Source: an optimization exercise on an open RTL-to-GDS flow (aim: small area and a short achievable clock period). Production flows keep margins and buffers that such runs may drop. Where RTL was checked, it was by simulation tests only, not by an equivalence proof against the original. Not every run is shown, and edits may drop behaviour that the tests do not exercise. No functional check of the RTL was part of runs 4 to 8 and 13.

### constraint.sdc
create_clock -name core_clock -period 20.0 [get_ports {clk}]
set_input_delay 4.0000 -clock core_clock [delete_from_list [all_inputs] [get_ports {clk}]]
set_output_delay 4.0000 -clock core_clock [all_outputs]
set_load 0.01 [all_outputs]
### design.v
`timescale 1ns/10ps
module CS(Y, X, reset, clk);
input clk, reset;
input  [7:0] X;
output [9:0] Y;
reg [11:0] v [0:8];      
reg [11:0] S;            
reg [8:0]  sel;          
reg [80:0] c;            
integer i, j;
wire [7:0]  u8 = v[8][7:0] * 8'd57;
wire [11:0] P  = S - {4'd0, u8};           
wire [11:0] Sn = P + {4'd0, X};
wire [11:0] vx = {X, 3'b000} + {4'd0, X};  
reg [8:0] Fn;    
reg [8:0] cn0;   
reg [8:0] seln;
always @(*) begin
    Fn[0] = ({1'b0, X} <= P[11:3]);        
    for (i = 1; i < 9; i = i + 1) Fn[i] = (v[i-1] <= Sn);
    cn0[0] = 1'b0;
    for (j = 1; j < 9; j = j + 1) cn0[j] = (vx[11:3] > v[j-1][11:3]);
    for (i = 0; i < 9; i = i + 1) begin
        seln[i] = Fn[i];
        for (j = 0; j < 9; j = j + 1)
            if (j < i) begin
                if (j == 0) seln[i] = seln[i] & (~Fn[j] | ~cn0[i]);
                else        seln[i] = seln[i] & (~Fn[j] | ~c[(j-1)*9+i-1]);
            end else if (j > i) begin
                if (i == 0) seln[i] = seln[i] & (~Fn[j] | cn0[j]);
                else        seln[i] = seln[i] & (~Fn[j] | c[(i-1)*9+j-1]);
            end
    end
end
always @(posedge clk or posedge reset) begin
    if (reset) begin
        for (i = 0; i < 9; i = i + 1) v[i] <= 12'd0;
        S   <= 12'd0;
        sel <= 9'h100;
        c   <= 81'd0;
    end else begin
        v[0] <= vx;
        for (i = 0; i < 8; i = i + 1) v[i+1] <= v[i];
        S   <= Sn;
        sel <= seln;
        for (j = 1; j < 9; j = j + 1) c[j] <= cn0[j];
        for (i = 1; i < 9; i = i + 1)
            for (j = i + 1; j < 9; j = j + 1) c[i*9+j] <= c[(i-1)*9+j-1];
    end
end
reg [11:0] A9;
always @(*) begin
    A9 = 12'd0;
    for (i = 0; i < 9; i = i + 1) A9 = A9 | ({12{sel[i]}} & v[i]);
end
wire [12:0] T = {1'b0, S} + {1'b0, A9};
assign Y = T[12:3];
endmodule
### standard.sh
#!/bin/bash
# synth_recipe.tcl (not shown) runs the flow's synth.tcl, then flattens the netlist and writes it again
# the make line also repeats each setting of config.mk as NAME=value (left out here)
make -C /OpenROAD-flow-scripts/flow DESIGN_CONFIG=/design/flow/config.mk WORK_HOME=/design/flow/orfs CLKGATE_MAP_FILE= SYNTH_SCRIPT=/design/flow/synth_recipe.tcl "${@:-finish}"
### flow/abc.script
strash
ifraig
scorr
dc2
dretime
strash
&get -n
&dch -f
&nf {D}
&put
### flow/run.sh
#!/bin/bash
# The standard flow's own layout (standard.sh), with the synthesis of flow/my_synth.tcl:
# no adder-cell extraction before abc, and abc's script from flow/abc.script.
set -euo pipefail
here=$(pwd)
export ABC_SCRIPT_FILE=$here/flow/abc.script
bash standard.sh SYNTH_SCRIPT=$here/flow/my_synth.tcl finish > standard.log 2>&1
### flow/my_synth.tcl
# The standard flow's synthesis (synth_recipe.tcl) with two changes: no full/half adder cells are
# extracted before abc, and abc maps with the script in ABC_SCRIPT_FILE (if set).
proc synth {args} { yosys synth -nofsm -noshare {*}$args }
proc extract_fa {args} { puts "extract_fa skipped" }
proc abc {args} {
  set out {}
  set skip 0
  foreach a $args {
    if {$skip} { set skip 0; continue }
    if {$a eq "-script" && [info exists ::env(ABC_SCRIPT_FILE)] && $::env(ABC_SCRIPT_FILE) ne ""} {
      lappend out -script $::env(ABC_SCRIPT_FILE); set skip 1; continue
    }
    if {$a eq "-D" && [info exists ::env(ABC_D_OVERRIDE)]} {
      set skip 1
      if {$::env(ABC_D_OVERRIDE) ne "none"} { lappend out -D $::env(ABC_D_OVERRIDE) }
      continue
    }
    lappend out $a
  }
  puts "abc override: $out"
  yosys abc {*}$out
}
source $::env(SCRIPTS_DIR)/synth.tcl
# left out here: clear keep_hierarchy, flatten, clean up, hide names made inside functions, write 1_2_yosys.v
### config.mk
export PLATFORM = sky130hd
export DESIGN_NAME = CS
export DESIGN_NICKNAME = CS
export VERILOG_FILES = /design/flow/design.v
export SDC_FILE = /design/flow/constraint.sdc
export NUM_CORES = 4
export LEC_CHECK = 0
export CAP_MARGIN = 20
export CORE_MARGIN = 2
export CORE_UTILIZATION = 40
export SLEW_MARGIN = 20
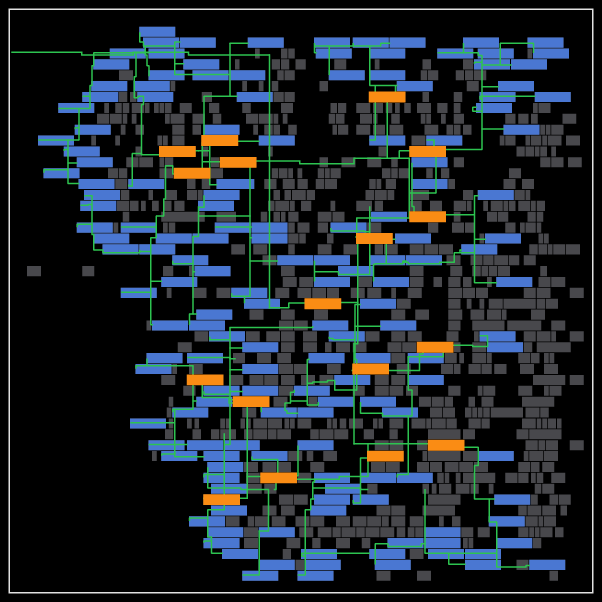
run_1/clk_routes.png
Drawn at 4 px/um.
[blue] flip-flops | count: 157
[orange] clock drivers | count: 17
[green] clock wires | length: 1,950 um
routed clock nets: 18

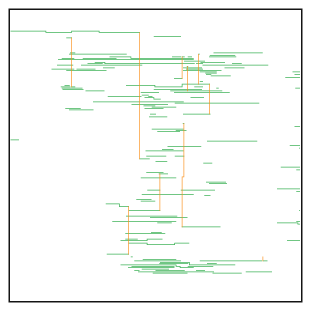
run_1/wires.png
Drawn at 2 px/um. Only two layers are drawn.
[green] metal 3 | wire length: 1,850 um
[orange] metal 4 | wire length: 238 um

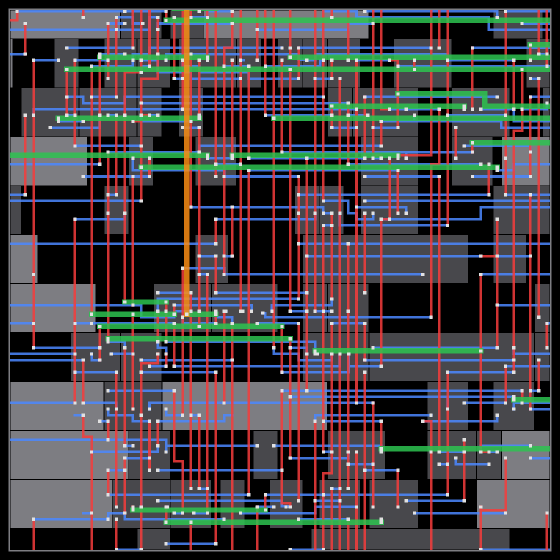
run_1/detail.png
Region (21, 94) to (51, 124) um. Cells in gray, sequential cells in the stronger gray; small squares are vias.
[green] metal 3
[orange] metal 4
[blue] metal 1
[red] metal 2
sequential cells in the window: 7
netlist names of flops here include: c (5), sel (2)
cells with their middle in the window: 59
most frequent: dfrtp_1 (7), clkinv_1 (6), nor2_1 (6)

## run 1: state kept, by name, summed over array words and instances (netlist names)
register and flops:
sel 9, c 28, v 108, S 12
## run 1: per-stage QoR
step / setup WS [ns] / area, um^2
2_1_floorplan: 11.07 / 8010
3_3_place_gp: 10.06 / 8620
3_5_place_dp: 9.97 / 8620
4_1_cts: 10.41 / 9210
5_1_grt: 9.94 / 9210
6_report: 10.32 / 9210
## run 1: worst max-delay path by stage
stage | slack, ns | depth (start not counted) | endpoint | startpoint
2_1_floorplan | 11.07 | 16 | sel[0] | X[0]
6_report | 10.32 | 16 | sel[3] | X[0]
3_5_place_dp | 9.97 | 16 | sel[3] | X[0]
4_1_cts | 10.41 | 16 | sel[3] | X[0]
3_3_place_gp | 10.06 | 16 | sel[0] | X[0]
5_1_grt | 9.94 | 16 | sel[3] | X[0]
==> flow_summary.ini, run 1 <==
[setup_path]
reg2reg_from = v[8][0]
slowest_delay_ns = 0.79
critPathLaunchType = input port
r2r_slack_ns = 13.61
crit_path_end_kind = flop
path_class = input port to flop
cp.required_ns = 20.37
crit_slowest_cell = xor2_1
path_common_cell = maj3_1
r2r_end = sel[3]
r2r_cells = 16
path_cells = clkdlybuf4s50_1 > and2_0 > maj3_1 > maj3_1 > maj3_1 > maj3_1 > maj3_1 > maj3_1 > o21ai_0 > xor2_1 > maj3_1 > o221ai_1 > a21oi_1 > nor2_1 > a2111oi_0 > and3_1
cp.buffers_inverters = 1
critPathArrivalTime_ns = 10.05
worstPathMaxFanout = 14
critPathTopFamily = adder cells

[floorplanning]
initial_core_util = 0.409
core_area_um2 = 19600
die_w_um = 146
num_rows = 51
die_y_um = 146
dieArea_um2 = 21200
n_tap_cell = 265
ios = 20

[clock_tree]
cts_resized = 0
cts_buffer_depth = 2
cts.sinks = 157
htreeDepth = 4
clkTransAtPathRegs_ns = 0.07
numCtsBuffers = 17
post-cts-setup-buffers = 0
holdBufCountCts = 0
cts_tree = yes
clk-insertion-delay-late_ns = 0.43
clockRootBuffer = clkbuf_16

[grt]
globalRouteMet3Util = 0.0533
grt_overflow = 0
grt_start_max_net_pins = 99
grt_pass1_wl_mm = 35.4
first_global_vias = 6246
use_met2 = 0.314
grt-busiest-layer = met1
antenna_found_initial = 0
groute.layer.met1.usage = 0.319
gr-usage-all-layers = 0.215

[sta]
min_period_ns = 9.68
fmax_mhz = 103
finalSetupViolCount = 0
finalMaxSlewViolations = 0
final_hold_viol_count = 0
hold_slack_ns = 0.382
min_period_over_period = 0.484
setup_tns_ns = 0
finClkSkew_ns = 0.0115
max_slew_margin = 0.255

[final_layout]
final-nonclk-buf-share = 0.0296
design.seq.count = 157
layout_common_cells = 156 x dfrtp_1, 115 x maj3_1, 44 x clkinv_1, 39 x xnor2_1, 37 x nand2_1
largestClassByArea = sequential cells
clk_share = 0.0635
utilization = 0.470
seqCellArea_um2 = 3930
multiInputGateArea_um2 = 3910
antenna_cells = 0
final_cells = 1026
drive_above_1_share = 0.0591
syn2layout_area_growth_pct = 14.9
clock_buffers = 19
fin_nets = 758
multi_input_area_share = 0.425
inverters = 45
sh_seq_area = 0.427
nFillCells = 1755
final_common_cell = dfrtp_1

[route]
wl_met3_mm = 1.85
dr.pass1.iters = 10
ant_nets = 0
dr.first_iter.drc_count = 801
drc_errors = 0
wl_per_cell_um = 21.6
wl_met2_mm = 9.70
via_per_inst = 5.97
top_layer = met5
num_vias = 6125
m1WireLength_mm = 10.4

[synthesis]
synth_top_family_by_area = compound AO/OA/AOI/OAI gates
synth_nets = 709
synth-edff-count = 0
synth_compound_area_frac = 0.163
synthTopCellsByArea = dfrtp_1 49%, maj3_1 14%, a222oi_1 4.5%
ys.flop_type = dfrtp_1
ys_ff_latch = 157
ys_seq_area_frac = 0.491
synth_fa_ha_area_frac = 0.144
synth_xor_xnor_area_share = 0.0970
synth_most_common_cell = dfrtp_1
syn-cell-area_um2 = 8010
async_flop_share = 1.00
synth_simple_gate_area_frac = 0.0848
muxShareOfSynthArea = 0
synth_cell_type_count = 44
synth_cells = 699
synth.avg_cell_area_um2 = 11.5
synth_area_leader_cell = dfrtp_1
yosys-top-cells-count = 156 x dfrtp_1, 115 x maj3_1, 45 x clkinv_1
synth_top_area_share = 0.487
yosysWarnings = 2

[run_status]
status = no timing/DRC/antenna violations

[run]
maxCapViolCount = 0

[placed_design]
dp_hpwl_mm = 15.8
io_buffer_count = 19
gp_congestion = 0.909

[min_path]
hp-start = c[31]
worstHoldPathCells = 0
worstHoldPathType = flop to flop
holdPathEnd = c[41]
run_1/congestion.png
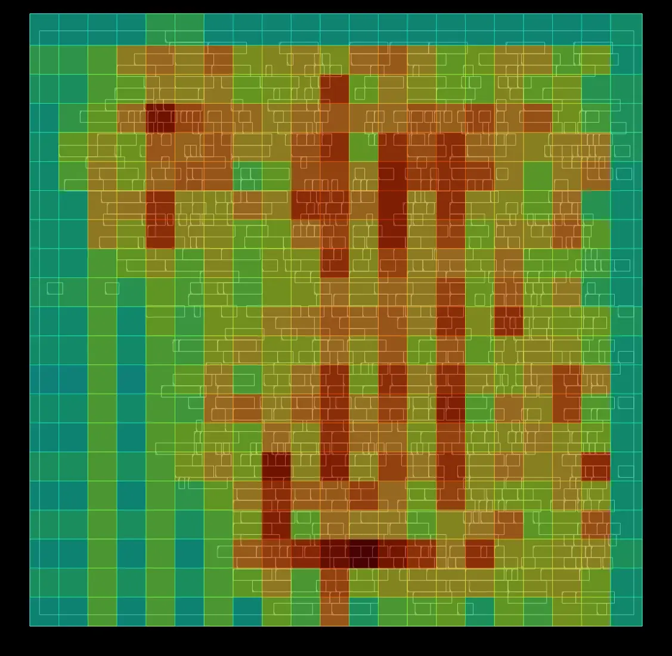

==> inputs of run 2 (changes only) <==
--- a/config.mk
+++ b/config.mk
@@ -10,2 +10,5 @@
 export CORE_UTILIZATION = 40
+export CTS_BUF_LIST = sky130_fd_sc_hd__clkbuf_8
+export CTS_CLUSTER_DIAMETER = 100
+export CTS_CLUSTER_SIZE = 20
 export SLEW_MARGIN = 20
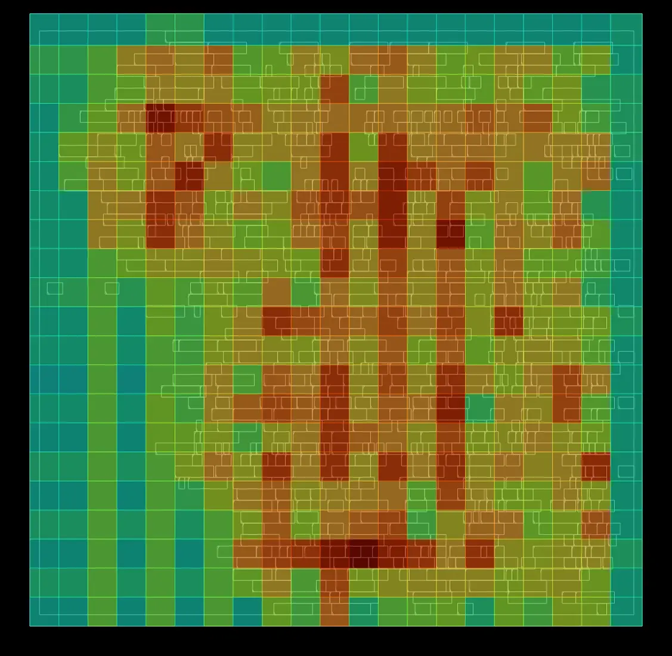
run_2/congestion.png
final core utilization: 0.460
met3 Usage GRT: 0.0561
Top Usage Layer GRT: met1
Routed WL per cell: 21.6 um
met1 Use GR: 0.318

==> run 2 against run 1 <==
Final cell count stayed put. Sequential share of layout area is 0.91 points higher.
==> flow_summary.ini, run 2 <==
[synthesis]
synth_simple_gate_area_frac = 0.0848
synth_top_area_share = 0.487
synth_compound_area_frac = 0.163
ys_seq_area_frac = 0.491
synth_cell_type_count = 44
synth_nets = 709
yosys-top-cells-count = 156 x dfrtp_1, 115 x maj3_1, 45 x clkinv_1
synth_top_family_by_area = compound AO/OA/AOI/OAI gates
muxShareOfSynthArea = 0
yosysWarnings = 2
ys.flop_type = dfrtp_1
synth_fa_ha_area_frac = 0.144
syn-cell-area_um2 = 8010
ys_ff_latch = 157
async_flop_share = 1.00
synth.avg_cell_area_um2 = 11.5
synthTopCellsByArea = dfrtp_1 49%, maj3_1 14%, a222oi_1 4.5%
synth-edff-count = 0
synth_cells = 699
synth_most_common_cell = dfrtp_1
synth_area_leader_cell = dfrtp_1
synth_xor_xnor_area_share = 0.0970

[setup_path]
cp-startpoint = X[0]
cp.required_ns = 20.41
r2r_slack_ns = 13.59
slowest_delay_ns = 0.78
path_cells = clkdlybuf4s50_1 > and2_0 > maj3_1 > maj3_1 > maj3_1 > maj3_1 > maj3_1 > maj3_1 > o21ai_0 > xor2_1 > maj3_1 > o221ai_1 > a21oi_1 > nor2_1 > a2111oi_0 > and3_1
setup.worst_path.end = sel[3]
crit_slowest_cell = a21oi_1
r2r_cells = 16
critPathArrivalTime_ns = 10.05
crit_path_end_kind = flop
path_class = input port to flop
path_common_cell = maj3_1
r2r_end = sel[3]
worstPathMaxFanout = 14
critPathLaunchType = input port
reg2reg_from = v[8][0]

[sta]
setup_tns_ns = 0
finalSetupViolCount = 0
min_period_ns = 9.65
rsz0062_at_grt = no
finalWorstSetupSlack_ns = 10.35
tightest_slew_ns = 1.17
final_hold_viol_count = 0
min_period_over_period = 0.482
max_slew_margin = 0.218
fmax_mhz = 104
hold_slack_ns = 0.386
finalMaxSlewViolations = 0
finClkSkew_ns = 0.0146

[final_layout]
stdcell_area_um2 = 9010
seqCellArea_um2 = 3930
antenna_cells = 0
final_cells = 1026
top_register = v
final_common_cell = dfrtp_1
nFillCells = 1778
drive_above_1_share = 0.0591
fin_nets = 758
multiInputGateArea_um2 = 3910
syn2layout_area_growth_pct = 12.5
reg_top3 = v (108), c (28), S (12)
layout_common_cells = 156 x dfrtp_1, 115 x maj3_1, 44 x clkinv_1, 39 x xnor2_1, 37 x nand2_1
largest_reg_flops = 108

[placed_design]
io_buffer_count = 19
pre_cts_slack_ns = 9.97
gp_congestion = 0.909
dp_hpwl_mm = 15.8
place_area_um2 = 8620
place_inst = 994

[floorplanning]
die_w_um = 146
die_y_um = 146
num_rows = 51
initial_core_util = 0.409
ios = 20
core_area_um2 = 19600
dieArea_um2 = 21200

[grt]
grt_overflow = 0
gr-usage-all-layers = 0.215
antenna_found_initial = 0
use_met2 = 0.314
grt_start_max_net_pins = 99
grt_pass1_wl_mm = 35.3
first_global_vias = 6241

[route]
routed_wl_mm = 22.2
dr.pass1.iters = 8
ant_nets = 0
drc_errors = 0
via_per_inst = 6.01
dr.first_iter.drc_count = 747
num_vias = 6168

[clock_tree]
post-cts-setup-buffers = 0
holdBufCountCts = 0
cts_resized = 0
cts_buffer_depth = 2
cts.sinks = 157
htreeDepth = 4
numCtsBuffers = 17
clkTransAtPathRegs_ns = 0.09
cts_tree = yes
clk-insertion-delay-late_ns = 0.46
clockRootBuffer = clkbuf_8

[min_path]
worstHoldPathType = flop to flop
worstHoldPathCells = 0
hp-start = c[31]
holdPathEnd = c[41]

[run]
maxCapViolCount = 0

[run_status]
status = no timing/DRC/antenna violations
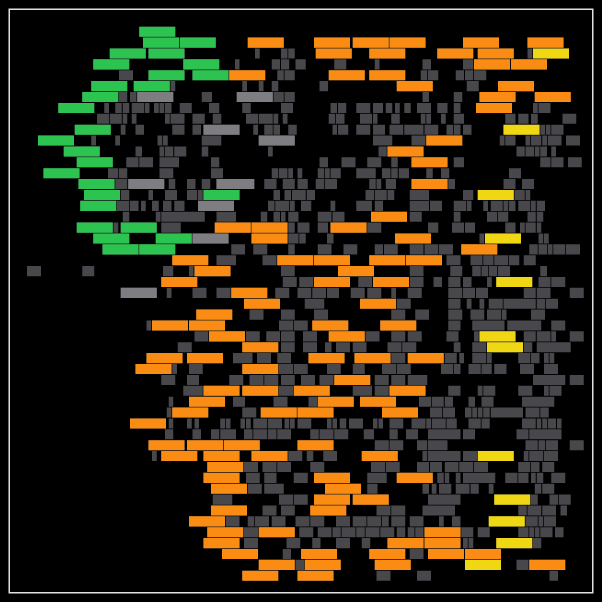
run_2/flops_by_reg.png
Drawn at 4 px/um.
[orange] v | sequential cells: 108
[yellow] S | sequential cells: 12
[green] c | sequential cells: 28 | where: north-west

-- run 2: cell counts after synthesis --
Identical to the previous run, type by type.
-- run 2: area by class of cell --
cell class / count / area share
clock buffer: 19 / 0.0290
clock inverter: 13 / 0.0146
inverter: 45 / 0.0193
multi-input combinational: 497 / 0.434
sequential: 157 / 0.436
tap: 265 / 0.0368
timing repair buffer: 30 / 0.0303
-- run 2: routing by layer --
metal	part of all wire	vias up
li1	-	2763
met1	0.47	3097
met2	0.43	279
met3	0.087	29
met4	0.014	0
met5	0	-
-- run 2: worst max-delay path: cells and delay by family --
| kind | cells | cell delay, ns |
|---|---|---|
| adder cells (fa/ha/maj) | 7 | 2.69 |
| AO/OA/AOI/OAI | 4 | 1.51 |
| XOR/XNOR | 1 | 0.77 |
| buffers and inverters | 1 | 0.55 |
| AND/OR/NAND/NOR | 3 | 0.53 |
run_2/detail.png
Region (21, 94) to (51, 124) um. Cells in gray, sequential cells in the stronger gray; small squares are vias.
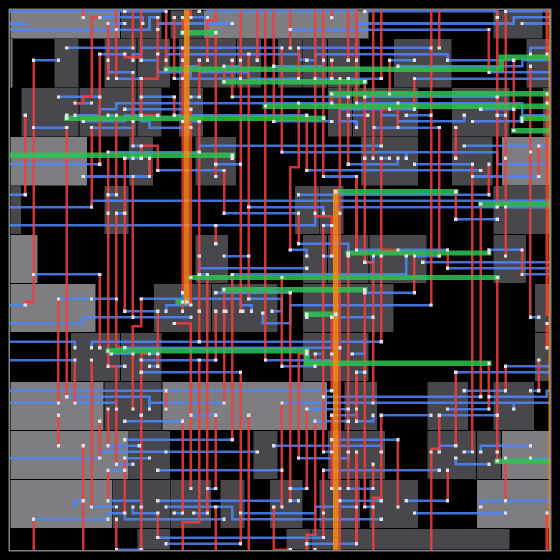

==> inputs of run 3 (changes only) <==
==> run.sh (new file) <==
#!/bin/bash
# synth_recipe.tcl (not shown) runs the flow's synth.tcl, then flattens the netlist and writes it again
# the make line also repeats each setting of config.mk as NAME=value (left out here)
make -C /OpenROAD-flow-scripts/flow DESIGN_CONFIG=/design/flow/config.mk WORK_HOME=/design/flow/orfs CLKGATE_MAP_FILE= SYNTH_SCRIPT=/design/flow/synth_recipe.tcl finish
--- a/config.mk
+++ b/config.mk
@@ -10,5 +10,2 @@
 export CORE_UTILIZATION = 40
-export CTS_BUF_LIST = sky130_fd_sc_hd__clkbuf_8
-export CTS_CLUSTER_DIAMETER = 100
-export CTS_CLUSTER_SIZE = 20
 export SLEW_MARGIN = 20
removed: flow/run.sh
removed: flow/abc.script
removed: flow/my_synth.tcl
removed: standard.sh
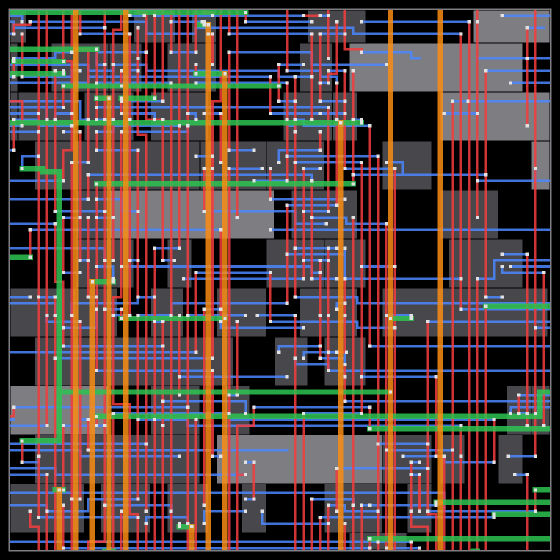
run_3/detail.png
Region (29, 116) to (59, 146) um. Cells in gray, sequential cells in the stronger gray; small squares are vias.
[red] metal 2
[orange] metal 4
[green] metal 3
[blue] metal 1
most frequent: nand2_1 (5)
sequential cells in the window: 5
cells with their middle in the window: 54
netlist names of flops here include: sel (4), v (1)

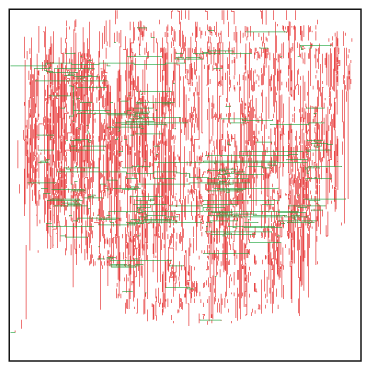
run_3/wires.png
Drawn at 2 px/um. Only two layers are drawn.
[green] metal 3 | wire length: 2,580 um
[red] metal 2 | wire length: 18,000 um
gr usage total: 0.271
vias: 10,100

==> run 3 against run 2 <==
Still clean on timing, DRC and antenna. Sequential share of layout area shrank 13 points. Cell area grew 44%. Synthesized area grew 46%. Final cell count grew 58%. Hold slack lost 0.0064 ns. Routed wire length grew 84%. Register-to-register slack lost 1.6 ns. First-iteration DRC count grew 36%. Critical endpoint is now sel[6]. Highest routed layer unchanged.
==> flow_summary.ini, run 3 <==
[final_layout]
largestClassByArea = multi-input combinational cells
utilization = 0.450
multi_input_area_share = 0.551
fin_nets = 1442
sh_seq_area = 0.304
layout_common_cells = 198 x ha_1, 156 x dfrtp_1, 136 x inv_1, 61 x a21oi_1, 57 x nand2_1
drive_above_1_share = 0.0501
design.seq.count = 157
clock_buffers = 18
clk_share = 0.0468
nMultiInputCombCells = 882
final_cells = 1622
final-nonclk-buf-share = 0.0205
syn2layout_area_growth_pct = 10.5

[clock_tree]
clk-insertion-delay-late_ns = 0.45
cts_buffer_depth = 2
cts.sinks = 157
clkTransAtPathRegs_ns = 0.07
holdBufCountCts = 0
numCtsBuffers = 17
cts_resized = 0
post-cts-setup-buffers = 0

[setup_path]
critPathLaunchType = input port
path_cells = clkdlybuf4s50_1 > ha_1 > inv_1 > fa_1 > nor2b_1 > o2111ai_1 > nand3_1 > and2_1 > xnor2_1 > inv_1 > ha_1 > nand2_1 > o31ai_1 > o31ai_1 > a31oi_1 > nand3_1 > o21ai_0 > or3_1 > a21oi_1 > a221o_1 > nor4_1
slowest_delay_ns = 0.56
worstPathMaxFanout = 11
crit_path_end_kind = flop
path_class = input port to flop

[synthesis]
synth_top_family_by_area = adder cells
synth_fa_ha_area_frac = 0.229
synth_compound_area_frac = 0.217
synthTopCellsByArea = dfrtp_1 33%, ha_1 21%, inv_1 4.4%
synth_nets = 1423
yosysWarnings = 2
async_flop_share = 1.00
ys.flop_type = dfrtp_1
synth_cell_type_count = 86
ys_ff_latch = 157
synth_xor_xnor_area_share = 0.0364

[sta]
min_period_over_period = 0.453
min_period_ns = 9.06
hold_slack_ns = 0.380
finalWorstSetupSlack_ns = 10.94
tightest_slew_ns = 0.885
setup_tns_ns = 0

[grt]
first_global_vias = 9859
grt_start_max_net_pins = 90
grt_pass1_wl_mm = 62.2

[floorplanning]
die_w_um = 175
ios = 20

[run_status]
status = no timing/DRC/antenna violations

[route]
wl_met2_mm = 18.0
drc_errors = 0
wl_met3_mm = 2.58
via_per_inst = 6.22
top_layer = met4
dr.pass1.iters = 7

[placed_design]
io_buffer_count = 19

[min_path]
worstHoldPathType = flop to flop

[run]
maxCapViolCount = 0
run 3: cell types whose count changed after synthesis, moves of 31 or more:
cell,before,now
a21oi_1,23,61
clkinv_1,45,0
ha_1,0,198
inv_1,0,137
maj3_1,115,2
nand3_1,9,40
run 3: final timing paths:
path | cells after the start | startpoint | to | slack, ns
setup / recovery | 21 | X[0] | sel[6] | 10.94
hold / removal | 0 | c[42] | c[52] | 0.38
setup reg to reg | 29 | v[8][0] | sel[6] | 11.99
min in group asynchronous | 2 | reset | v[1][11] | 4.13
max in group asynchronous | 3 | reset | v[6][0] | 14.47
hold reg to reg | 0 | c[42] | c[52] | 0.38
run 3: layer usage:
layer | up-vias | track usage
met5 | - | 0
met4 | 0 | 0.141
met3 | 123 | 0.0333
met2 | 480 | 0.422
met1 | 4893 | 0.371
li1 | 4591 | -
run_3/congestion.png
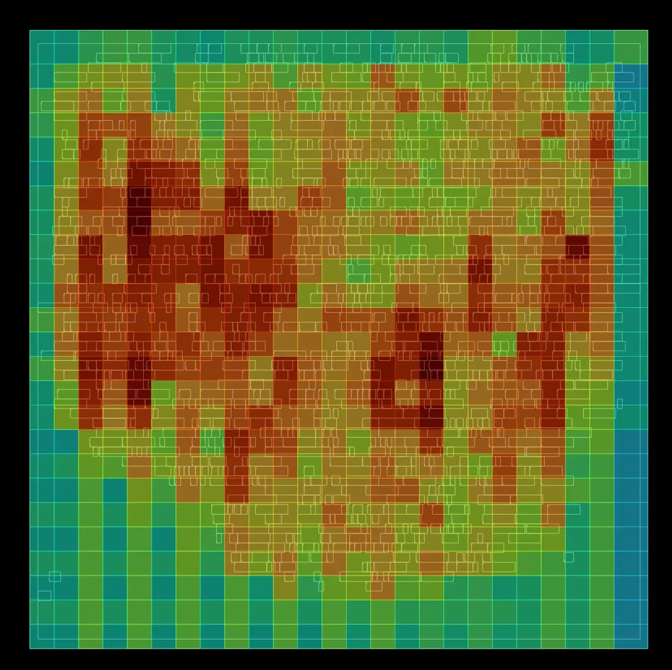

==> inputs of run 4 (changes only) <==
==> design.v (replaced) <==
`timescale 1ns/10ps
module CS(Y, X, reset, clk);
input clk, reset;
input  [7:0] X;
output [9:0] Y;
reg [7:0] w [0:8];
reg [11:0] S;
integer i;
always @(posedge clk or posedge reset) begin
    if (reset) begin
        for (i = 0; i < 9; i = i + 1) w[i] <= 8'd0;
        S <= 12'd0;
    end else begin
        w[0] <= X;
        for (i = 0; i < 8; i = i + 1) w[i+1] <= w[i];
        S <= S + {4'd0, X} - {4'd0, w[8]};
    end
end
function [7:0] div9;
    input [11:0] s;
    reg [3:0] r;
    reg [4:0] t;
    integer b;
    begin
        r = s[11:8];
        for (b = 7; b >= 0; b = b - 1) begin
            t = {r, s[b]};
            div9[b] = (t >= 5'd9);
            r = div9[b] ? (t - 5'd9) : t[3:0];
        end
    end
endfunction
wire [7:0] avg = div9(S);
wire [8:0] f;
genvar g;
generate for (g = 0; g < 9; g = g + 1) begin : cmp
    assign f[g] = (w[g] <= avg);
end endgenerate
function [8:0] pick;  
    input [8:0] a, b;
    begin
        if (a[8] & (~b[8] | (a[7:0] >= b[7:0]))) pick = a;
        else pick = {b[8], b[7:0]};
    end
endfunction
wire [8:0] l1_0 = pick({f[0], w[0]}, {f[1], w[1]});
wire [8:0] l1_1 = pick({f[2], w[2]}, {f[3], w[3]});
wire [8:0] l1_2 = pick({f[4], w[4]}, {f[5], w[5]});
wire [8:0] l1_3 = pick({f[6], w[6]}, {f[7], w[7]});
wire [8:0] l2_0 = pick(l1_0, l1_1);
wire [8:0] l2_1 = pick(l1_2, l1_3);
wire [8:0] l3_0 = pick(l2_0, l2_1);
wire [8:0] l4_0 = pick(l3_0, {f[8], w[8]});
wire [7:0] A = l4_0[7:0];
wire [12:0] T = {1'b0, S} + {2'b0, A, 3'b0} + {5'b0, A};
assign Y = T[12:3];
endmodule
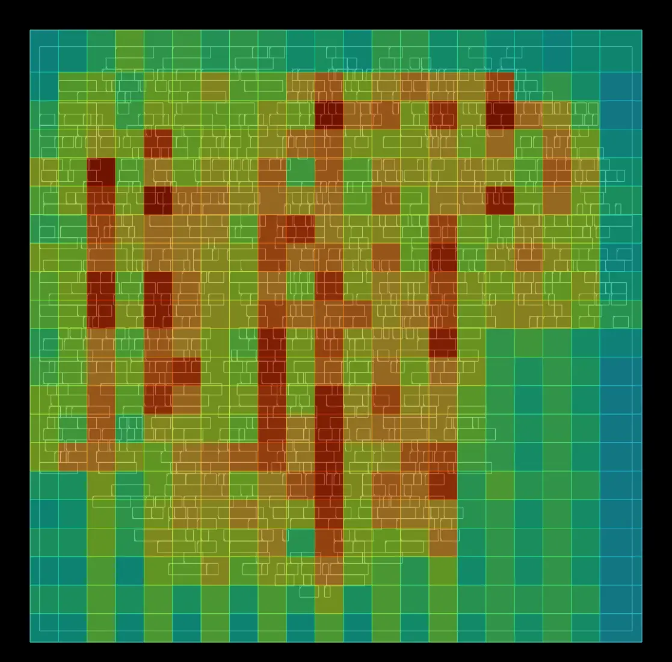
run_4/congestion.png
gr usage total: 0.197
Routed WL per cell: 17.6 um

==> run 4 against run 3 <==
Still clean on timing, DRC and antenna. Register-to-register slack improved by 4.5 ns. Clock skew decreased by 0.0064 ns. Maximum frequency decreased by 52%. Synthesized cell count decreased by 28%. Routed wire length decreased by 49%. Cell area decreased by 27%. Utilization increased by 1.6 points. Global-route usage decreased by 7.5 points. Hold slack improved by 0.040 ns. Critical path type is now flop to output port.
==> flow_summary.ini, run 4 <==
[route]
wl_met3_um = 700
num_vias = 6499
wl_met2_mm = 9.84
drc_errors = 0
top_layer = met4
dr.first_iter.drc_count = 353
routed_wl_mm = 21.0
ant_nets = 0
via_per_inst = 5.44
dr.pass1.iters = 5
m1WireLength_mm = 10.0

[final_layout]
syn2layout_area_growth_pct = 13.7
drive_above_1_share = 0.109
top_register = w
largest_reg_flops = 72
antenna_cells = 0
final_common_cell = ha_1
fin_nets = 1116
layout_common_cells = 173 x ha_1, 119 x inv_1, 83 x dfrtp_1, 44 x mux2i_1, 39 x a21oi_1
stdcell_area_um2 = 9450
final_cells = 1195
reg_top3 = w (72), S (12)

[sta]
finalMaxSlewViolations = 0
max_slew_margin = 0.382
finClkSkew_ns = 0.00731
hold_slack_ns = 0.420
final_hold_viol_count = 0
finalSetupViolCount = 0
min_period_ns = 18.99
setup_tns_ns = 0
fmax_mhz = 52.7
min_period_over_period = 0.949
finalWorstSetupSlack_ns = 1.01
tightest_slew_ns = 0.927

[setup_path]
worstPathMaxFanout = 17
path_class = flop to output port
r2r_slack_ns = 16.54
slowest_delay_ns = 0.55
r2r_end = S[11]
setup.worst_path.end = Y[7]
path_common_cell = ha_1
cp.required_ns = 16.00
crit_slowest_cell = clkdlybuf4s50_1
cp-startpoint = S[8]
critPathArrivalTime_ns = 14.99
crit_path_end_kind = output port
critPathLaunchType = flop
reg2reg_from = S[3]
r2r_cells = 14

[synthesis]
synth_fa_ha_area_frac = 0.292
syn-cell-area_um2 = 8320
synth_nets = 1069
synth_compound_area_frac = 0.202
synth_cell_type_count = 73
ys_ff_latch = 84
synth_most_common_cell = ha_1
synth_cells = 873
synth_top_family_by_area = adder cells
ys.flop_type = dfrtp_1
synth_top_area_share = 0.260
ys_seq_area_frac = 0.253
synth.avg_cell_area_um2 = 9.53
synth_simple_gate_area_frac = 0.0969
async_flop_share = 1.00
synth_xor_xnor_area_share = 0.0262
synth-edff-count = 0
muxShareOfSynthArea = 0.0709
yosys-top-cells-count = 173 x ha_1, 122 x inv_1, 84 x dfrtp_1
yosysWarnings = 2
synth_area_leader_cell = ha_1
synthTopCellsByArea = ha_1 26%, dfrtp_1 25%, mux2i_1 5.7%

[grt]
first_global_vias = 6313
grt_pass1_wl_mm = 33.9
globalRouteMet3Util = 0.0298
grt-busiest-layer = met2
antenna_found_initial = 1
grt_overflow = 0
grt_start_max_net_pins = 71
groute.layer.met1.usage = 0.268
use_met2 = 0.325

[clock_tree]
htreeDepth = 3
clkTransAtPathRegs_ns = 0.07
clk-insertion-delay-late_ns = 0.35
numCtsBuffers = 9
cts_buffer_depth = 2
cts.sinks = 84
holdBufCountCts = 0
clockRootBuffer = clkbuf_16
cts_tree = yes

[placed_design]
pre_cts_slack_ns = 0.242
place_inst = 1169
io_buffer_count = 19
dp_hpwl_mm = 16.4
place_area_um2 = 8920
gp_congestion = 0.875

[floorplanning]
die_y_um = 148
initial_core_util = 0.410
num_rows = 52
die_w_um = 148
dieArea_um2 = 22000
core_area_um2 = 20300
ios = 20

[min_path]
holdPathEnd = w[3][0]
worstHoldPathType = flop to flop
worstHoldPathCells = 0
hp-start = w[2][0]

[run_status]
status = no timing/DRC/antenna violations

[run]
maxCapViolCount = 0
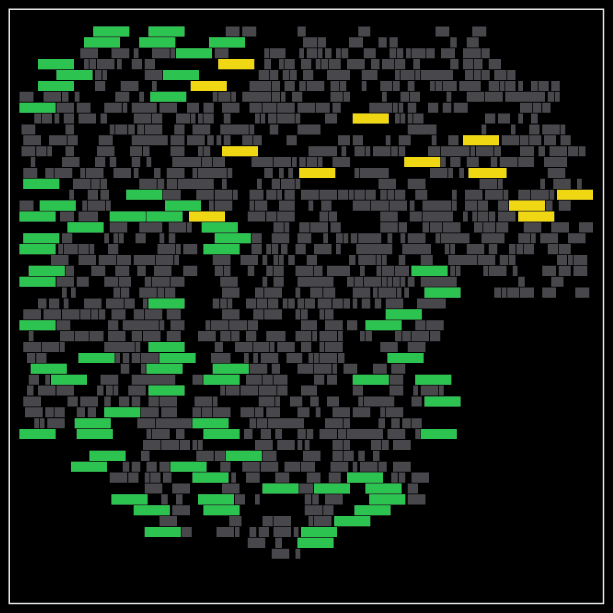
run_4/flops_by_reg.png
Drawn at 4 px/um.
[yellow] S | sequential cells: 12
[green] w | sequential cells: 72
Reg area: 2100 um^2
proportion of cell area occupied by registers: 0.223
final core utilization: 0.466

## run 4: repair_timing
| action | CTS | global route |
|---|---|---|
| endpoints found under the setup margin | 6 | 10 |
| gates resized for setup | 2 | 32 |
| pin swaps | 0 | 5 |
| setup buffers | 0 | 10 |
## run 4: cell type report
| type | instances | area, um^2 |
|---|---|---|
| fillers | 1962 | 10800 |
| multi-input cells | 658 | 5860 |
| flip-flops and latches | 84 | 2100 |
| inverters | 124 | 467 |
| repair buffers | 43 | 370 |
| well taps | 270 | 338 |
| clock buffers | 9 | 225 |
| clock inverters | 7 | 93.8 |
## run 4: worst max-delay path, delay by kind of cell, from the launching register on
kind,cells,cell delay [ns]
multiplexers,4,0.80
flip-flops,1,0.45
AO/OA/AOI/OAI,34,6.52
buffers and inverters,7,1.40
XOR/XNOR,2,0.35
AND/OR/NAND/NOR,14,2.46
adder cells (fa/ha/maj),9,2.61
## run 4: logic make-up (layout without fill, tap and decap cells)
logic type | after synthesis | in the layout
fa+ha+maj | 186 | 186
mux | 57 | 57
xor+xnor | 24 | 24
buf+inv | 131 | 183
flops | 84 | 84
simple gates | 157 | 157
compound gates | 234 | 234
==> inputs of run 5 (changes only) <==
==> flow/run.sh (new file) <==
#!/bin/bash
bash standard.sh > standard.log 2>&1
==> standard.sh (new file) <==
#!/bin/bash
# synth_recipe.tcl (not shown) runs the flow's synth.tcl, then flattens the netlist and writes it again
# the make line also repeats each setting of config.mk as NAME=value (left out here)
make -C /OpenROAD-flow-scripts/flow DESIGN_CONFIG=/design/flow/config.mk WORK_HOME=/design/flow/orfs CLKGATE_MAP_FILE= SYNTH_SCRIPT=/design/flow/synth_recipe.tcl "${@:-finish}"
removed: run.sh
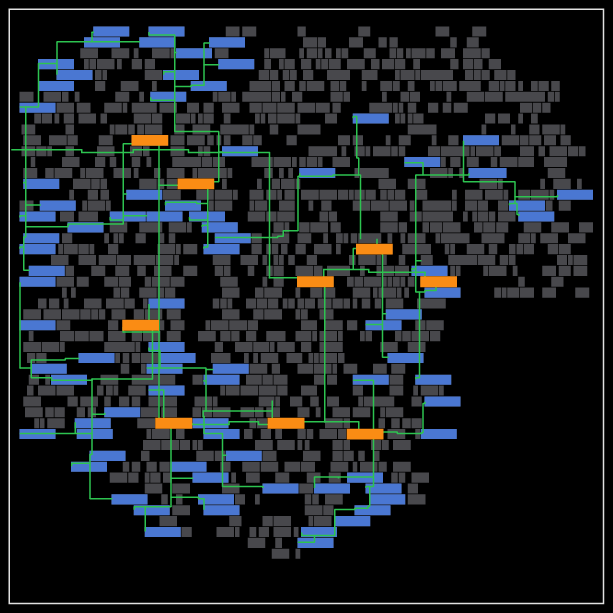
run_5/clk_routes.png
Drawn at 4 px/um.
[green] clock wires | length: 1,310 um
[blue] flip-flops | count: 84
[orange] clock drivers | count: 9
flops lie: widely spread
skew final: 0.00731 ns
worst skew pair latency: 0.35 ns

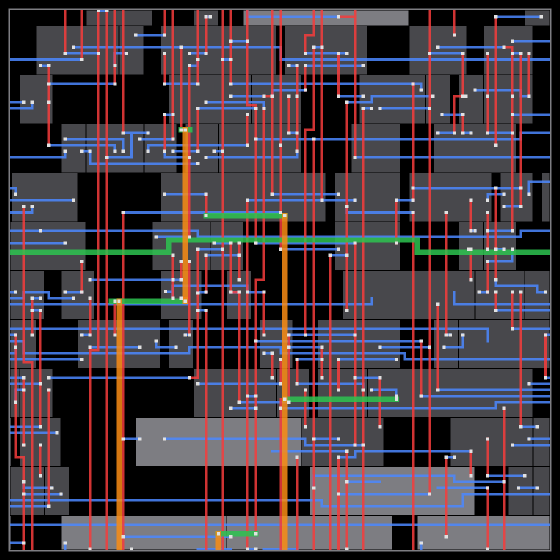
run_5/detail.png
Region (22, 96) to (52, 126) um. Cells in gray, sequential cells in the stronger gray; small squares are vias.
[orange] metal 4
[blue] metal 1
[green] metal 3
[red] metal 2
cells with their middle in the window: 58
netlist names of flops here include: w (4), S (1)
most frequent: ha_1 (12), inv_1 (8), dfrtp_1 (5)
sequential cells in the window: 5

==> run 5 against run 4 <==
Still clean on timing, DRC and antenna. Sequential share of layout area unchanged. Hold slack unchanged. Routed wire length unchanged. Clock skew did not move. Register-to-register slack is essentially flat. First-iteration DRC count unchanged. Synthesized cell count unchanged. Critical endpoint unchanged. Largest cell class unchanged.
==> flow_summary.ini, run 5 <==
[sta]
min_period_over_period = 0.949
tightest_slew_ns = 0.927
max_slew_margin = 0.382
finalMaxSlewViolations = 0
final_hold_viol_count = 0
finalSetupViolCount = 0
hold_slack_ns = 0.420
min_period_ns = 18.99
fmax_mhz = 52.7
finalWorstSetupSlack_ns = 1.01

[final_layout]
multi_input_area_share = 0.619
final-nonclk-buf-share = 0.0392
drive_above_1_share = 0.109
sh_seq_area = 0.223
top_register = w
clk_share = 0.0338
inverters = 124
antenna_cells = 0
signal_buffers = 43
clock_buffers = 9
reg_top3 = w (72), S (12)
design.seq.count = 84
layout_common_cells = 173 x ha_1, 119 x inv_1, 83 x dfrtp_1, 44 x mux2i_1, 39 x a21oi_1
largest_reg_flops = 72
nFillCells = 1962
stdcell_area_um2 = 9450
fin_nets = 1116
nMultiInputCombCells = 658
multiInputGateArea_um2 = 5860
largestClassByArea = multi-input combinational cells

[setup_path]
critPathLaunchType = flop
reg2reg_from = S[3]
r2r_slack_ns = 16.54
path_class = flop to output port
crit_slowest_cell = clkdlybuf4s50_1
worstPathMaxFanout = 17
crit_path_end_kind = output port
path_common_cell = ha_1
cp.required_ns = 16.00
setup.worst_path.end = Y[7]
slowest_delay_ns = 0.55
cp-startpoint = S[8]
critPathArrivalTime_ns = 14.99
r2r_cells = 14

[run_status]
status = no timing/DRC/antenna violations

[placed_design]
place_area_um2 = 8920
gp_congestion = 0.875
dp_hpwl_mm = 16.4
io_buffer_count = 19
pre_cts_slack_ns = 0.242

[floorplanning]
dieArea_um2 = 22000
num_rows = 52
die_w_um = 148
core_area_um2 = 20300
n_tap_cell = 270
initial_core_util = 0.410
ios = 20
die_y_um = 148

[synthesis]
synth_cell_type_count = 73
yosys-top-cells-count = 173 x ha_1, 122 x inv_1, 84 x dfrtp_1
synth_xor_xnor_area_share = 0.0262
synth_cells = 873
ys_ff_latch = 84
async_flop_share = 1.00
yosysWarnings = 2
synth_compound_area_frac = 0.202
synth_fa_ha_area_frac = 0.292
synthTopCellsByArea = ha_1 26%, dfrtp_1 25%, mux2i_1 5.7%
ys_seq_area_frac = 0.253
synth_most_common_cell = ha_1
synth-edff-count = 0
synth_top_area_share = 0.260
synth_simple_gate_area_frac = 0.0969
synth_top_family_by_area = adder cells
synth.avg_cell_area_um2 = 9.53
synth_area_leader_cell = ha_1
synth_nets = 1069
ys.flop_type = dfrtp_1
syn-cell-area_um2 = 8320

[grt]
first_global_vias = 6313
grt_pass1_wl_mm = 33.9
grt_overflow = 0
antenna_found_initial = 1
grt_start_max_net_pins = 71
gr-usage-all-layers = 0.197

[route]
drc_errors = 0
wl_per_cell_um = 17.6
dr.pass1.iters = 5
dr.first_iter.drc_count = 353
num_vias = 6499
ant_nets = 0
routed_wl_mm = 21.0

[min_path]
worstHoldPathCells = 0
worstHoldPathType = flop to flop

[clock_tree]
htreeDepth = 3
cts_tree = yes
clkTransAtPathRegs_ns = 0.07
cts.sinks = 84
## run 5: routing by layer
layer	global-route usage	routed length, um	vias to the layer above
met3	0.0298	700	31
li1	-	-	3255
met5	0	0	-
met1	0.268	10000	3092
met2	0.325	9840	121
met4	0.0552	435	0
## run 5: repair_timing
item	CTS	global route
endpoints found under the setup margin	6	10
resized for setup	2	32
buffers inserted	0	10
hold buffers	0	0
gates cloned	0	0
pin swaps	0	5
## run 5: worst min path at each step
stage | from | to | slack, ns
floorplan | w[0][0] | w[1][0] | 0.37
global placement | w[0][0] | w[1][0] | 0.39
detailed placement | w[0][0] | w[1][0] | 0.39
CTS | w[0][0] | w[1][0] | 0.41
global route | w[2][0] | w[3][0] | 0.43
finish | w[2][0] | w[3][0] | 0.42
## run 5: metrics by stage
stage / utilization / std cells
floorplan: - / 873
global placement: 0.439 / 1169
detailed placement: 0.439 / 1169
CTS: 0.455 / 1185
global route: 0.466 / 1195
finish: 0.466 / 1195
## run 5: worst max-delay path: cells and delay by family, from the launching register on
family | cells | cell delay, ns
buf+inv | 7 | 1.40
fa+ha+maj | 9 | 2.61
compound gates | 34 | 6.52
xor+xnor | 2 | 0.35
mux | 4 | 0.80
simple gates | 14 | 2.46
flops | 1 | 0.45
run_5/wires.png
Drawn at 2 px/um. Only two layers are drawn.
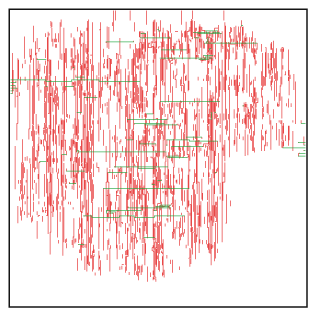

==> inputs of run 6 (changes only) <==
--- a/design.v
+++ b/design.v
@@ -5,15 +5,2 @@
 output [9:0] Y;
-reg [7:0] w [0:8];
-reg [11:0] S;
-integer i;
-always @(posedge clk or posedge reset) begin
-    if (reset) begin
-        for (i = 0; i < 9; i = i + 1) w[i] <= 8'd0;
-        S <= 12'd0;
-    end else begin
-        w[0] <= X;
-        for (i = 0; i < 8; i = i + 1) w[i+1] <= w[i];
-        S <= S + {4'd0, X} - {4'd0, w[8]};
-    end
-end
 function [7:0] div9;
@@ -32,8 +19,22 @@
 endfunction
-wire [7:0] avg = div9(S);
-wire [8:0] f;
-genvar g;
-generate for (g = 0; g < 9; g = g + 1) begin : cmp
-    assign f[g] = (w[g] <= avg);
-end endgenerate
+reg [7:0] w [0:8];
+reg [11:0] S;
+reg [8:0] g;    
+integer i;
+wire [11:0] Sn = S + {4'd0, X} - {4'd0, w[8]};
+wire [7:0] avgn = div9(Sn);
+always @(posedge clk or posedge reset) begin
+    if (reset) begin
+        for (i = 0; i < 9; i = i + 1) w[i] <= 8'd0;
+        S <= 12'd0;
+        g <= 9'd0;
+    end else begin
+        w[0] <= X;
+        for (i = 0; i < 8; i = i + 1) w[i+1] <= w[i];
+        S <= Sn;
+        g[0] <= X > avgn;
+        for (i = 0; i < 8; i = i + 1) g[i+1] <= w[i] > avgn;
+    end
+end
+wire [8:0] f = ~g;
 function [8:0] pick;  
==> run.sh (new file) <==
#!/bin/bash
# synth_recipe.tcl (not shown) runs the flow's synth.tcl, then flattens the netlist and writes it again
# the make line also repeats each setting of config.mk as NAME=value (left out here)
make -C /OpenROAD-flow-scripts/flow DESIGN_CONFIG=/design/flow/config.mk WORK_HOME=/design/flow/orfs CLKGATE_MAP_FILE= SYNTH_SCRIPT=/design/flow/synth_recipe.tcl finish
removed: flow/run.sh
removed: standard.sh
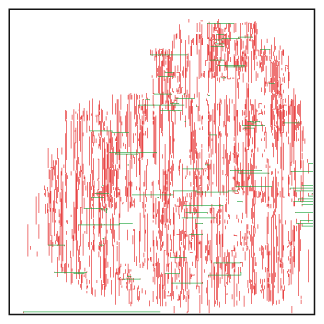
run_6/wires.png
Drawn at 2 px/um. Only two layers are drawn.
[green] metal 3 | wire length: 755 um
[red] metal 2 | wire length: 10,300 um

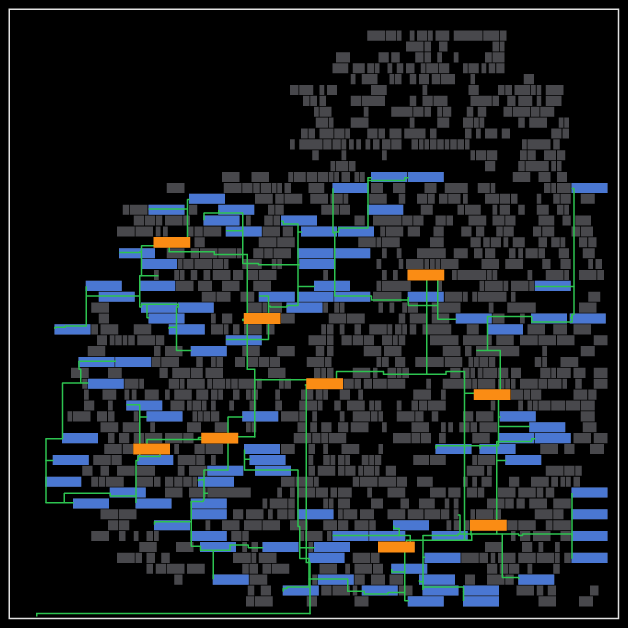
run_6/clk_routes.png
Drawn at 4 px/um.
[blue] flip-flops | count: 93
[orange] clock drivers | count: 9
[green] clock wires | length: 1,340 um
routed clock nets: 10
skew final: 0.00805 ns

==> run 6 against run 5 <==
Register-to-register slack lost 4.9 ns. Synthesized area grew 5.3%. Count of clock-buffer cells in the layout grew 4. Critical path depth shrank 17. First-iteration DRC count grew 18%. Routed wire length grew 6.2%.
==> flow_summary.ini, run 6 <==
[clock_tree]
numCtsBuffers = 9
clk-insertion-delay-late_ns = 0.35
post-cts-setup-buffers = 0
cts_buffer_depth = 2
holdBufCountCts = 0
cts_resized = 0
clkTransAtPathRegs_ns = 0.07
htreeDepth = 3
cts_tree = yes
cts.sinks = 93

[final_layout]
reg_top3 = w (72), S (12), g (9)
fin_nets = 1164
nFillCells = 2101
antenna_cells = 0
top_register = w
largest_reg_flops = 72
final_cells = 1261
utilization = 0.444

[placed_design]
io_buffer_count = 19
place_inst = 1245
dp_hpwl_mm = 17.3

[route]
ant_nets = 0
drc_errors = 0
routed_wl_mm = 22.3
dr.first_iter.drc_count = 417
via_per_inst = 5.61
wl_per_cell_um = 17.7
dr.pass1.iters = 5

[setup_path]
path_class = flop to output port
worstPathMaxFanout = 17
critPathArrivalTime_ns = 12.15
crit_path_end_kind = output port
cp.required_ns = 16.00
critPathTopFamily = compound AO/OA/AOI/OAI gates
r2r_slack_ns = 11.61
path_common_cell = a21o_1
slowest_delay_ns = 0.52

[sta]
finalMaxSlewViolations = 0
tightest_slew_ns = 1.06
min_period_over_period = 0.808
min_period_ns = 16.15
finalSetupViolCount = 0
hold_slack_ns = 0.403
finalWorstSetupSlack_ns = 3.85

[synthesis]
ys_ff_latch = 93
synth_cell_type_count = 77
syn-cell-area_um2 = 8750
yosysWarnings = 2
synth_nets = 1142
async_flop_share = 1.00
synth_area_leader_cell = dfrtp_1
yosys-top-cells-count = 165 x ha_1, 103 x inv_1, 93 x dfrtp_1
synth_most_common_cell = ha_1
synth.avg_cell_area_um2 = 9.17
synthTopCellsByArea = dfrtp_1 27%, ha_1 24%, inv_1 4.4%
ys.flop_type = dfrtp_1
ys_seq_area_frac = 0.266

[grt]
grt_pass1_wl_mm = 36.8
grt_overflow = 0
first_global_vias = 6911

[min_path]
worstHoldPathType = flop to flop

[floorplanning]
ios = 20
core_area_um2 = 21600
dieArea_um2 = 23100

[run]
maxCapViolCount = 0

[run_status]
status = no timing/DRC/antenna violations
## run 6: final cells by class
class | instances | area (um^2) | area share
flip-flops and latches | 93 | 2330 | 0.242
well taps | 280 | 350 | 0.0365
clock buffers | 13 | 260 | 0.0271
multi-input cells | 738 | 5950 | 0.619
repair buffers | 26 | 243 | 0.0253
clock inverters | 3 | 67.6 | 0.00703
inverters | 108 | 408 | 0.0425
## run 6: routing by layer
metal  GRT usage  vias up  wire [um]
li1            -     3537          -
met1       0.276     3369      10800
met2       0.326      144      10300
met3      0.0297       24        755
met4      0.0525        0        433
met5           0        -          0
## run 6: final timing paths
check / start / end / cells after the start
worst max-delay path: w[0][0] / Y[8] / 53
worst min-delay path: w[0][0] / w[1][0] / 0
worst max register to register: S[4] / g[8] / 30
worst min register to register: w[0][0] / w[1][0] / 0
max in group asynchronous: reset / w[7][5] / 3
min in group asynchronous: reset / w[1][3] / 2
## run 6: cell families after synthesis
group / after synthesis / share of synthesized area
buffers and inverters: 123 / 0.0562
adders and majority gates: 179 / 0.267
DFF: 93 / 0.266
and+or+nand+nor: 214 / 0.119
xor gates and xnor gates: 13 / 0.0130
AOI/OAI and AO/OA: 300 / 0.241
muxes: 32 / 0.0377
run_6/detail.png
Region (23, 99) to (53, 129) um. Cells in gray, sequential cells in the stronger gray; small squares are vias.
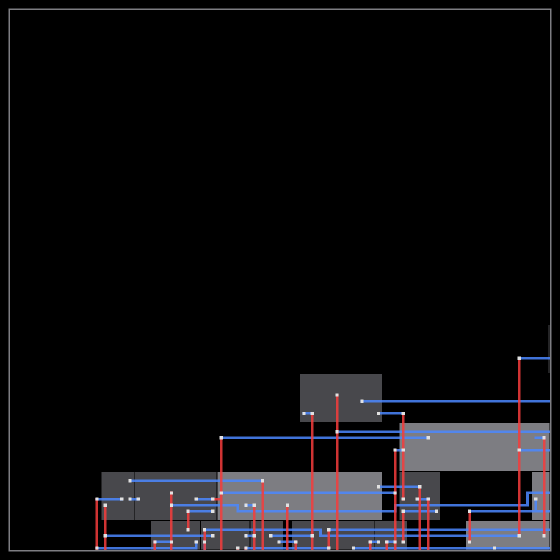

==> inputs of run 7 (changes only) <==
==> design.v (replaced) <==
`timescale 1ns/10ps
module CS(Y, X, reset, clk);
input clk, reset;
input  [7:0] X;
output [9:0] Y;
function [7:0] dm9;
    input [7:0] v;
    begin
        dm9[7:4] = v / 9;
        dm9[3:0] = v % 9;
    end
endfunction
reg [7:0]  w [0:8];      
reg [11:0] S;            
reg [8:0]  F;            
reg [80:0] c;         
integer i, j;
wire [11:0] P = S - {4'd0, w[8]};
wire [7:0] d1 = dm9({P[11:8], P[7:4]});
wire [7:0] d2 = dm9({d1[3:0], P[3:0]});
wire [7:0] p  = {d1[7:4], d2[7:4]};
wire [3:0] r  = d2[3:0];
wire [8:0] rx = {5'd0, r} + {1'b0, X};
wire [4:0] q  = rx / 9;
wire [7:0] avgn = p + {3'd0, q};
wire [11:0] Sn = P + {4'd0, X};
always @(posedge clk or posedge reset) begin
    if (reset) begin
        for (i = 0; i < 9; i = i + 1) w[i] <= 8'd0;
        S <= 12'd0;
        F <= 9'h1ff;
        for (i = 0; i < 9; i = i + 1)
            for (j = 0; j < 9; j = j + 1) c[(i)*9+(j)] <= 1'b0;
    end else begin
        w[0] <= X;
        for (i = 0; i < 8; i = i + 1) w[i+1] <= w[i];
        S <= Sn;
        F[0] <= ({1'b0, X} <= P[11:3]);
        for (i = 0; i < 8; i = i + 1) F[i+1] <= (w[i] <= avgn);
        for (j = 1; j < 9; j = j + 1) c[(0)*9+(j)] <= (X > w[j-1]);
        for (i = 1; i < 9; i = i + 1)
            for (j = i + 1; j < 9; j = j + 1) c[(i)*9+(j)] <= c[(i-1)*9+(j-1)];
    end
end
reg [8:0] sel;
reg [7:0] A;
always @(*) begin
    for (i = 0; i < 9; i = i + 1) begin
        sel[i] = F[i];
        for (j = 0; j < 9; j = j + 1)
            if (j < i)      sel[i] = sel[i] & (~F[j] | ~c[(j)*9+(i)]);
            else if (j > i) sel[i] = sel[i] & (~F[j] | c[(i)*9+(j)]);
    end
    A = 8'd0;
    for (i = 0; i < 9; i = i + 1) A = A | ({8{sel[i]}} & w[i]);
end
wire [12:0] T = {1'b0, S} + {2'b0, A, 3'b0} + {5'b0, A};
assign Y = T[12:3];
endmodule
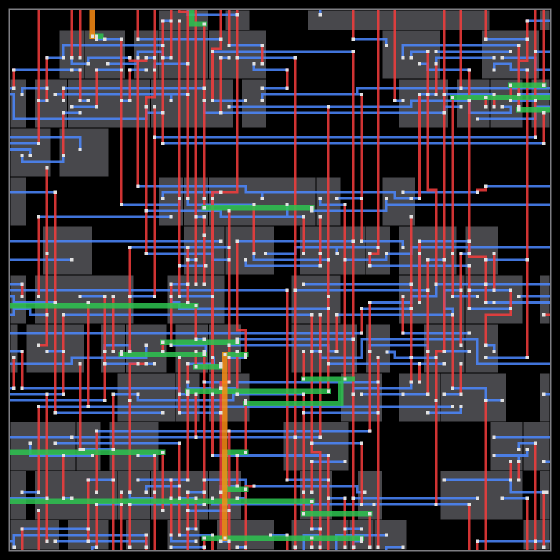
run_7/detail.png
Region (29, 118) to (59, 148) um. Cells in gray, sequential cells in the stronger gray; small squares are vias.
[blue] metal 1
[green] metal 3
[red] metal 2
[orange] metal 4
sequential cells in the window: 0
most frequent: nand2_1 (8), nand3_1 (5), buf_4 (5)
cells with their middle in the window: 69

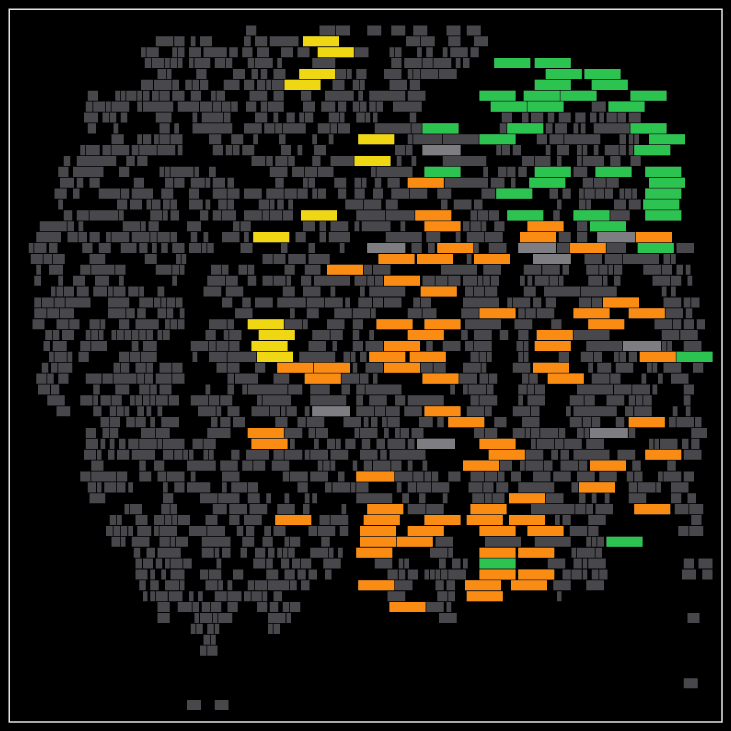
run_7/flops_by_reg.png
Drawn at 4 px/um.
[green] c | sequential cells: 36 | where: north-east
[orange] w | sequential cells: 72
[yellow] S | sequential cells: 12
not colored: 9

==> run 7 against run 6 <==
Via count up 52%. Still clean on timing, DRC and antenna. Routed wire length grew 64%. First-iteration DRC count is 120% higher. Global-route usage up 3.9 points.
==> flow_summary.ini, run 7 <==
[synthesis]
ys_ff_latch = 129
async_flop_share = 1.00
synth_area_leader_cell = dfrtp_1
synth_top_area_share = 0.248
synth_nets = 1525
synthTopCellsByArea = dfrtp_1 25%, ha_1 19%, inv_1 3.9%
yosys-top-cells-count = 183 x ha_1, 125 x inv_1, 120 x dfrtp_1
synth_cell_type_count = 110
yosysWarnings = 2
ys.flop_type = dfrtp_1

[setup_path]
path_class = flop to flop
worstPathMaxFanout = 9
slowest_delay_ns = 0.65
cp.required_ns = 20.34
critPathTopFamily = compound AO/OA/AOI/OAI gates
cp.depth = 97
r2r_cells = 97
cp-startpoint = S[0]
critPathArrivalTime_ns = 19.10
path_common_cell = ha_1
reg2reg_from = S[0]
crit_path_end_kind = flop

[sta]
max_slew_margin = 0.260
finClkSkew_ns = 0.00790
min_period_over_period = 0.938
setup_tns_ns = 0
finalMaxSlewViolations = 0
finalSetupViolCount = 0
hold_slack_ns = 0.382
min_period_ns = 18.77

[floorplanning]
num_rows = 63
die_y_um = 178
n_tap_cell = 390
initial_core_util = 0.407

[final_layout]
multiInputGateArea_um2 = 8530
signal_buffers = 70
clock_buffers = 20
nMultiInputCombCells = 1039
clk_share = 0.0463
final-nonclk-buf-share = 0.0424
design.seq.count = 129
top_register = w
nFillCells = 2823
syn2layout_area_growth_pct = 15.7
drive_above_1_share = 0.136
antenna_cells = 0
utilization = 0.471
final_cells = 1788

[route]
drc_errors = 0
routed_wl_mm = 36.6
via_per_inst = 6.02
wl_per_cell_um = 20.5
num_vias = 10800

[min_path]
holdPathEnd = c[62]
worstHoldPathCells = 0

[clock_tree]
clkTransAtPathRegs_ns = 0.06
holdBufCountCts = 0
cts_tree = yes

[grt]
groute.layer.met1.usage = 0.313
globalRouteMet3Util = 0.0388
first_global_vias = 10600
antenna_found_initial = 0

[placed_design]
place_inst = 1743
io_buffer_count = 19
pre_cts_slack_ns = -0.168

[run_status]
status = no timing/DRC/antenna violations
run 7: changes by cell type after synthesis, sizes merged, moves of 16 or more:
cell	previous run	this run
xnor2	9	52
nor3	14	31
o22ai	3	19
nand3	14	42
nand4	14	30
ha	165	183
inv	104	127
a21o	50	30
a21oi	57	79
dfrtp	93	120
run 7: kinds of logic (layout without fill, tap and decap cells):
| logic type | Yosys count | in the layout | share of synthesized area |
|---|---|---|---|
| AOI/OAI and AO/OA | 404 | 404 | 0.248 |
| xor gates and xnor gates | 68 | 68 | 0.0505 |
| adders and majority gates | 207 | 207 | 0.217 |
| buffers and inverters | 155 | 230 | 0.0512 |
| DFF | 129 | 129 | 0.268 |
| muxes | 15 | 15 | 0.0135 |
| and+or+nand+nor | 345 | 345 | 0.152 |
run 7: timing repair:
action	in CTS	in global routing
pin swaps	0	17
setup endpoints to repair	8	8
setup buffers	0	13
resized for setup	2	48
run 7: routing by layer:
layer,vias up,share of wire
li1,5059,-
met1,5272,0.44
met2,357,0.47
met3,82,0.055
met4,0,0.034
met5,-,0
run_7/clk_routes.png
Drawn at 3 px/um.
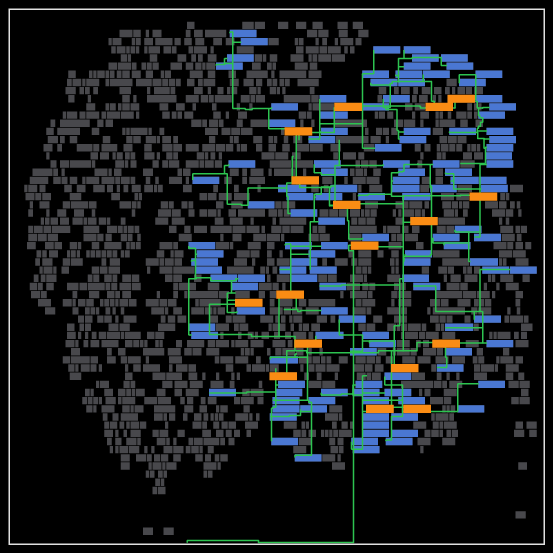

==> inputs of run 8 (changes only) <==
==> design.v (replaced) <==
`timescale 1ns/10ps
module CS(Y, X, reset, clk);
input clk, reset; 
input 	[7:0] X;
output 	[9:0] Y;
wire[8:0] flag;
reg [7:0]inputx[0:8];
integer i;
reg [11:0] accum;
wire  [12:0] sum;
wire[29:0] avg;
wire o_valid_11,o_valid_12,o_valid_13,o_valid_14,o_valid_21,o_valid_22,o_valid_31,
    o_valid_41;
wire [7:0] o_value_11,o_value_12,o_value_13,o_value_14,o_value_21,o_value_22,
            o_value_31,o_value_41;
always @(posedge clk or posedge reset) begin
    if(reset)begin
        for(i=0;i<9;i=i+1)begin
            inputx[i]<=8'b0;
        end
    end
    else begin
        inputx[0] <= X;
        for(i=0;i<8;i=i+1)begin
            inputx[i+1] <= inputx[i];
        end
    end    
end
always @(posedge clk or posedge reset)begin
    if(reset)begin
        accum <= 8'b0;
    end
    else begin
        accum <= accum + {4'b0,X} - {4'b0,inputx[8]};
    end
end
parameter one_nine = 18'b000111000111001000;
wire [29:0]a;
assign a = {4'b0,accum,14'b0}+{5'b0,accum,13'b0}+{6'b0,accum,12'b0}+{10'b0,accum,8'b0}+{11'b0,accum,7'b0}+{12'b0,accum,6'b0}+{15'b0,accum,3'b0};
assign avg = a>>18;
assign flag[0] = inputx[0] > avg[7:0];
assign flag[1] = inputx[1] > avg[7:0];
assign flag[2] = inputx[2] > avg[7:0];
assign flag[3] = inputx[3] > avg[7:0];
assign flag[4] = inputx[4] > avg[7:0];
assign flag[5] = inputx[5] > avg[7:0];
assign flag[6] = inputx[6] > avg[7:0];
assign flag[7] = inputx[7] > avg[7:0];
assign flag[8] = inputx[8] > avg[7:0];
Compare c11(flag[0],flag[1],inputx[0],inputx[1],o_valid_11,o_value_11);
Compare c12(flag[2],flag[3],inputx[2],inputx[3],o_valid_12,o_value_12);
Compare c13(flag[4],flag[5],inputx[4],inputx[5],o_valid_13,o_value_13);
Compare c14(flag[6],flag[7],inputx[6],inputx[7],o_valid_14,o_value_14);
Compare c21(o_valid_11,o_valid_12,o_value_11,o_value_12,o_valid_21,o_value_21);
Compare c22(o_valid_13,o_valid_14,o_value_13,o_value_14,o_valid_22,o_value_22);
Compare c31(o_valid_21,o_valid_22,o_value_21,o_value_22,o_valid_31,o_value_31);
Compare c41(o_valid_31,flag[8],o_value_31,inputx[8],o_valid_41,o_value_41);
wire [11:0]xappr9;
assign xappr9 = {1'b0,o_value_41,3'b0} + {4'b0,o_value_41};
assign sum = accum + xappr9;
assign Y = sum[12:3];
endmodule
module Compare (in_valid1,in_valid2,in_value1,in_value2,out_valid,out_value);
input in_valid1;
input in_valid2;
input [7:0]in_value1;
input [7:0]in_value2;
output reg out_valid;
output reg [7:0]out_value;
wire flag;
assign flag = in_value1 > in_value2;
always @(*) begin
    case({in_valid1,in_valid2})
        2'b00:begin
            out_valid = 1'b0;
            if(flag) out_value = in_value1;
            else out_value = in_value2;
        end
        2'b01:begin
            out_valid = 1'b0;
            out_value = in_value1;
        end
        2'b10:begin
            out_valid = 1'b0;
            out_value = in_value2;
        end
        default:begin
            out_valid = 1'b1;
            out_value = 8'bx;
        end
    endcase
end
endmodule
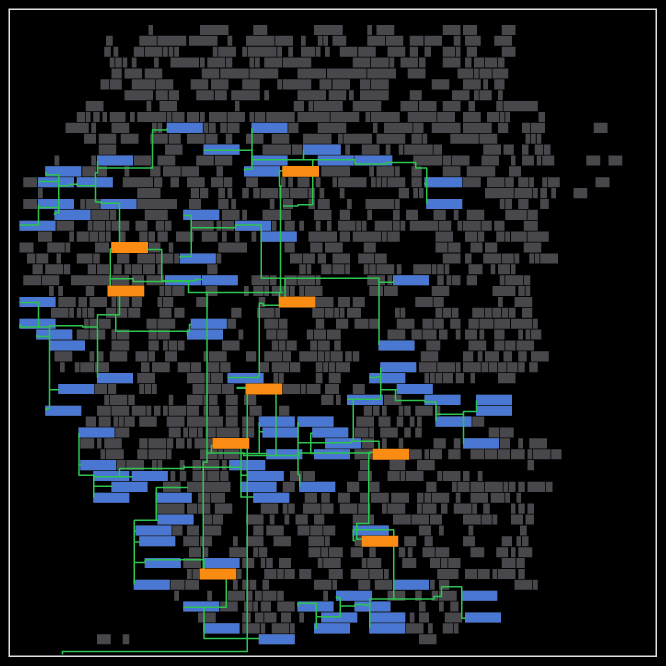
run_8/clk_routes.png
Drawn at 4 px/um.
[orange] clock drivers | count: 9
[blue] flip-flops | count: 84
[green] clock wires | length: 1,290 um
routed clock nets: 10
skew final: 0.00532 ns

==> run 8 against run 7 <==
Setup slack got worse by 0.52 ns. Synthesized area decreased by 18%. First-iteration DRC count decreased by 52%. Critical path depth decreased by 34. Clock skew decreased by 0.0026 ns. Routed wire length decreased by 30%. Cell area decreased by 20%. Utilization decreased by 0.91 points. Flip-flop and latch count decreased by 45. Sequential share of layout area decreased by 4.4 points. Final cell count decreased by 20%. Critical endpoint is now Y[8]. Largest cell class unchanged.
==> flow_summary.ini, run 8 <==
[run_status]
status = no timing/DRC/antenna violations

[placed_design]
place_area_um2 = 10600
dp_hpwl_mm = 20.6
place_inst = 1399
pre_cts_slack_ns = -0.000567
gp_congestion = 0.868

[synthesis]
synthTopCellsByArea = ha_1 25%, dfrtp_1 21%, fa_1 9.3%
muxShareOfSynthArea = 0.0173
synth_cells = 1051
synth_compound_area_frac = 0.190
synth_simple_gate_area_frac = 0.0899
synth.avg_cell_area_um2 = 9.43
yosys-top-cells-count = 196 x ha_1, 180 x inv_1, 84 x dfrtp_1
synth_fa_ha_area_frac = 0.360
async_flop_share = 1.00
synth_top_area_share = 0.248
ys_ff_latch = 84
synth_nets = 1303
syn-cell-area_um2 = 9910

[clock_tree]
cts.sinks = 84
clk-insertion-delay-late_ns = 0.35
clkTransAtPathRegs_ns = 0.06
htreeDepth = 3
numCtsBuffers = 9
cts_tree = yes

[grt]
grt_overflow = 0
grt_pass1_wl_mm = 41.4
first_global_vias = 7786
gr-usage-all-layers = 0.203
groute.layer.met1.usage = 0.290
globalRouteMet3Util = 0.0244
use_met2 = 0.328

[route]
drc_errors = 0
dr.pass1.iters = 5
dr.first_iter.drc_count = 444
via_per_inst = 5.50
wl_per_cell_um = 18.0

[sta]
setup_tns_ns = 0
min_period_over_period = 0.964
finalMaxSlewViolations = 0
finalWorstSetupSlack_ns = 0.713
tightest_slew_ns = 0.846
fmax_mhz = 51.8
hold_slack_ns = 0.431
min_period_ns = 19.29

[min_path]
holdPathEnd = inputx[7][0]
worstHoldPathType = flop to flop

[setup_path]
path_common_cell = ha_1
slowest_delay_ns = 0.59
reg2reg_from = accum[1]
critPathLaunchType = flop
worstPathMaxFanout = 8

[final_layout]
inverters = 180
multi_input_area_share = 0.650
clk_share = 0.0261
final_common_cell = ha_1
design.seq.count = 84
stdcell_area_um2 = 11200
drive_above_1_share = 0.0887
multiInputGateArea_um2 = 7290
final-nonclk-buf-share = 0.0398
sh_seq_area = 0.188
final_cells = 1429
signal_buffers = 52
nMultiInputCombCells = 773
layout_common_cells = 195 x ha_1, 179 x inv_1, 81 x dfrtp_1, 63 x a21oi_1, 50 x xnor2_1

[run]
maxCapViolCount = 0

[floorplanning]
num_rows = 57
die_w_um = 161
core_area_um2 = 24300
initial_core_util = 0.407
die_y_um = 161
dieArea_um2 = 26000
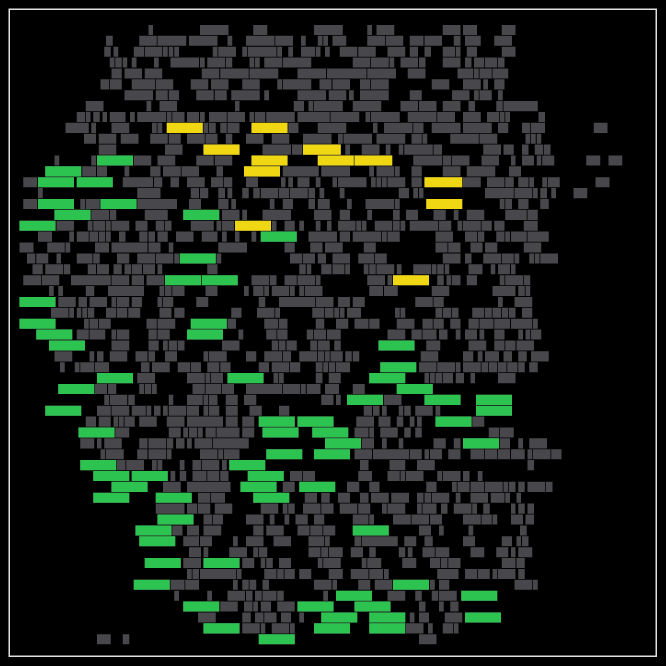
run_8/flops_by_reg.png
Drawn at 4 px/um.
[green] inputx | sequential cells: 72
[yellow] accum | sequential cells: 12 | where: north
Reg area: 2110 um^2
final core utilization: 0.461

## run 8: cell count changes in the layout (fill, tap and decap cells not counted), moves of 29 or more
cell / change
nand2_1: -37
o21ai_0: -41
inv_1: +56
dfrtp_1: -38
fa_1: +36
a22o_1: +29
## run 8: worst max-delay path by stage
stage	start	end	slack [ns]
4_1_cts	accum[0]	Y[7]	0.004
6_report	accum[0]	Y[8]	0.71
3_5_place_dp	accum[0]	Y[7]	-0.0006
5_1_grt	accum[6]	Y[4]	-0.11
2_1_floorplan	accum[7]	Y[7]	1.10
3_3_place_gp	accum[0]	Y[7]	0.26
## run 8: metal layers
layer,vias to the layer above,wire (um)
li1,3826,-
met1,3857,12500
met2,146,11800
met3,27,968
met4,0,408
met5,-,0
## run 8: logic make-up (layout without fill, tap and decap cells)
kind of cell,count (synthesis),count (layout)
adders and majority gates,261,261
xor gates and xnor gates,62,62
buffers and inverters,194,248
and+or+nand+nor,174,174
muxes,17,17
DFF,84,84
AOI/OAI and AO/OA,259,259
## run 8: timing repair
action,in CTS,in global routing
setup buffers,0,14
gates resized for setup,12,38
setup endpoints to repair,6,9
pin swaps,0,8
run_8/detail.png
Region (25, 106) to (55, 136) um. Cells in gray, sequential cells in the stronger gray; small squares are vias.
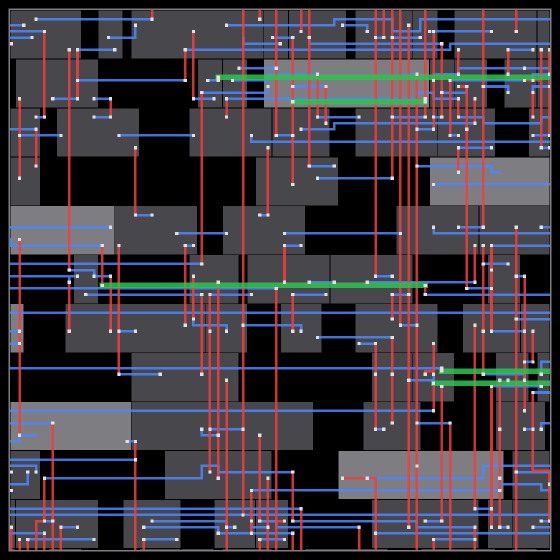

--- run 9 (changed files replaced; the others as in run 8) ---
removed: run.sh
==> design.v <==
`timescale 1ns/10ps
module CS(Y, X, reset, clk);
input clk, reset;
input  [7:0] X;
output [9:0] Y;
reg [11:0] v [0:8];      
reg [11:0] S;            
reg [8:0]  sel;          
reg [80:0] c;            
integer i, j;
wire [7:0]  u8 = v[8][7:0] * 8'd57;
wire [11:0] P  = S - {4'd0, u8};           
wire [11:0] Sn, vx;
wire [8:0]  seln;
wire [8:1]  cn0;
CS_next u_next (
    .X(X), .P(P),
    .v0(v[0]), .v1(v[1]), .v2(v[2]), .v3(v[3]), .v4(v[4]), .v5(v[5]), .v6(v[6]), .v7(v[7]),
    .c(c), .Sn(Sn), .vx(vx), .cn0(cn0), .seln(seln));
always @(posedge clk or posedge reset) begin
    if (reset) begin
        for (i = 0; i < 9; i = i + 1) v[i] <= 12'd0;
        S <= 12'd0;
    end else begin
        v[0] <= vx;
        for (i = 0; i < 8; i = i + 1) v[i+1] <= v[i];
        S <= Sn;
    end
end
always @(posedge clk) begin
    sel <= seln;
    c[8:0] <= {cn0, 1'b0};
    for (i = 1; i < 9; i = i + 1)
        for (j = 0; j < 9; j = j + 1)
            if (j > i) c[i*9+j] <= c[(i-1)*9+j-1];
            else       c[i*9+j] <= 1'b0;
end
reg [11:0] A9;
always @(*) begin
    A9 = 12'd0;
    for (i = 0; i < 9; i = i + 1) A9 = A9 | ({12{sel[i]}} & v[i]);
end
wire [12:0] T = {1'b0, S} + {1'b0, A9};
assign Y = T[12:3];
endmodule
module CS_next(X, P, v0, v1, v2, v3, v4, v5, v6, v7, c, Sn, vx, cn0, seln);
input  [7:0]  X;
input  [11:0] P;
input  [11:0] v0, v1, v2, v3, v4, v5, v6, v7;
input  [80:0] c;
output [11:0] Sn, vx;
output [8:1]  cn0;
output reg [8:0] seln;
wire [11:0] v [0:7];
assign v[0] = v0; assign v[1] = v1; assign v[2] = v2; assign v[3] = v3;
assign v[4] = v4; assign v[5] = v5; assign v[6] = v6; assign v[7] = v7;
assign Sn = P + {4'd0, X};
assign vx = {1'b0, X, 3'b000} + {4'd0, X};    
reg [8:0] Fn;    
reg [8:0] cx;    
integer i, j;
assign cn0 = cx[8:1];
always @(*) begin
    Fn[0] = ({1'b0, X} <= P[11:3]);        
    for (i = 1; i < 9; i = i + 1) Fn[i] = (v[i-1] <= Sn);
    cx[0] = 1'b0;
    for (j = 1; j < 9; j = j + 1) cx[j] = (vx[11:3] > v[j-1][11:3]);
    for (i = 0; i < 9; i = i + 1) begin
        seln[i] = Fn[i];
        for (j = 0; j < 9; j = j + 1)
            if (j < i) begin
                if (j == 0) seln[i] = seln[i] & (~Fn[j] | ~cx[i]);
                else        seln[i] = seln[i] & (~Fn[j] | ~c[(j-1)*9+i-1]);
            end else if (j > i) begin
                if (i == 0) seln[i] = seln[i] & (~Fn[j] | cx[j]);
                else        seln[i] = seln[i] & (~Fn[j] | c[(i-1)*9+j-1]);
            end
    end
end
endmodule
==> flow/run.sh <==
#!/bin/bash
# The standard flow's own layout (standard.sh), with the synthesis of flow/my_synth.tcl: no
# adder-cell extraction before abc; abc maps the logic that completes the next
# window from X (module CS_next) with flow/abc_fast.script and the rest with
# flow/abc.script; then the design is flattened as in the standard flow's synthesis.
set -euo pipefail
here=$(pwd)
export ABC_SCRIPT_FILE=$here/flow/abc.script
export ABC_FAST_SCRIPT_FILE=$here/flow/abc_fast.script
export FAST_MODULES=CS_next
bash standard.sh SYNTH_SCRIPT=$here/flow/my_synth.tcl SYNTH_KEEP_MODULES=CS_next finish > standard.log 2>&1
==> flow/abc.script <==
strash
ifraig
scorr
dc2
dretime
strash
&get -n
&dch -f
&nf {D}
&put
==> flow/abc_fast.script <==
strash
dc2
&get -n
&dch
&nf
&put
==> flow/my_synth.tcl <==
# The standard flow's synthesis (synth_recipe.tcl) with these changes: no full/half adder cells
# are extracted before abc; abc maps with flow/abc.script; and the modules named
# in FAST_MODULES (kept apart until then by SYNTH_KEEP_MODULES) are mapped by abc
# with flow/abc_fast.script. The design is flattened afterwards as the standard flow's is.
proc synth {args} { yosys synth -nofsm -noshare {*}$args }
proc extract_fa {args} { puts "extract_fa skipped" }
proc abc_with_script {args script} {
  set out {}
  set skip 0
  foreach a $args {
    if {$skip} { set skip 0; continue }
    if {$a eq "-script"} { lappend out -script $script; set skip 1; continue }
    lappend out $a
  }
  return $out
}
proc abc {args} {
  set fast {}
  if {[info exists ::env(FAST_MODULES)]} { set fast $::env(FAST_MODULES) }
  if {$fast ne ""} {
    set fa [abc_with_script $args $::env(ABC_FAST_SCRIPT_FILE)]
    puts "abc (fast): $fa $fast"
    yosys abc {*}$fa {*}$fast
    set na [abc_with_script $args $::env(ABC_SCRIPT_FILE)]
    puts "abc (rest): $na $::env(DESIGN_NAME)"
    yosys abc {*}$na $::env(DESIGN_NAME)
  } else {
    set na [abc_with_script $args $::env(ABC_SCRIPT_FILE)]
    yosys abc {*}$na
  }
}
source $::env(SCRIPTS_DIR)/synth.tcl
# left out here: clear keep_hierarchy, flatten, clean up, hide names made inside functions, write 1_2_yosys.v
==> standard.sh <==
#!/bin/bash
# synth_recipe.tcl (not shown) runs the flow's synth.tcl, then flattens the netlist and writes it again
# the make line also repeats each setting of config.mk as NAME=value (left out here)
make -C /OpenROAD-flow-scripts/flow DESIGN_CONFIG=/design/flow/config.mk WORK_HOME=/design/flow/orfs CLKGATE_MAP_FILE= SYNTH_SCRIPT=/design/flow/synth_recipe.tcl "${@:-finish}"
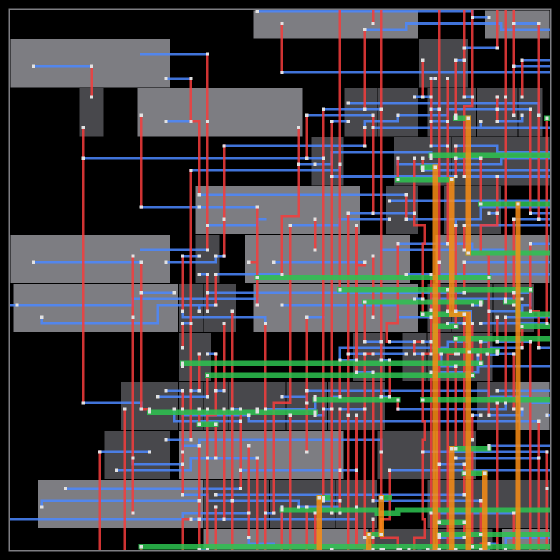
run_9/detail.png
Region (21, 94) to (51, 124) um. Cells in gray, sequential cells in the stronger gray; small squares are vias.
[green] metal 3
[blue] metal 1
[red] metal 2
[orange] metal 4
netlist names of flops here include: v (11)
cells with their middle in the window: 47
sequential cells in the window: 11
most frequent: dfrtp_1 (11)

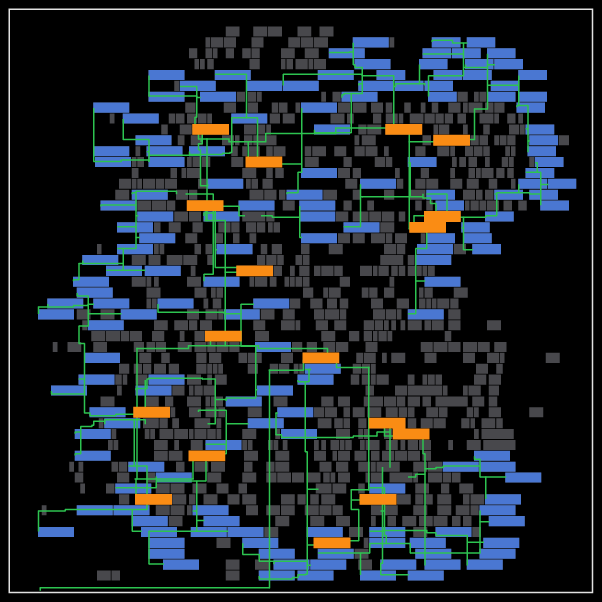
run_9/clk_routes.png
Drawn at 4 px/um.
[orange] clock drivers | count: 17
[green] clock wires | length: 2,020 um
[blue] flip-flops | count: 157
routed clock nets: 18
worst skew pair latency: 0.44 ns
skew final: 0.00944 ns

==> run 9 against run 8 <==
Still clean on timing, DRC and antenna. Synthesized cell count shrank 26%. Global-route usage is 2.5 points higher. Cell area decreased by 18%. Via count decreased by 14%. Die area down 19%. Maximum frequency rose by 120%. Utilization rose by 1.1 points. Non-clock buffer count is 18 lower. Flip-flop and latch count is 73 higher. Critical endpoint is now sel[0]. Largest cell class unchanged. Highest routed layer unchanged.
==> flow_summary.ini, run 9 <==
[run_status]
status = no timing/DRC/antenna violations

[route]
via_per_inst = 6.16
dr.first_iter.drc_count = 891
wl_per_cell_um = 21.6
dr.pass1.iters = 8
wl_met3_mm = 2.05
top_layer = met4
routed_wl_mm = 23.8
wl_met2_mm = 10.4
num_vias = 6785

[final_layout]
drive_above_1_share = 0.0585
layout_common_cells = 120 x dfrtp_1, 68 x nand2_1, 62 x maj3_1, 44 x clkinv_1, 43 x xnor2_1
largest_reg_flops = 108
nFillCells = 1843
final_cells = 1102
final_common_cell = dfrtp_1
utilization = 0.472
stdcell_area_um2 = 9220

[placed_design]
dp_hpwl_mm = 16.6
place_area_um2 = 8620
io_buffer_count = 19
pre_cts_slack_ns = 11.00

[setup_path]
crit_slowest_cell = clkdlybuf4s50_1
path_class = input port to flop
cp.required_ns = 20.36
cp.buffers_inverters = 2
critPathArrivalTime_ns = 9.02
path_cells = clkdlybuf4s50_1 > xnor2_1 > o21ai_0 > maj3_1 > maj3_1 > maj3_1 > nand3_1 > nand2_1 > o22ai_1 > nor2_1 > a221oi_1 > a2bb2oi_1 > clkinv_1 > a2111oi_0 > nor3b_1

[sta]
fmax_mhz = 115
tightest_slew_ns = 1.01
rsz0062_at_grt = no
max_slew_margin = 0.316
final_hold_viol_count = 0
finalMaxSlewViolations = 0
setup_tns_ns = 0

[clock_tree]
clkTransAtPathRegs_ns = 0.07
cts_resized = 0
numCtsBuffers = 17
cts_tree = yes
post-cts-setup-buffers = 0
clockRootBuffer = clkbuf_16
cts.sinks = 157

[grt]
grt_start_max_net_pins = 70
gr-usage-all-layers = 0.228
grt_pass1_wl_mm = 37.4
antenna_found_initial = 0
grt_overflow = 0

[floorplanning]
die_w_um = 145
die_y_um = 145
core_area_um2 = 19500
dieArea_um2 = 21200
num_rows = 51

[run]
maxCapViolCount = 0

[synthesis]
syn-cell-area_um2 = 8000
synth_nets = 784
synth_cells = 774
synth.avg_cell_area_um2 = 10.3

[min_path]
worstHoldPathType = flop to flop
-- run 9: cell type report --
cell class | count | area [um^2] | share of cell area
multi-input cells | 569 | 4080 | 0.442
flip-flops and latches | 157 | 3740 | 0.406
clock buffers | 17 | 425 | 0.0461
well taps | 265 | 332 | 0.0360
repair buffers | 34 | 303 | 0.0328
clock inverters | 15 | 171 | 0.0186
inverters | 45 | 171 | 0.0186
-- run 9: final timing paths --
check	slack [ns]	start	depth (start not counted)	endpoint
min in group asynchronous	4.00	reset	2	v[4][3]
worst max register to register	13.99	v[8][2]	18	sel[1]
worst min-delay path	0.37	c[22]	0	c[32]
worst min register to register	0.37	c[22]	0	c[32]
worst max-delay path	11.34	X[4]	15	sel[0]
max in group asynchronous	14.68	reset	3	v[5][10]
-- run 9: per-layer routing --
metal / track usage / up-vias
met4: 0.0897 / 0
met2: 0.331 / 343
met1: 0.332 / 3297
met5: 0 / -
met3: 0.0514 / 60
li1: - / 3085
run_9/flops_by_reg.png
Drawn at 4 px/um.
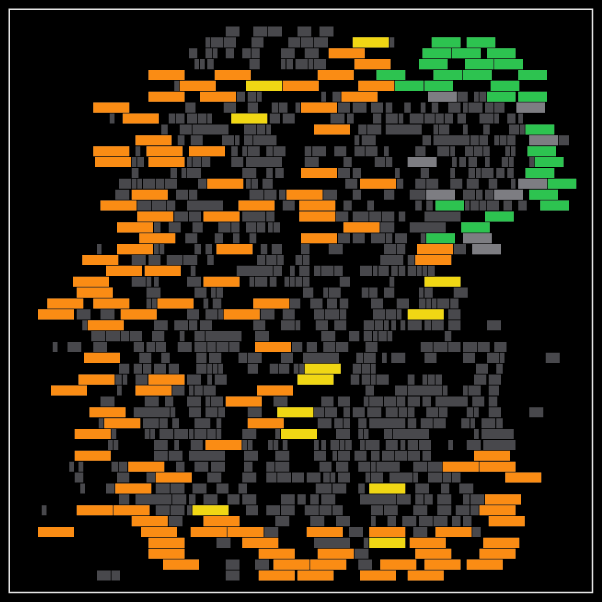

==> inputs of run 10 (changes only) <==
--- a/config.mk
+++ b/config.mk
@@ -10,2 +10,5 @@
 export CORE_UTILIZATION = 40
+export CTS_BUF_LIST = sky130_fd_sc_hd__clkbuf_8
+export CTS_CLUSTER_DIAMETER = 100
+export CTS_CLUSTER_SIZE = 20
 export SLEW_MARGIN = 20
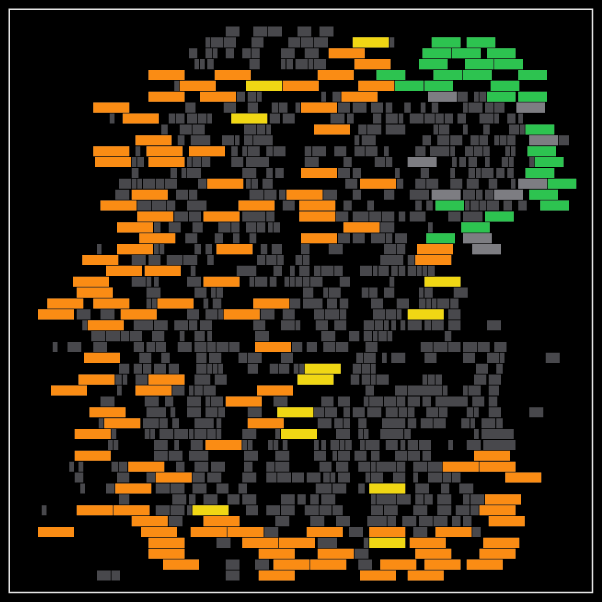
run_10/flops_by_reg.png
Drawn at 4 px/um.
[green] c | sequential cells: 28 | where: north-east
[orange] v | sequential cells: 108
[yellow] S | sequential cells: 12
not colored: 9
Reg area: 3740 um^2
final core utilization: 0.463
proportion of cell area occupied by registers: 0.415

==> run 10 against run 9 <==
Still clean on timing, DRC and antenna. Maximum frequency is 0.61% higher. Critical path depth stayed put. Setup slack better by 0.053 ns.
==> flow_summary.ini, run 10 <==
[run_status]
status = no timing/DRC/antenna violations

[sta]
finalMaxSlewViolations = 0
min_period_over_period = 0.431
finalSetupViolCount = 0
rsz0062_at_grt = no
setup_tns_ns = 0
final_hold_viol_count = 0
tightest_slew_ns = 0.982
finClkSkew_ns = 0.0130
hold_slack_ns = 0.369
min_period_ns = 8.61
fmax_mhz = 116
max_slew_margin = 0.339

[final_layout]
drive_above_1_share = 0.0585
antenna_cells = 0
syn2layout_area_growth_pct = 12.8
top_register = v
reg_top3 = v (108), c (28), S (12)
largest_reg_flops = 108
final_common_cell = dfrtp_1
fin_nets = 834
layout_common_cells = 120 x dfrtp_1, 68 x nand2_1, 62 x maj3_1, 44 x clkinv_1, 43 x xnor2_1
stdcell_area_um2 = 9030
nFillCells = 1862
final_cells = 1102

[clock_tree]
clkTransAtPathRegs_ns = 0.10
htreeDepth = 4
clk-insertion-delay-late_ns = 0.48
cts.sinks = 157
clockRootBuffer = clkbuf_8
holdBufCountCts = 0
numCtsBuffers = 17
cts_tree = yes
cts_resized = 0
cts_buffer_depth = 2
post-cts-setup-buffers = 0

[setup_path]
reg2reg_from = v[8][2]
cp-startpoint = X[4]
r2r_cells = 18
r2r_slack_ns = 13.97
path_class = input port to flop
crit_path_end_kind = flop
setup.worst_path.end = sel[0]
critPathArrivalTime_ns = 9.01
critPathLaunchType = input port
cp.required_ns = 20.40
worstPathMaxFanout = 17
r2r_end = sel[1]

[floorplanning]
die_w_um = 145
ios = 20
die_y_um = 145
initial_core_util = 0.410
core_area_um2 = 19500
dieArea_um2 = 21200
num_rows = 51

[route]
num_vias = 6682
top_layer = met4
drc_errors = 0
ant_nets = 0
m1WireLength_mm = 10.8
dr.pass1.iters = 7
wl_met3_mm = 1.92
dr.first_iter.drc_count = 945
routed_wl_mm = 23.7
wl_met2_mm = 10.2
via_per_inst = 6.06
wl_per_cell_um = 21.5

[min_path]
hp-start = c[22]
worstHoldPathCells = 0
worstHoldPathType = flop to flop
holdPathEnd = c[32]

[grt]
use_met2 = 0.332
globalRouteMet3Util = 0.0429
grt_start_max_net_pins = 70
first_global_vias = 6355
gr-usage-all-layers = 0.230
grt_pass1_wl_mm = 37.5
antenna_found_initial = 0
grt-busiest-layer = met1
groute.layer.met1.usage = 0.337
grt_overflow = 0

[synthesis]
synth.avg_cell_area_um2 = 10.3
yosysWarnings = 4
syn-cell-area_um2 = 8000
synth_cells = 774
synth_nets = 784

[placed_design]
io_buffer_count = 19
place_area_um2 = 8620
dp_hpwl_mm = 16.6
place_inst = 1070
gp_congestion = 0.871

[run]
maxCapViolCount = 0
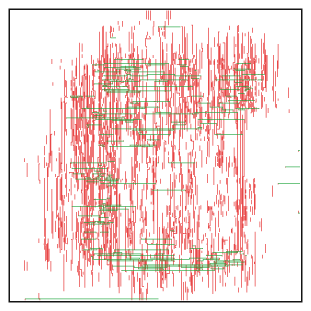
run_10/wires.png
Drawn at 2 px/um. Only two layers are drawn.
[green] metal 3 | wire length: 1,920 um
[red] metal 2 | wire length: 10,200 um

==> run 10: stage by stage <==
step                worst slack, ns
floorplan                     12.36
global placement              11.12
detailed placement            11.00
CTS                           11.49
global route                  11.10
finish                        11.39
==> run 10: worst max-delay path, stage by stage <==
cell and delay (ns):
clkdlybuf4s50_1 0.64, xnor2_1 0.55, o21ai_0 0.25, maj3_1 0.44
maj3_1 0.40, maj3_1 0.43, nand3_1 0.15, nand2_1 0.40
o22ai_1 0.30, nor2_1 0.06, a221oi_1 0.25, a2bb2oi_1 0.36
clkinv_1 0.15, a2111oi_0 0.41, nor3b_1 0.21
==> run 10: cell type report <==
type,instances,area [um^2],share of cell area
clock buffer,17,234,0.0259
clock inverter,15,171,0.0190
inverter,45,171,0.0190
multi-input combinational,569,4080,0.451
sequential,157,3740,0.415
tap,265,332,0.0367
timing repair buffer,34,303,0.0335
run_10/detail.png
Region (21, 94) to (51, 124) um. Cells in gray, sequential cells in the stronger gray; small squares are vias.
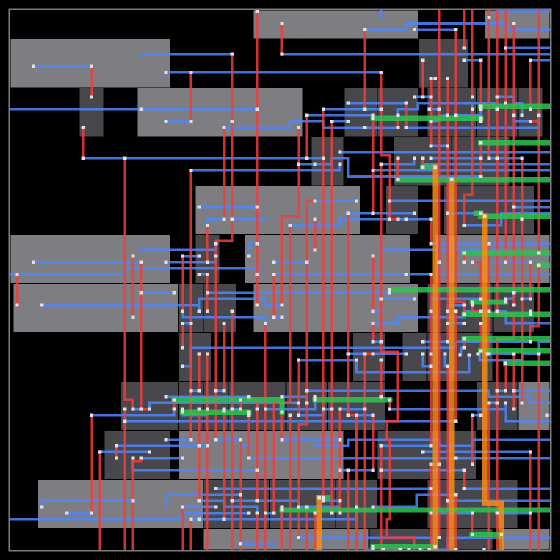

==> inputs of run 11 (changes only) <==
--- a/config.mk
+++ b/config.mk
@@ -9,3 +9,3 @@
 export CORE_MARGIN = 2
-export CORE_UTILIZATION = 40
+export CORE_UTILIZATION = 70
 export CTS_BUF_LIST = sky130_fd_sc_hd__clkbuf_8
@@ -13,2 +13,3 @@
 export CTS_CLUSTER_SIZE = 20
+export PLACE_DENSITY = 0.8
 export SLEW_MARGIN = 20
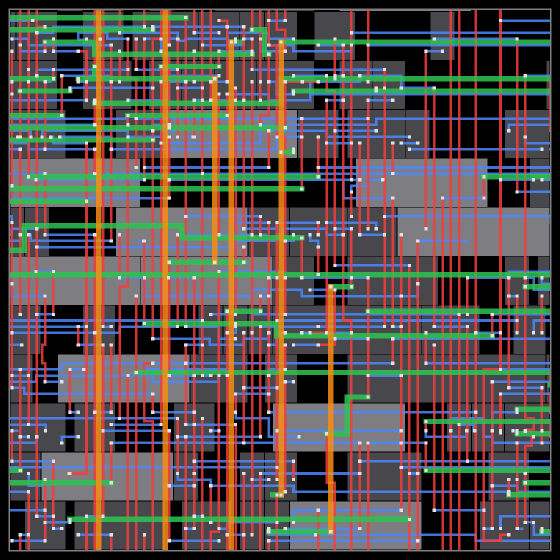
run_11/detail.png
Region (13, 68) to (43, 98) um. Cells in gray, sequential cells in the stronger gray; small squares are vias.
[green] metal 3
[blue] metal 1
[red] metal 2
[orange] metal 4
sequential cells in the window: 11
cells with their middle in the window: 73
most frequent: dfxtp_1 (10), o22ai_1 (6), o21ai_0 (6)
netlist names of flops here include: c (5), sel (5)

==> run 11 against run 10 <==
Critical path depth stayed put. Final cell count is 12% lower. Non-clock buffer count decreased by 5. Hold slack lost 0.00091 ns. Count of clock-buffer cells in the layout grew 1.
==> flow_summary.ini, run 11 <==
[placed_design]
pre_cts_slack_ns = 10.95
place_inst = 943
io_buffer_count = 19
dp_hpwl_mm = 16.4
gp_congestion = 0.931

[synthesis]
syn-cell-area_um2 = 8000
yosysWarnings = 4
synth_cells = 774
synth.avg_cell_area_um2 = 10.3
synth_nets = 784

[grt]
grt_pass1_wl_mm = 38.4
grt_overflow = 0
use_met2 = 0.604
gr-usage-all-layers = 0.408
grt-busiest-layer = met2
first_global_vias = 6985
grt_start_max_net_pins = 89
groute.layer.met1.usage = 0.569
globalRouteMet3Util = 0.110
antenna_found_initial = 0

[final_layout]
antenna_cells = 0
drive_above_1_share = 0.0529
multiInputGateArea_um2 = 4090
top_register = v
final_common_cell = dfrtp_1
largest_reg_flops = 108
reg_top3 = v (108), c (28), S (12)
fin_nets = 829
layout_common_cells = 120 x dfrtp_1, 68 x nand2_1, 62 x maj3_1, 44 x clkinv_1, 42 x xnor2_1
syn2layout_area_growth_pct = 10.5
seqCellArea_um2 = 3740
final_cells = 975
nFillCells = 747

[clock_tree]
cts.sinks = 157
clockRootBuffer = clkbuf_8
htreeDepth = 4
numCtsBuffers = 17
holdBufCountCts = 0
clk-insertion-delay-late_ns = 0.47
cts_resized = 0
clkTransAtPathRegs_ns = 0.09
post-cts-setup-buffers = 0
cts_tree = yes
cts_buffer_depth = 2

[floorplanning]
num_rows = 39
dieArea_um2 = 12300
ios = 20
die_y_um = 111
core_area_um2 = 11300
initial_core_util = 0.710
die_w_um = 111

[min_path]
holdPathEnd = c[41]
worstHoldPathCells = 0
worstHoldPathType = flop to flop
hp-start = c[31]

[sta]
finalSetupViolCount = 0
rsz0062_at_grt = no
min_period_over_period = 0.438
setup_tns_ns = 0
finalMaxSlewViolations = 0
max_slew_margin = 0.339
fmax_mhz = 114
min_period_ns = 8.75
tightest_slew_ns = 0.984
finalWorstSetupSlack_ns = 11.25
final_hold_viol_count = 0
finClkSkew_ns = 0.0182

[setup_path]
path_common_cell = a22o_1
r2r_end = sel[8]
cp.depth = 15
worstPathMaxFanout = 16
r2r_slack_ns = 13.62
critPathArrivalTime_ns = 9.14
cp.required_ns = 20.39
path_cells = clkdlybuf4s50_1 > xnor2_1 > o21ai_0 > a221o_1 > a22o_1 > a311oi_1 > o31ai_1 > and3_1 > or2_0 > a22o_1 > o221a_1 > a21oi_1 > a21boi_0 > o2111ai_1 > nor3_1
r2r_cells = 18
critPathTopFamily = compound AO/OA/AOI/OAI gates
path_class = input port to flop
crit_path_end_kind = flop
slowest_delay_ns = 0.60
cp.buffers_inverters = 1
critPathLaunchType = input port
crit_slowest_cell = a21oi_1
reg2reg_from = v[8][1]

[route]
num_vias = 7092
dr.first_iter.drc_count = 1249
drc_errors = 0
wl_per_cell_um = 24.7
via_per_inst = 7.27
ant_nets = 0
dr.pass1.iters = 8
routed_wl_mm = 24.1

[run]
maxCapViolCount = 0

[run_status]
status = no timing/DRC/antenna violations
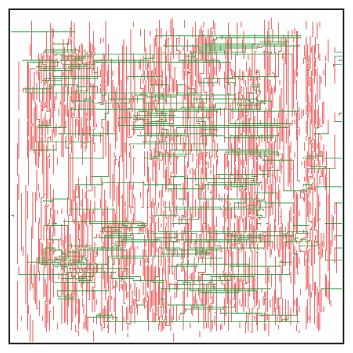
run_11/wires.png
Drawn at 3 px/um. Only two layers are drawn.
[green] metal 3 | wire length: 2,960 um
[red] metal 2 | wire length: 10,800 um

[run 11: how the worst max path moves through the flow]
stage / endpoint / slack, ns / from
after floorplan: sel[0] / 12.36 / X[1]
after global placement: sel[1] / 11.07 / X[1]
after detailed placement: sel[8] / 10.95 / X[1]
after CTS: sel[0] / 11.37 / X[1]
after global routing: sel[5] / 11.09 / X[1]
final: sel[5] / 11.25 / X[1]
[run 11: final cells by class]
cell class | instances | area share
clock buffers | 18 | 0.0280
clock inverters | 14 | 0.0163
inverters | 45 | 0.0194
multi-input cells | 569 | 0.462
flip-flops and latches | 157 | 0.423
well taps | 143 | 0.0202
repair buffers | 29 | 0.0304
[run 11: layer usage]
metal	part of all wire	wire length, um
met5	0	0
met3	0.12	2960
met2	0.45	10800
met4	0.036	867
met1	0.39	9520
[run 11: per-stage QoR]
step / hold WS [ns] / util / area, um^2
floorplan: 0.338 / - / 8000
global placement: 0.345 / 0.748 / 8430
detailed placement: 0.357 / 0.748 / 8430
CTS: 0.369 / 0.782 / 8820
global route: 0.377 / 0.784 / 8840
finish: 0.368 / 0.784 / 8840
run_11/congestion.png
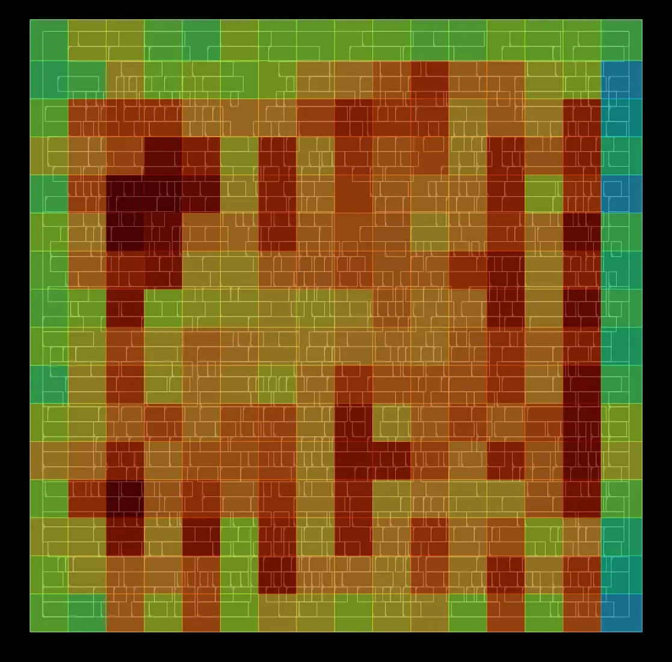

==> inputs of run 12 (changes only) <==
--- a/flow/run.sh
+++ b/flow/run.sh
@@ -5,2 +5,3 @@
 # flow/abc.script; then the design is flattened as in the standard flow's synthesis.
+# Ports are buffered with buf_2 cells instead of the delay buffers buffer_ports picks.
 set -euo pipefail
@@ -10,2 +11,2 @@
 export FAST_MODULES=CS_next
-bash standard.sh SYNTH_SCRIPT=$here/flow/my_synth.tcl SYNTH_KEEP_MODULES=CS_next finish > standard.log 2>&1
+bash standard.sh SYNTH_SCRIPT=$here/flow/my_synth.tcl SYNTH_KEEP_MODULES=CS_next "BUFFER_PORTS_ARGS=-buffer_cell sky130_fd_sc_hd__buf_2" finish > standard.log 2>&1
--- a/config.mk
+++ b/config.mk
@@ -9,3 +9,3 @@
 export CORE_MARGIN = 2
-export CORE_UTILIZATION = 70
+export CORE_UTILIZATION = 40
 export CTS_BUF_LIST = sky130_fd_sc_hd__clkbuf_8
@@ -13,3 +13,2 @@
 export CTS_CLUSTER_SIZE = 20
-export PLACE_DENSITY = 0.8
 export SLEW_MARGIN = 20
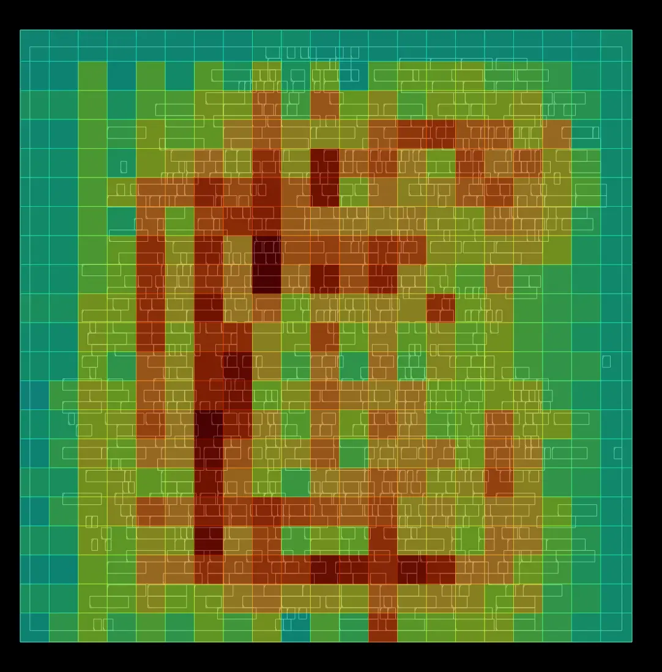
run_12/congestion.png
met3 Usage GRT: 0.0602
met1 Use GR: 0.325
met2 Use GR: 0.336
gr usage total: 0.227
Top Usage Layer GRT: met2

==> run 12 against run 11 <==
Still clean. Non-clock buffer count grew 7. Die area is 72% higher. Count of clock-buffer cells in the layout is 1 lower. Final cell count rose by 13%. Synthesized cell count stayed put. Cell area rose by 1.5%. Synthesized area stayed put. Largest cell class unchanged.
==> flow_summary.ini, run 12 <==
[grt]
antenna_found_initial = 0
grt_pass1_wl_mm = 37.3
grt_start_max_net_pins = 65
first_global_vias = 6387
grt_overflow = 0

[sta]
hold_slack_ns = 0.365
tightest_slew_ns = 0.970
finalSetupViolCount = 0
max_slew_margin = 0.354
final_hold_viol_count = 0
finalWorstSetupSlack_ns = 11.96
min_period_ns = 8.04
min_period_over_period = 0.402
fmax_mhz = 124
rsz0062_at_grt = no
finClkSkew_ns = 0.0122
finalMaxSlewViolations = 0

[setup_path]
crit_path_end_kind = flop
worstPathMaxFanout = 17
cp.required_ns = 20.39
critPathTopFamily = compound AO/OA/AOI/OAI gates
slowest_delay_ns = 0.43
cp.buffers_inverters = 2
cp-startpoint = X[4]
r2r_slack_ns = 13.80
critPathLaunchType = input port
crit_slowest_cell = maj3_1
path_class = input port to flop
cp.depth = 15
r2r_cells = 18
critPathArrivalTime_ns = 8.43
reg2reg_from = v[8][2]
path_common_cell = maj3_1
r2r_end = sel[8]
setup.worst_path.end = sel[0]

[final_layout]
syn2layout_area_growth_pct = 12.2
layout_common_cells = 120 x dfrtp_1, 68 x nand2_1, 62 x maj3_1, 44 x clkinv_1, 43 x xnor2_1
stdcell_area_um2 = 8980
largest_reg_flops = 108
top_register = v
final_cells = 1104
utilization = 0.460
antenna_cells = 0
drive_above_1_share = 0.0834
final_common_cell = dfrtp_1
reg_top3 = v (108), c (28), S (12)
fin_nets = 836

[synthesis]
synth_nets = 784
synth_cells = 774
yosysWarnings = 4
syn-cell-area_um2 = 8000
synth.avg_cell_area_um2 = 10.3

[clock_tree]
cts_buffer_depth = 2
cts.sinks = 157
post-cts-setup-buffers = 0
holdBufCountCts = 0
clkTransAtPathRegs_ns = 0.09
cts_resized = 0
htreeDepth = 4
clockRootBuffer = clkbuf_8
cts_tree = yes
clk-insertion-delay-late_ns = 0.48
numCtsBuffers = 17

[floorplanning]
dieArea_um2 = 21200
initial_core_util = 0.410
die_w_um = 145
die_y_um = 145
num_rows = 51

[route]
dr.first_iter.drc_count = 895
via_per_inst = 6.11
routed_wl_mm = 23.9
dr.pass1.iters = 8
num_vias = 6750
wl_per_cell_um = 21.6
ant_nets = 0

[placed_design]
pre_cts_slack_ns = 11.54
place_inst = 1072
place_area_um2 = 8540
gp_congestion = 0.892
io_buffer_count = 19

[run_status]
status = no timing/DRC/antenna violations

[min_path]
worstHoldPathType = flop to flop

[run]
maxCapViolCount = 0
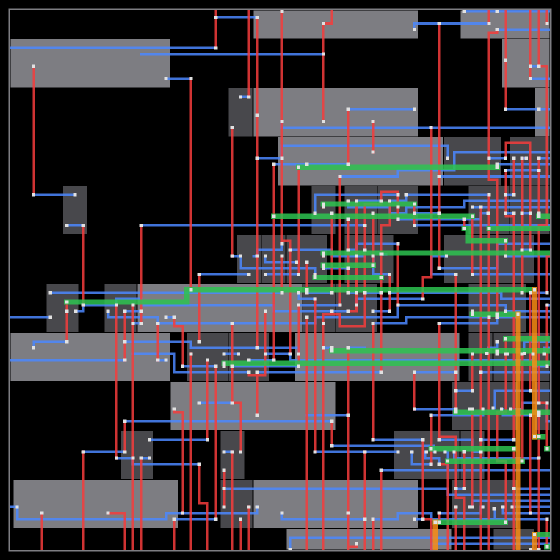
run_12/detail.png
Region (21, 94) to (51, 124) um. Cells in gray, sequential cells in the stronger gray; small squares are vias.
[red] metal 2
[blue] metal 1
[green] metal 3
[orange] metal 4
most frequent: dfrtp_1 (11)
cells with their middle in the window: 41
netlist names of flops here include: v (11)
sequential cells in the window: 11

==> run 12: cell count changes in the layout (fill, tap and decap cells not counted), sizes merged <==
cell,previous run,this run
buf,10,36
bufinv,2,3
clkbuf,18,17
clkdlybuf4s50,19,0
clkinvlp,1,0
inv,8,9
==> run 12: layout make-up <==
class | count | area (um^2)
tap | 265 | 332
clock buffer | 17 | 234
timing repair buffer | 36 | 223
multi-input combinational | 569 | 4080
inverter | 45 | 171
sequential | 157 | 3740
fill | 1877 | 10500
clock inverter | 15 | 198
==> run 12: worst min path at each step <==
stage	slack [ns]	startpoint	cells past startpoint	endpoint
3_3_place_gp	0.35	c[22]	0	c[32]
5_1_grt	0.37	c[22]	0	c[32]
4_1_cts	0.37	c[22]	0	c[32]
6_report	0.36	c[22]	0	c[32]
3_5_place_dp	0.35	c[22]	0	c[32]
2_1_floorplan	0.34	c[22]	0	c[32]
==> run 12: per-layer routing <==
| layer | up-vias | global-route usage | part of all wire |
|---|---|---|---|
| met5 | - | 0 | 0 |
| met4 | 0 | 0.0745 | 0.021 |
| li1 | 3083 | - | - |
| met1 | 3302 | 0.325 | 0.45 |
| met3 | 41 | 0.0602 | 0.090 |
| met2 | 324 | 0.336 | 0.44 |
run_12/clk_routes.png
Drawn at 4 px/um.
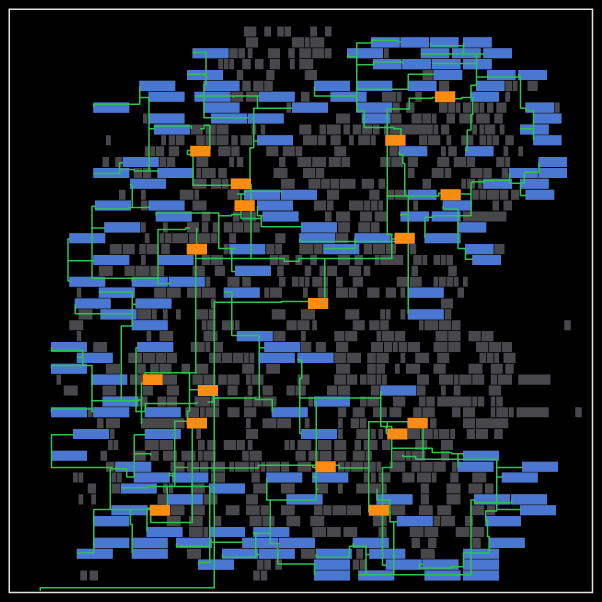

==> inputs of run 13 (changes only) <==
==> design.v (replaced) <==
`timescale 1ns/10ps
module CS(Y, X, reset, clk);
input clk, reset;
input  [7:0] X;
output [9:0] Y;
reg [11:0] v [0:8];      
reg [11:0] S;            
reg [8:0]  F;            
reg [80:0] c;            
integer i, j;
wire [7:0]  u8 = v[8][7:0] * 8'd57;
wire [11:0] P  = S - {4'd0, u8};           
wire [11:0] Sn, vx;
wire [8:0]  Fn;
wire [8:1]  cn0;
CS_next u_next (
    .X(X), .P(P),
    .v0(v[0]), .v1(v[1]), .v2(v[2]), .v3(v[3]), .v4(v[4]), .v5(v[5]), .v6(v[6]), .v7(v[7]),
    .Sn(Sn), .vx(vx), .cn0(cn0), .Fn(Fn));
always @(posedge clk or posedge reset) begin
    if (reset) begin
        for (i = 0; i < 9; i = i + 1) v[i] <= 12'd0;
        S <= 12'd0;
    end else begin
        v[0] <= vx;
        for (i = 0; i < 8; i = i + 1) v[i+1] <= v[i];
        S <= Sn;
    end
end
always @(posedge clk) begin
    F <= Fn;
    c[8:0] <= {cn0, 1'b0};
    for (i = 1; i < 9; i = i + 1)
        for (j = 0; j < 9; j = j + 1)
            if (j > i) c[i*9+j] <= c[(i-1)*9+j-1];
            else       c[i*9+j] <= 1'b0;
end
CS_out u_out (
    .S(S), .F(F), .c(c),
    .v0(v[0]), .v1(v[1]), .v2(v[2]), .v3(v[3]), .v4(v[4]), .v5(v[5]), .v6(v[6]), .v7(v[7]), .v8(v[8]),
    .Y(Y));
endmodule
module CS_next(X, P, v0, v1, v2, v3, v4, v5, v6, v7, Sn, vx, cn0, Fn);
input  [7:0]  X;
input  [11:0] P;
input  [11:0] v0, v1, v2, v3, v4, v5, v6, v7;
output [11:0] Sn, vx;
output [8:1]  cn0;
output [8:0]  Fn;
assign Sn = P + {4'd0, X};
assign vx = {1'b0, X, 3'b000} + {4'd0, X};    
assign Fn[0] = ({1'b0, X} <= P[11:3]);        
assign Fn[1] = (v0 <= Sn);
assign Fn[2] = (v1 <= Sn);
assign Fn[3] = (v2 <= Sn);
assign Fn[4] = (v3 <= Sn);
assign Fn[5] = (v4 <= Sn);
assign Fn[6] = (v5 <= Sn);
assign Fn[7] = (v6 <= Sn);
assign Fn[8] = (v7 <= Sn);
assign cn0[1] = (vx[11:3] > v0[11:3]);
assign cn0[2] = (vx[11:3] > v1[11:3]);
assign cn0[3] = (vx[11:3] > v2[11:3]);
assign cn0[4] = (vx[11:3] > v3[11:3]);
assign cn0[5] = (vx[11:3] > v4[11:3]);
assign cn0[6] = (vx[11:3] > v5[11:3]);
assign cn0[7] = (vx[11:3] > v6[11:3]);
assign cn0[8] = (vx[11:3] > v7[11:3]);
endmodule
module CS_out(S, F, c, v0, v1, v2, v3, v4, v5, v6, v7, v8, Y);
input  [11:0] S;
input  [8:0]  F;
input  [80:0] c;
input  [11:0] v0, v1, v2, v3, v4, v5, v6, v7, v8;
output [9:0]  Y;
wire [11:0] v [0:8];
assign v[0] = v0; assign v[1] = v1; assign v[2] = v2; assign v[3] = v3; assign v[4] = v4;
assign v[5] = v5; assign v[6] = v6; assign v[7] = v7; assign v[8] = v8;
reg [8:0]  sel;
reg [11:0] A9;
integer i, j;
always @(*) begin
    for (i = 0; i < 9; i = i + 1) begin
        sel[i] = F[i];
        for (j = 0; j < 9; j = j + 1)
            if (j < i)      sel[i] = sel[i] & (~F[j] | ~c[j*9+i]);
            else if (j > i) sel[i] = sel[i] & (~F[j] | c[i*9+j]);
    end
    A9 = 12'd0;
    for (i = 0; i < 9; i = i + 1) A9 = A9 | ({12{sel[i]}} & v[i]);
end
wire [12:0] T = {1'b0, S} + {1'b0, A9};
assign Y = T[12:3];
endmodule
==> flow/run.sh (replaced) <==
#!/bin/bash
# The standard flow's own layout (standard.sh), with the synthesis of flow/my_synth.tcl: no
# adder-cell extraction before abc; abc maps the logic between X and the next
# window (module CS_next) and between the registers and Y (module CS_out) with
# flow/abc_fast.script and the rest with flow/abc.script; then the design is
# flattened as in the standard flow's synthesis.
# Ports are buffered with buf_2 cells instead of the delay buffers buffer_ports picks.
set -euo pipefail
here=$(pwd)
export ABC_SCRIPT_FILE=$here/flow/abc.script
export ABC_FAST_SCRIPT_FILE=$here/flow/abc_fast.script
export FAST_MODULES="CS_next CS_out"
bash standard.sh SYNTH_SCRIPT=$here/flow/my_synth.tcl "SYNTH_KEEP_MODULES=CS_next CS_out" \
  "BUFFER_PORTS_ARGS=-buffer_cell sky130_fd_sc_hd__buf_2" finish > standard.log 2>&1
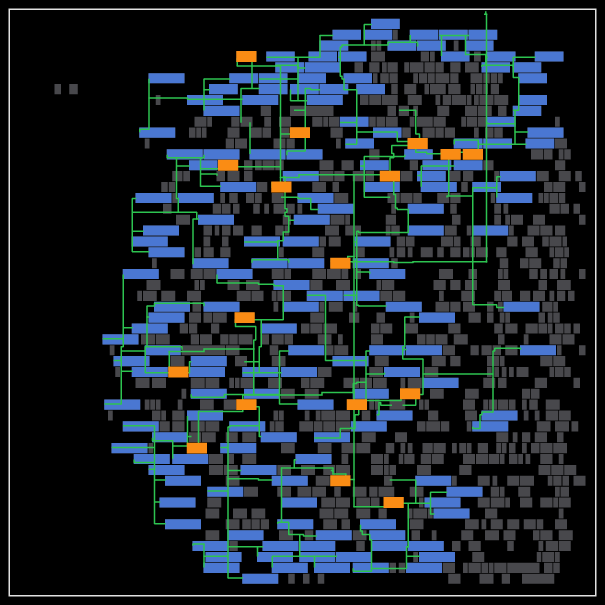
run_13/clk_routes.png
Drawn at 4 px/um.
[green] clock wires | length: 1,890 um
[orange] clock drivers | count: 17
[blue] flip-flops | count: 165
routed clock nets: 18

==> run 13 against run 12 <==
Still clean. Register-to-register slack better by 0.80 ns. Clock skew decreased by 0.0016 ns. Count of clock-buffer cells in the layout is the same. Die area is 1.1% higher. Maximum frequency down 6.1%. Final cell count down 0.18%. Non-clock buffer count is the same. Critical path type is now flop to output port. Critical endpoint is now Y[7].
==> flow_summary.ini, run 13 <==
[placed_design]
dp_hpwl_mm = 15.5
gp_congestion = 0.869
pre_cts_slack_ns = 12.01
place_area_um2 = 8640
io_buffer_count = 19
place_inst = 1070

[clock_tree]
post-cts-setup-buffers = 0
clkTransAtPathRegs_ns = 0.09
clk-insertion-delay-late_ns = 0.46
cts_resized = 0
cts_tree = yes
holdBufCountCts = 0
cts_buffer_depth = 2
clockRootBuffer = clkbuf_8
htreeDepth = 4
cts.sinks = 165
numCtsBuffers = 17

[final_layout]
clock_buffers = 17
final_cells = 1102
final-nonclk-buf-share = 0.0246
final_common_cell = dfrtp_1
multi_input_area_share = 0.440
drive_above_1_share = 0.0829
stdcell_area_um2 = 9040
inverters = 51
fin_nets = 829
utilization = 0.451
antenna_cells = 0
largest_reg_flops = 108
top_register = v
seqCellArea_um2 = 3900
design.seq.count = 165
multiInputGateArea_um2 = 3980
sh_seq_area = 0.432
largestClassByArea = multi-input combinational cells
reg_top3 = v (108), c (36), S (12)
nFillCells = 1953
nMultiInputCombCells = 548
syn2layout_area_growth_pct = 11.7
layout_common_cells = 120 x dfrtp_1, 79 x maj3_1, 70 x nand2_1, 50 x clkinv_1, 49 x xnor2_1
clk_share = 0.0446
signal_buffers = 36

[route]
dr.first_iter.drc_count = 723
m1WireLength_mm = 10.4
drc_errors = 0
wl_met2_mm = 8.89
wl_met3_mm = 1.55
top_layer = met4
via_per_inst = 5.82
ant_nets = 0
dr.pass1.iters = 6

[synthesis]
synth_nets = 777
synth.avg_cell_area_um2 = 10.6
synth_cells = 767
yosysWarnings = 4
syn-cell-area_um2 = 8100

[floorplanning]
dieArea_um2 = 21400
die_w_um = 146
core_area_um2 = 20000
n_tap_cell = 270
initial_core_util = 0.404
ios = 20
num_rows = 52
die_y_um = 146

[grt]
first_global_vias = 6240
grt_overflow = 0
antenna_found_initial = 1
grt_pass1_wl_mm = 34.4
grt_start_max_net_pins = 75

[sta]
rsz0062_at_grt = no
max_slew_margin = 0.327
fmax_mhz = 117
hold_slack_ns = 0.370
final_hold_viol_count = 0
setup_tns_ns = 0
tightest_slew_ns = 1.01
min_period_ns = 8.56
finalWorstSetupSlack_ns = 11.44
finalSetupViolCount = 0
finClkSkew_ns = 0.0106
min_period_over_period = 0.428
finalMaxSlewViolations = 0

[setup_path]
crit_path_end_kind = output port
path_cells = clkinv_1 > a2111oi_0 > and3_1 > a222oi_1 > a31oi_1 > o221a_1 > o21ai_0 > a21boi_0 > o311ai_0 > a211oi_1 > o21bai_1 > a211o_1 > and2_0 > buf_2
cp.required_ns = 16.00
critPathTopFamily = compound AO/OA/AOI/OAI gates
cp.buffers_inverters = 2
crit_slowest_cell = and3_1
path_class = flop to output port
slowest_delay_ns = 0.56
critPathArrivalTime_ns = 4.56
worstPathMaxFanout = 12
critPathLaunchType = flop

[min_path]
worstHoldPathType = flop to flop

[run_status]
status = no timing/DRC/antenna violations

[run]
maxCapViolCount = 0
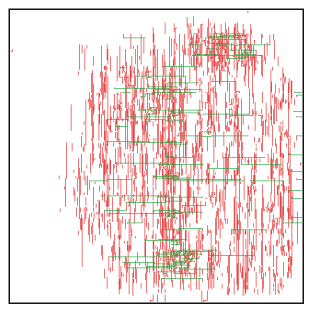
run_13/wires.png
Drawn at 2 px/um. Only two layers are drawn.
[red] metal 2 | wire length: 8,890 um
[green] metal 3 | wire length: 1,550 um
vias: 6,419
gr usage total: 0.205
total routed wirelength: 21.1 mm
Routed WL per cell: 19.1 um

run 13: metal layers:
layer  GRT usage  vias to the layer above
met3      0.0419                       20
met4      0.0529                        0
met1       0.319                     3151
met2       0.290                      248
met5           0                        -
li1            -                     3000
run 13: worst reg2reg max path: cells and delay by family, from the launching register on:
family                     cells  cell delay (ns)
adders and majority gates      6             2.48
and+or+nand+nor                3             0.98
AOI/OAI and AO/OA              4             0.92
DFF                            1             0.63
xor gates and xnor gates       1             0.29
run 13: path summary, 6_finish.rpt:
check / slack (ns) / end / cells after the start / startpoint
hold reg to reg: 0.37 / c[42] / 0 / c[32]
min in group asynchronous: 3.60 / v[0][11] / 2 / reset
max in group asynchronous: 14.99 / S[2] / 3 / reset
setup / recovery: 11.44 / Y[7] / 14 / F[2]
hold / removal: 0.37 / c[42] / 0 / c[32]
setup reg to reg: 14.60 / F[2] / 14 / v[8][0]

port drivers added, routing unchanged:
The flow's constraints put no driver on any port. The routed layouts listed below were extracted and timed again, unchanged, in two steps.
Step 1 (the two cells are an assumption about what drives the block):
set clk [get_ports {clk}]
set_driving_cell -lib_cell sky130_fd_sc_hd__clkbuf_16 $clk
set_driving_cell -lib_cell sky130_fd_sc_hd__buf_2 [delete_from_list [all_inputs] $clk]
Step 2, shift: input delay + t, output delay - t, t = (earliest + latest rising clock arrival at the registers) / 2. This alone moves slack from input paths to output paths.
a / b / c = ideal ports / drivers / drivers and shift; a / b = the first two.
run | t (ns) | slack for setup (ns) | clock arrival spread, ns
run 1 | 0.471 | 10.316 / 10.343 / 9.872 | 0.012 / 0.011
run 2 | 0.496 | 10.354 / 10.376 / 9.879 | 0.014 / 0.015
run 3 | 0.493 | 10.945 / 10.971 / 10.478 | 0.014 / 0.014
run 4 | 0.395 | 1.015 / 0.972 / 1.366 | 0.011 / 0.011
run 5 | 0.395 | 1.015 / 0.972 / 1.366 | 0.011 / 0.011
run 6 | 0.389 | 3.847 / 3.806 / 4.195 | 0.009 / 0.009
run 7 | 0.474 | 1.235 / 1.235 / 1.235 | 0.009 / 0.009
run 8 | 0.389 | 0.713 / 0.672 / 1.061 | 0.007 / 0.008
run 9 | 0.474 | 11.337 / 11.350 / 10.877 | 0.011 / 0.011
run 10 | 0.512 | 11.390 / 11.401 / 10.889 | 0.015 / 0.015
run 11 | 0.503 | 11.250 / 11.262 / 10.759 | 0.019 / 0.018
run 12 | 0.517 | 11.959 / 11.982 / 11.465 | 0.013 / 0.012
run 13 | 0.493 | 11.439 / 11.404 / 11.898 | 0.012 / 0.011
After both steps every run listed still meets setup and hold. The setup slack of run 10, which loses most, moves by +0.011 ns with the drivers and by -0.501 ns with both steps.
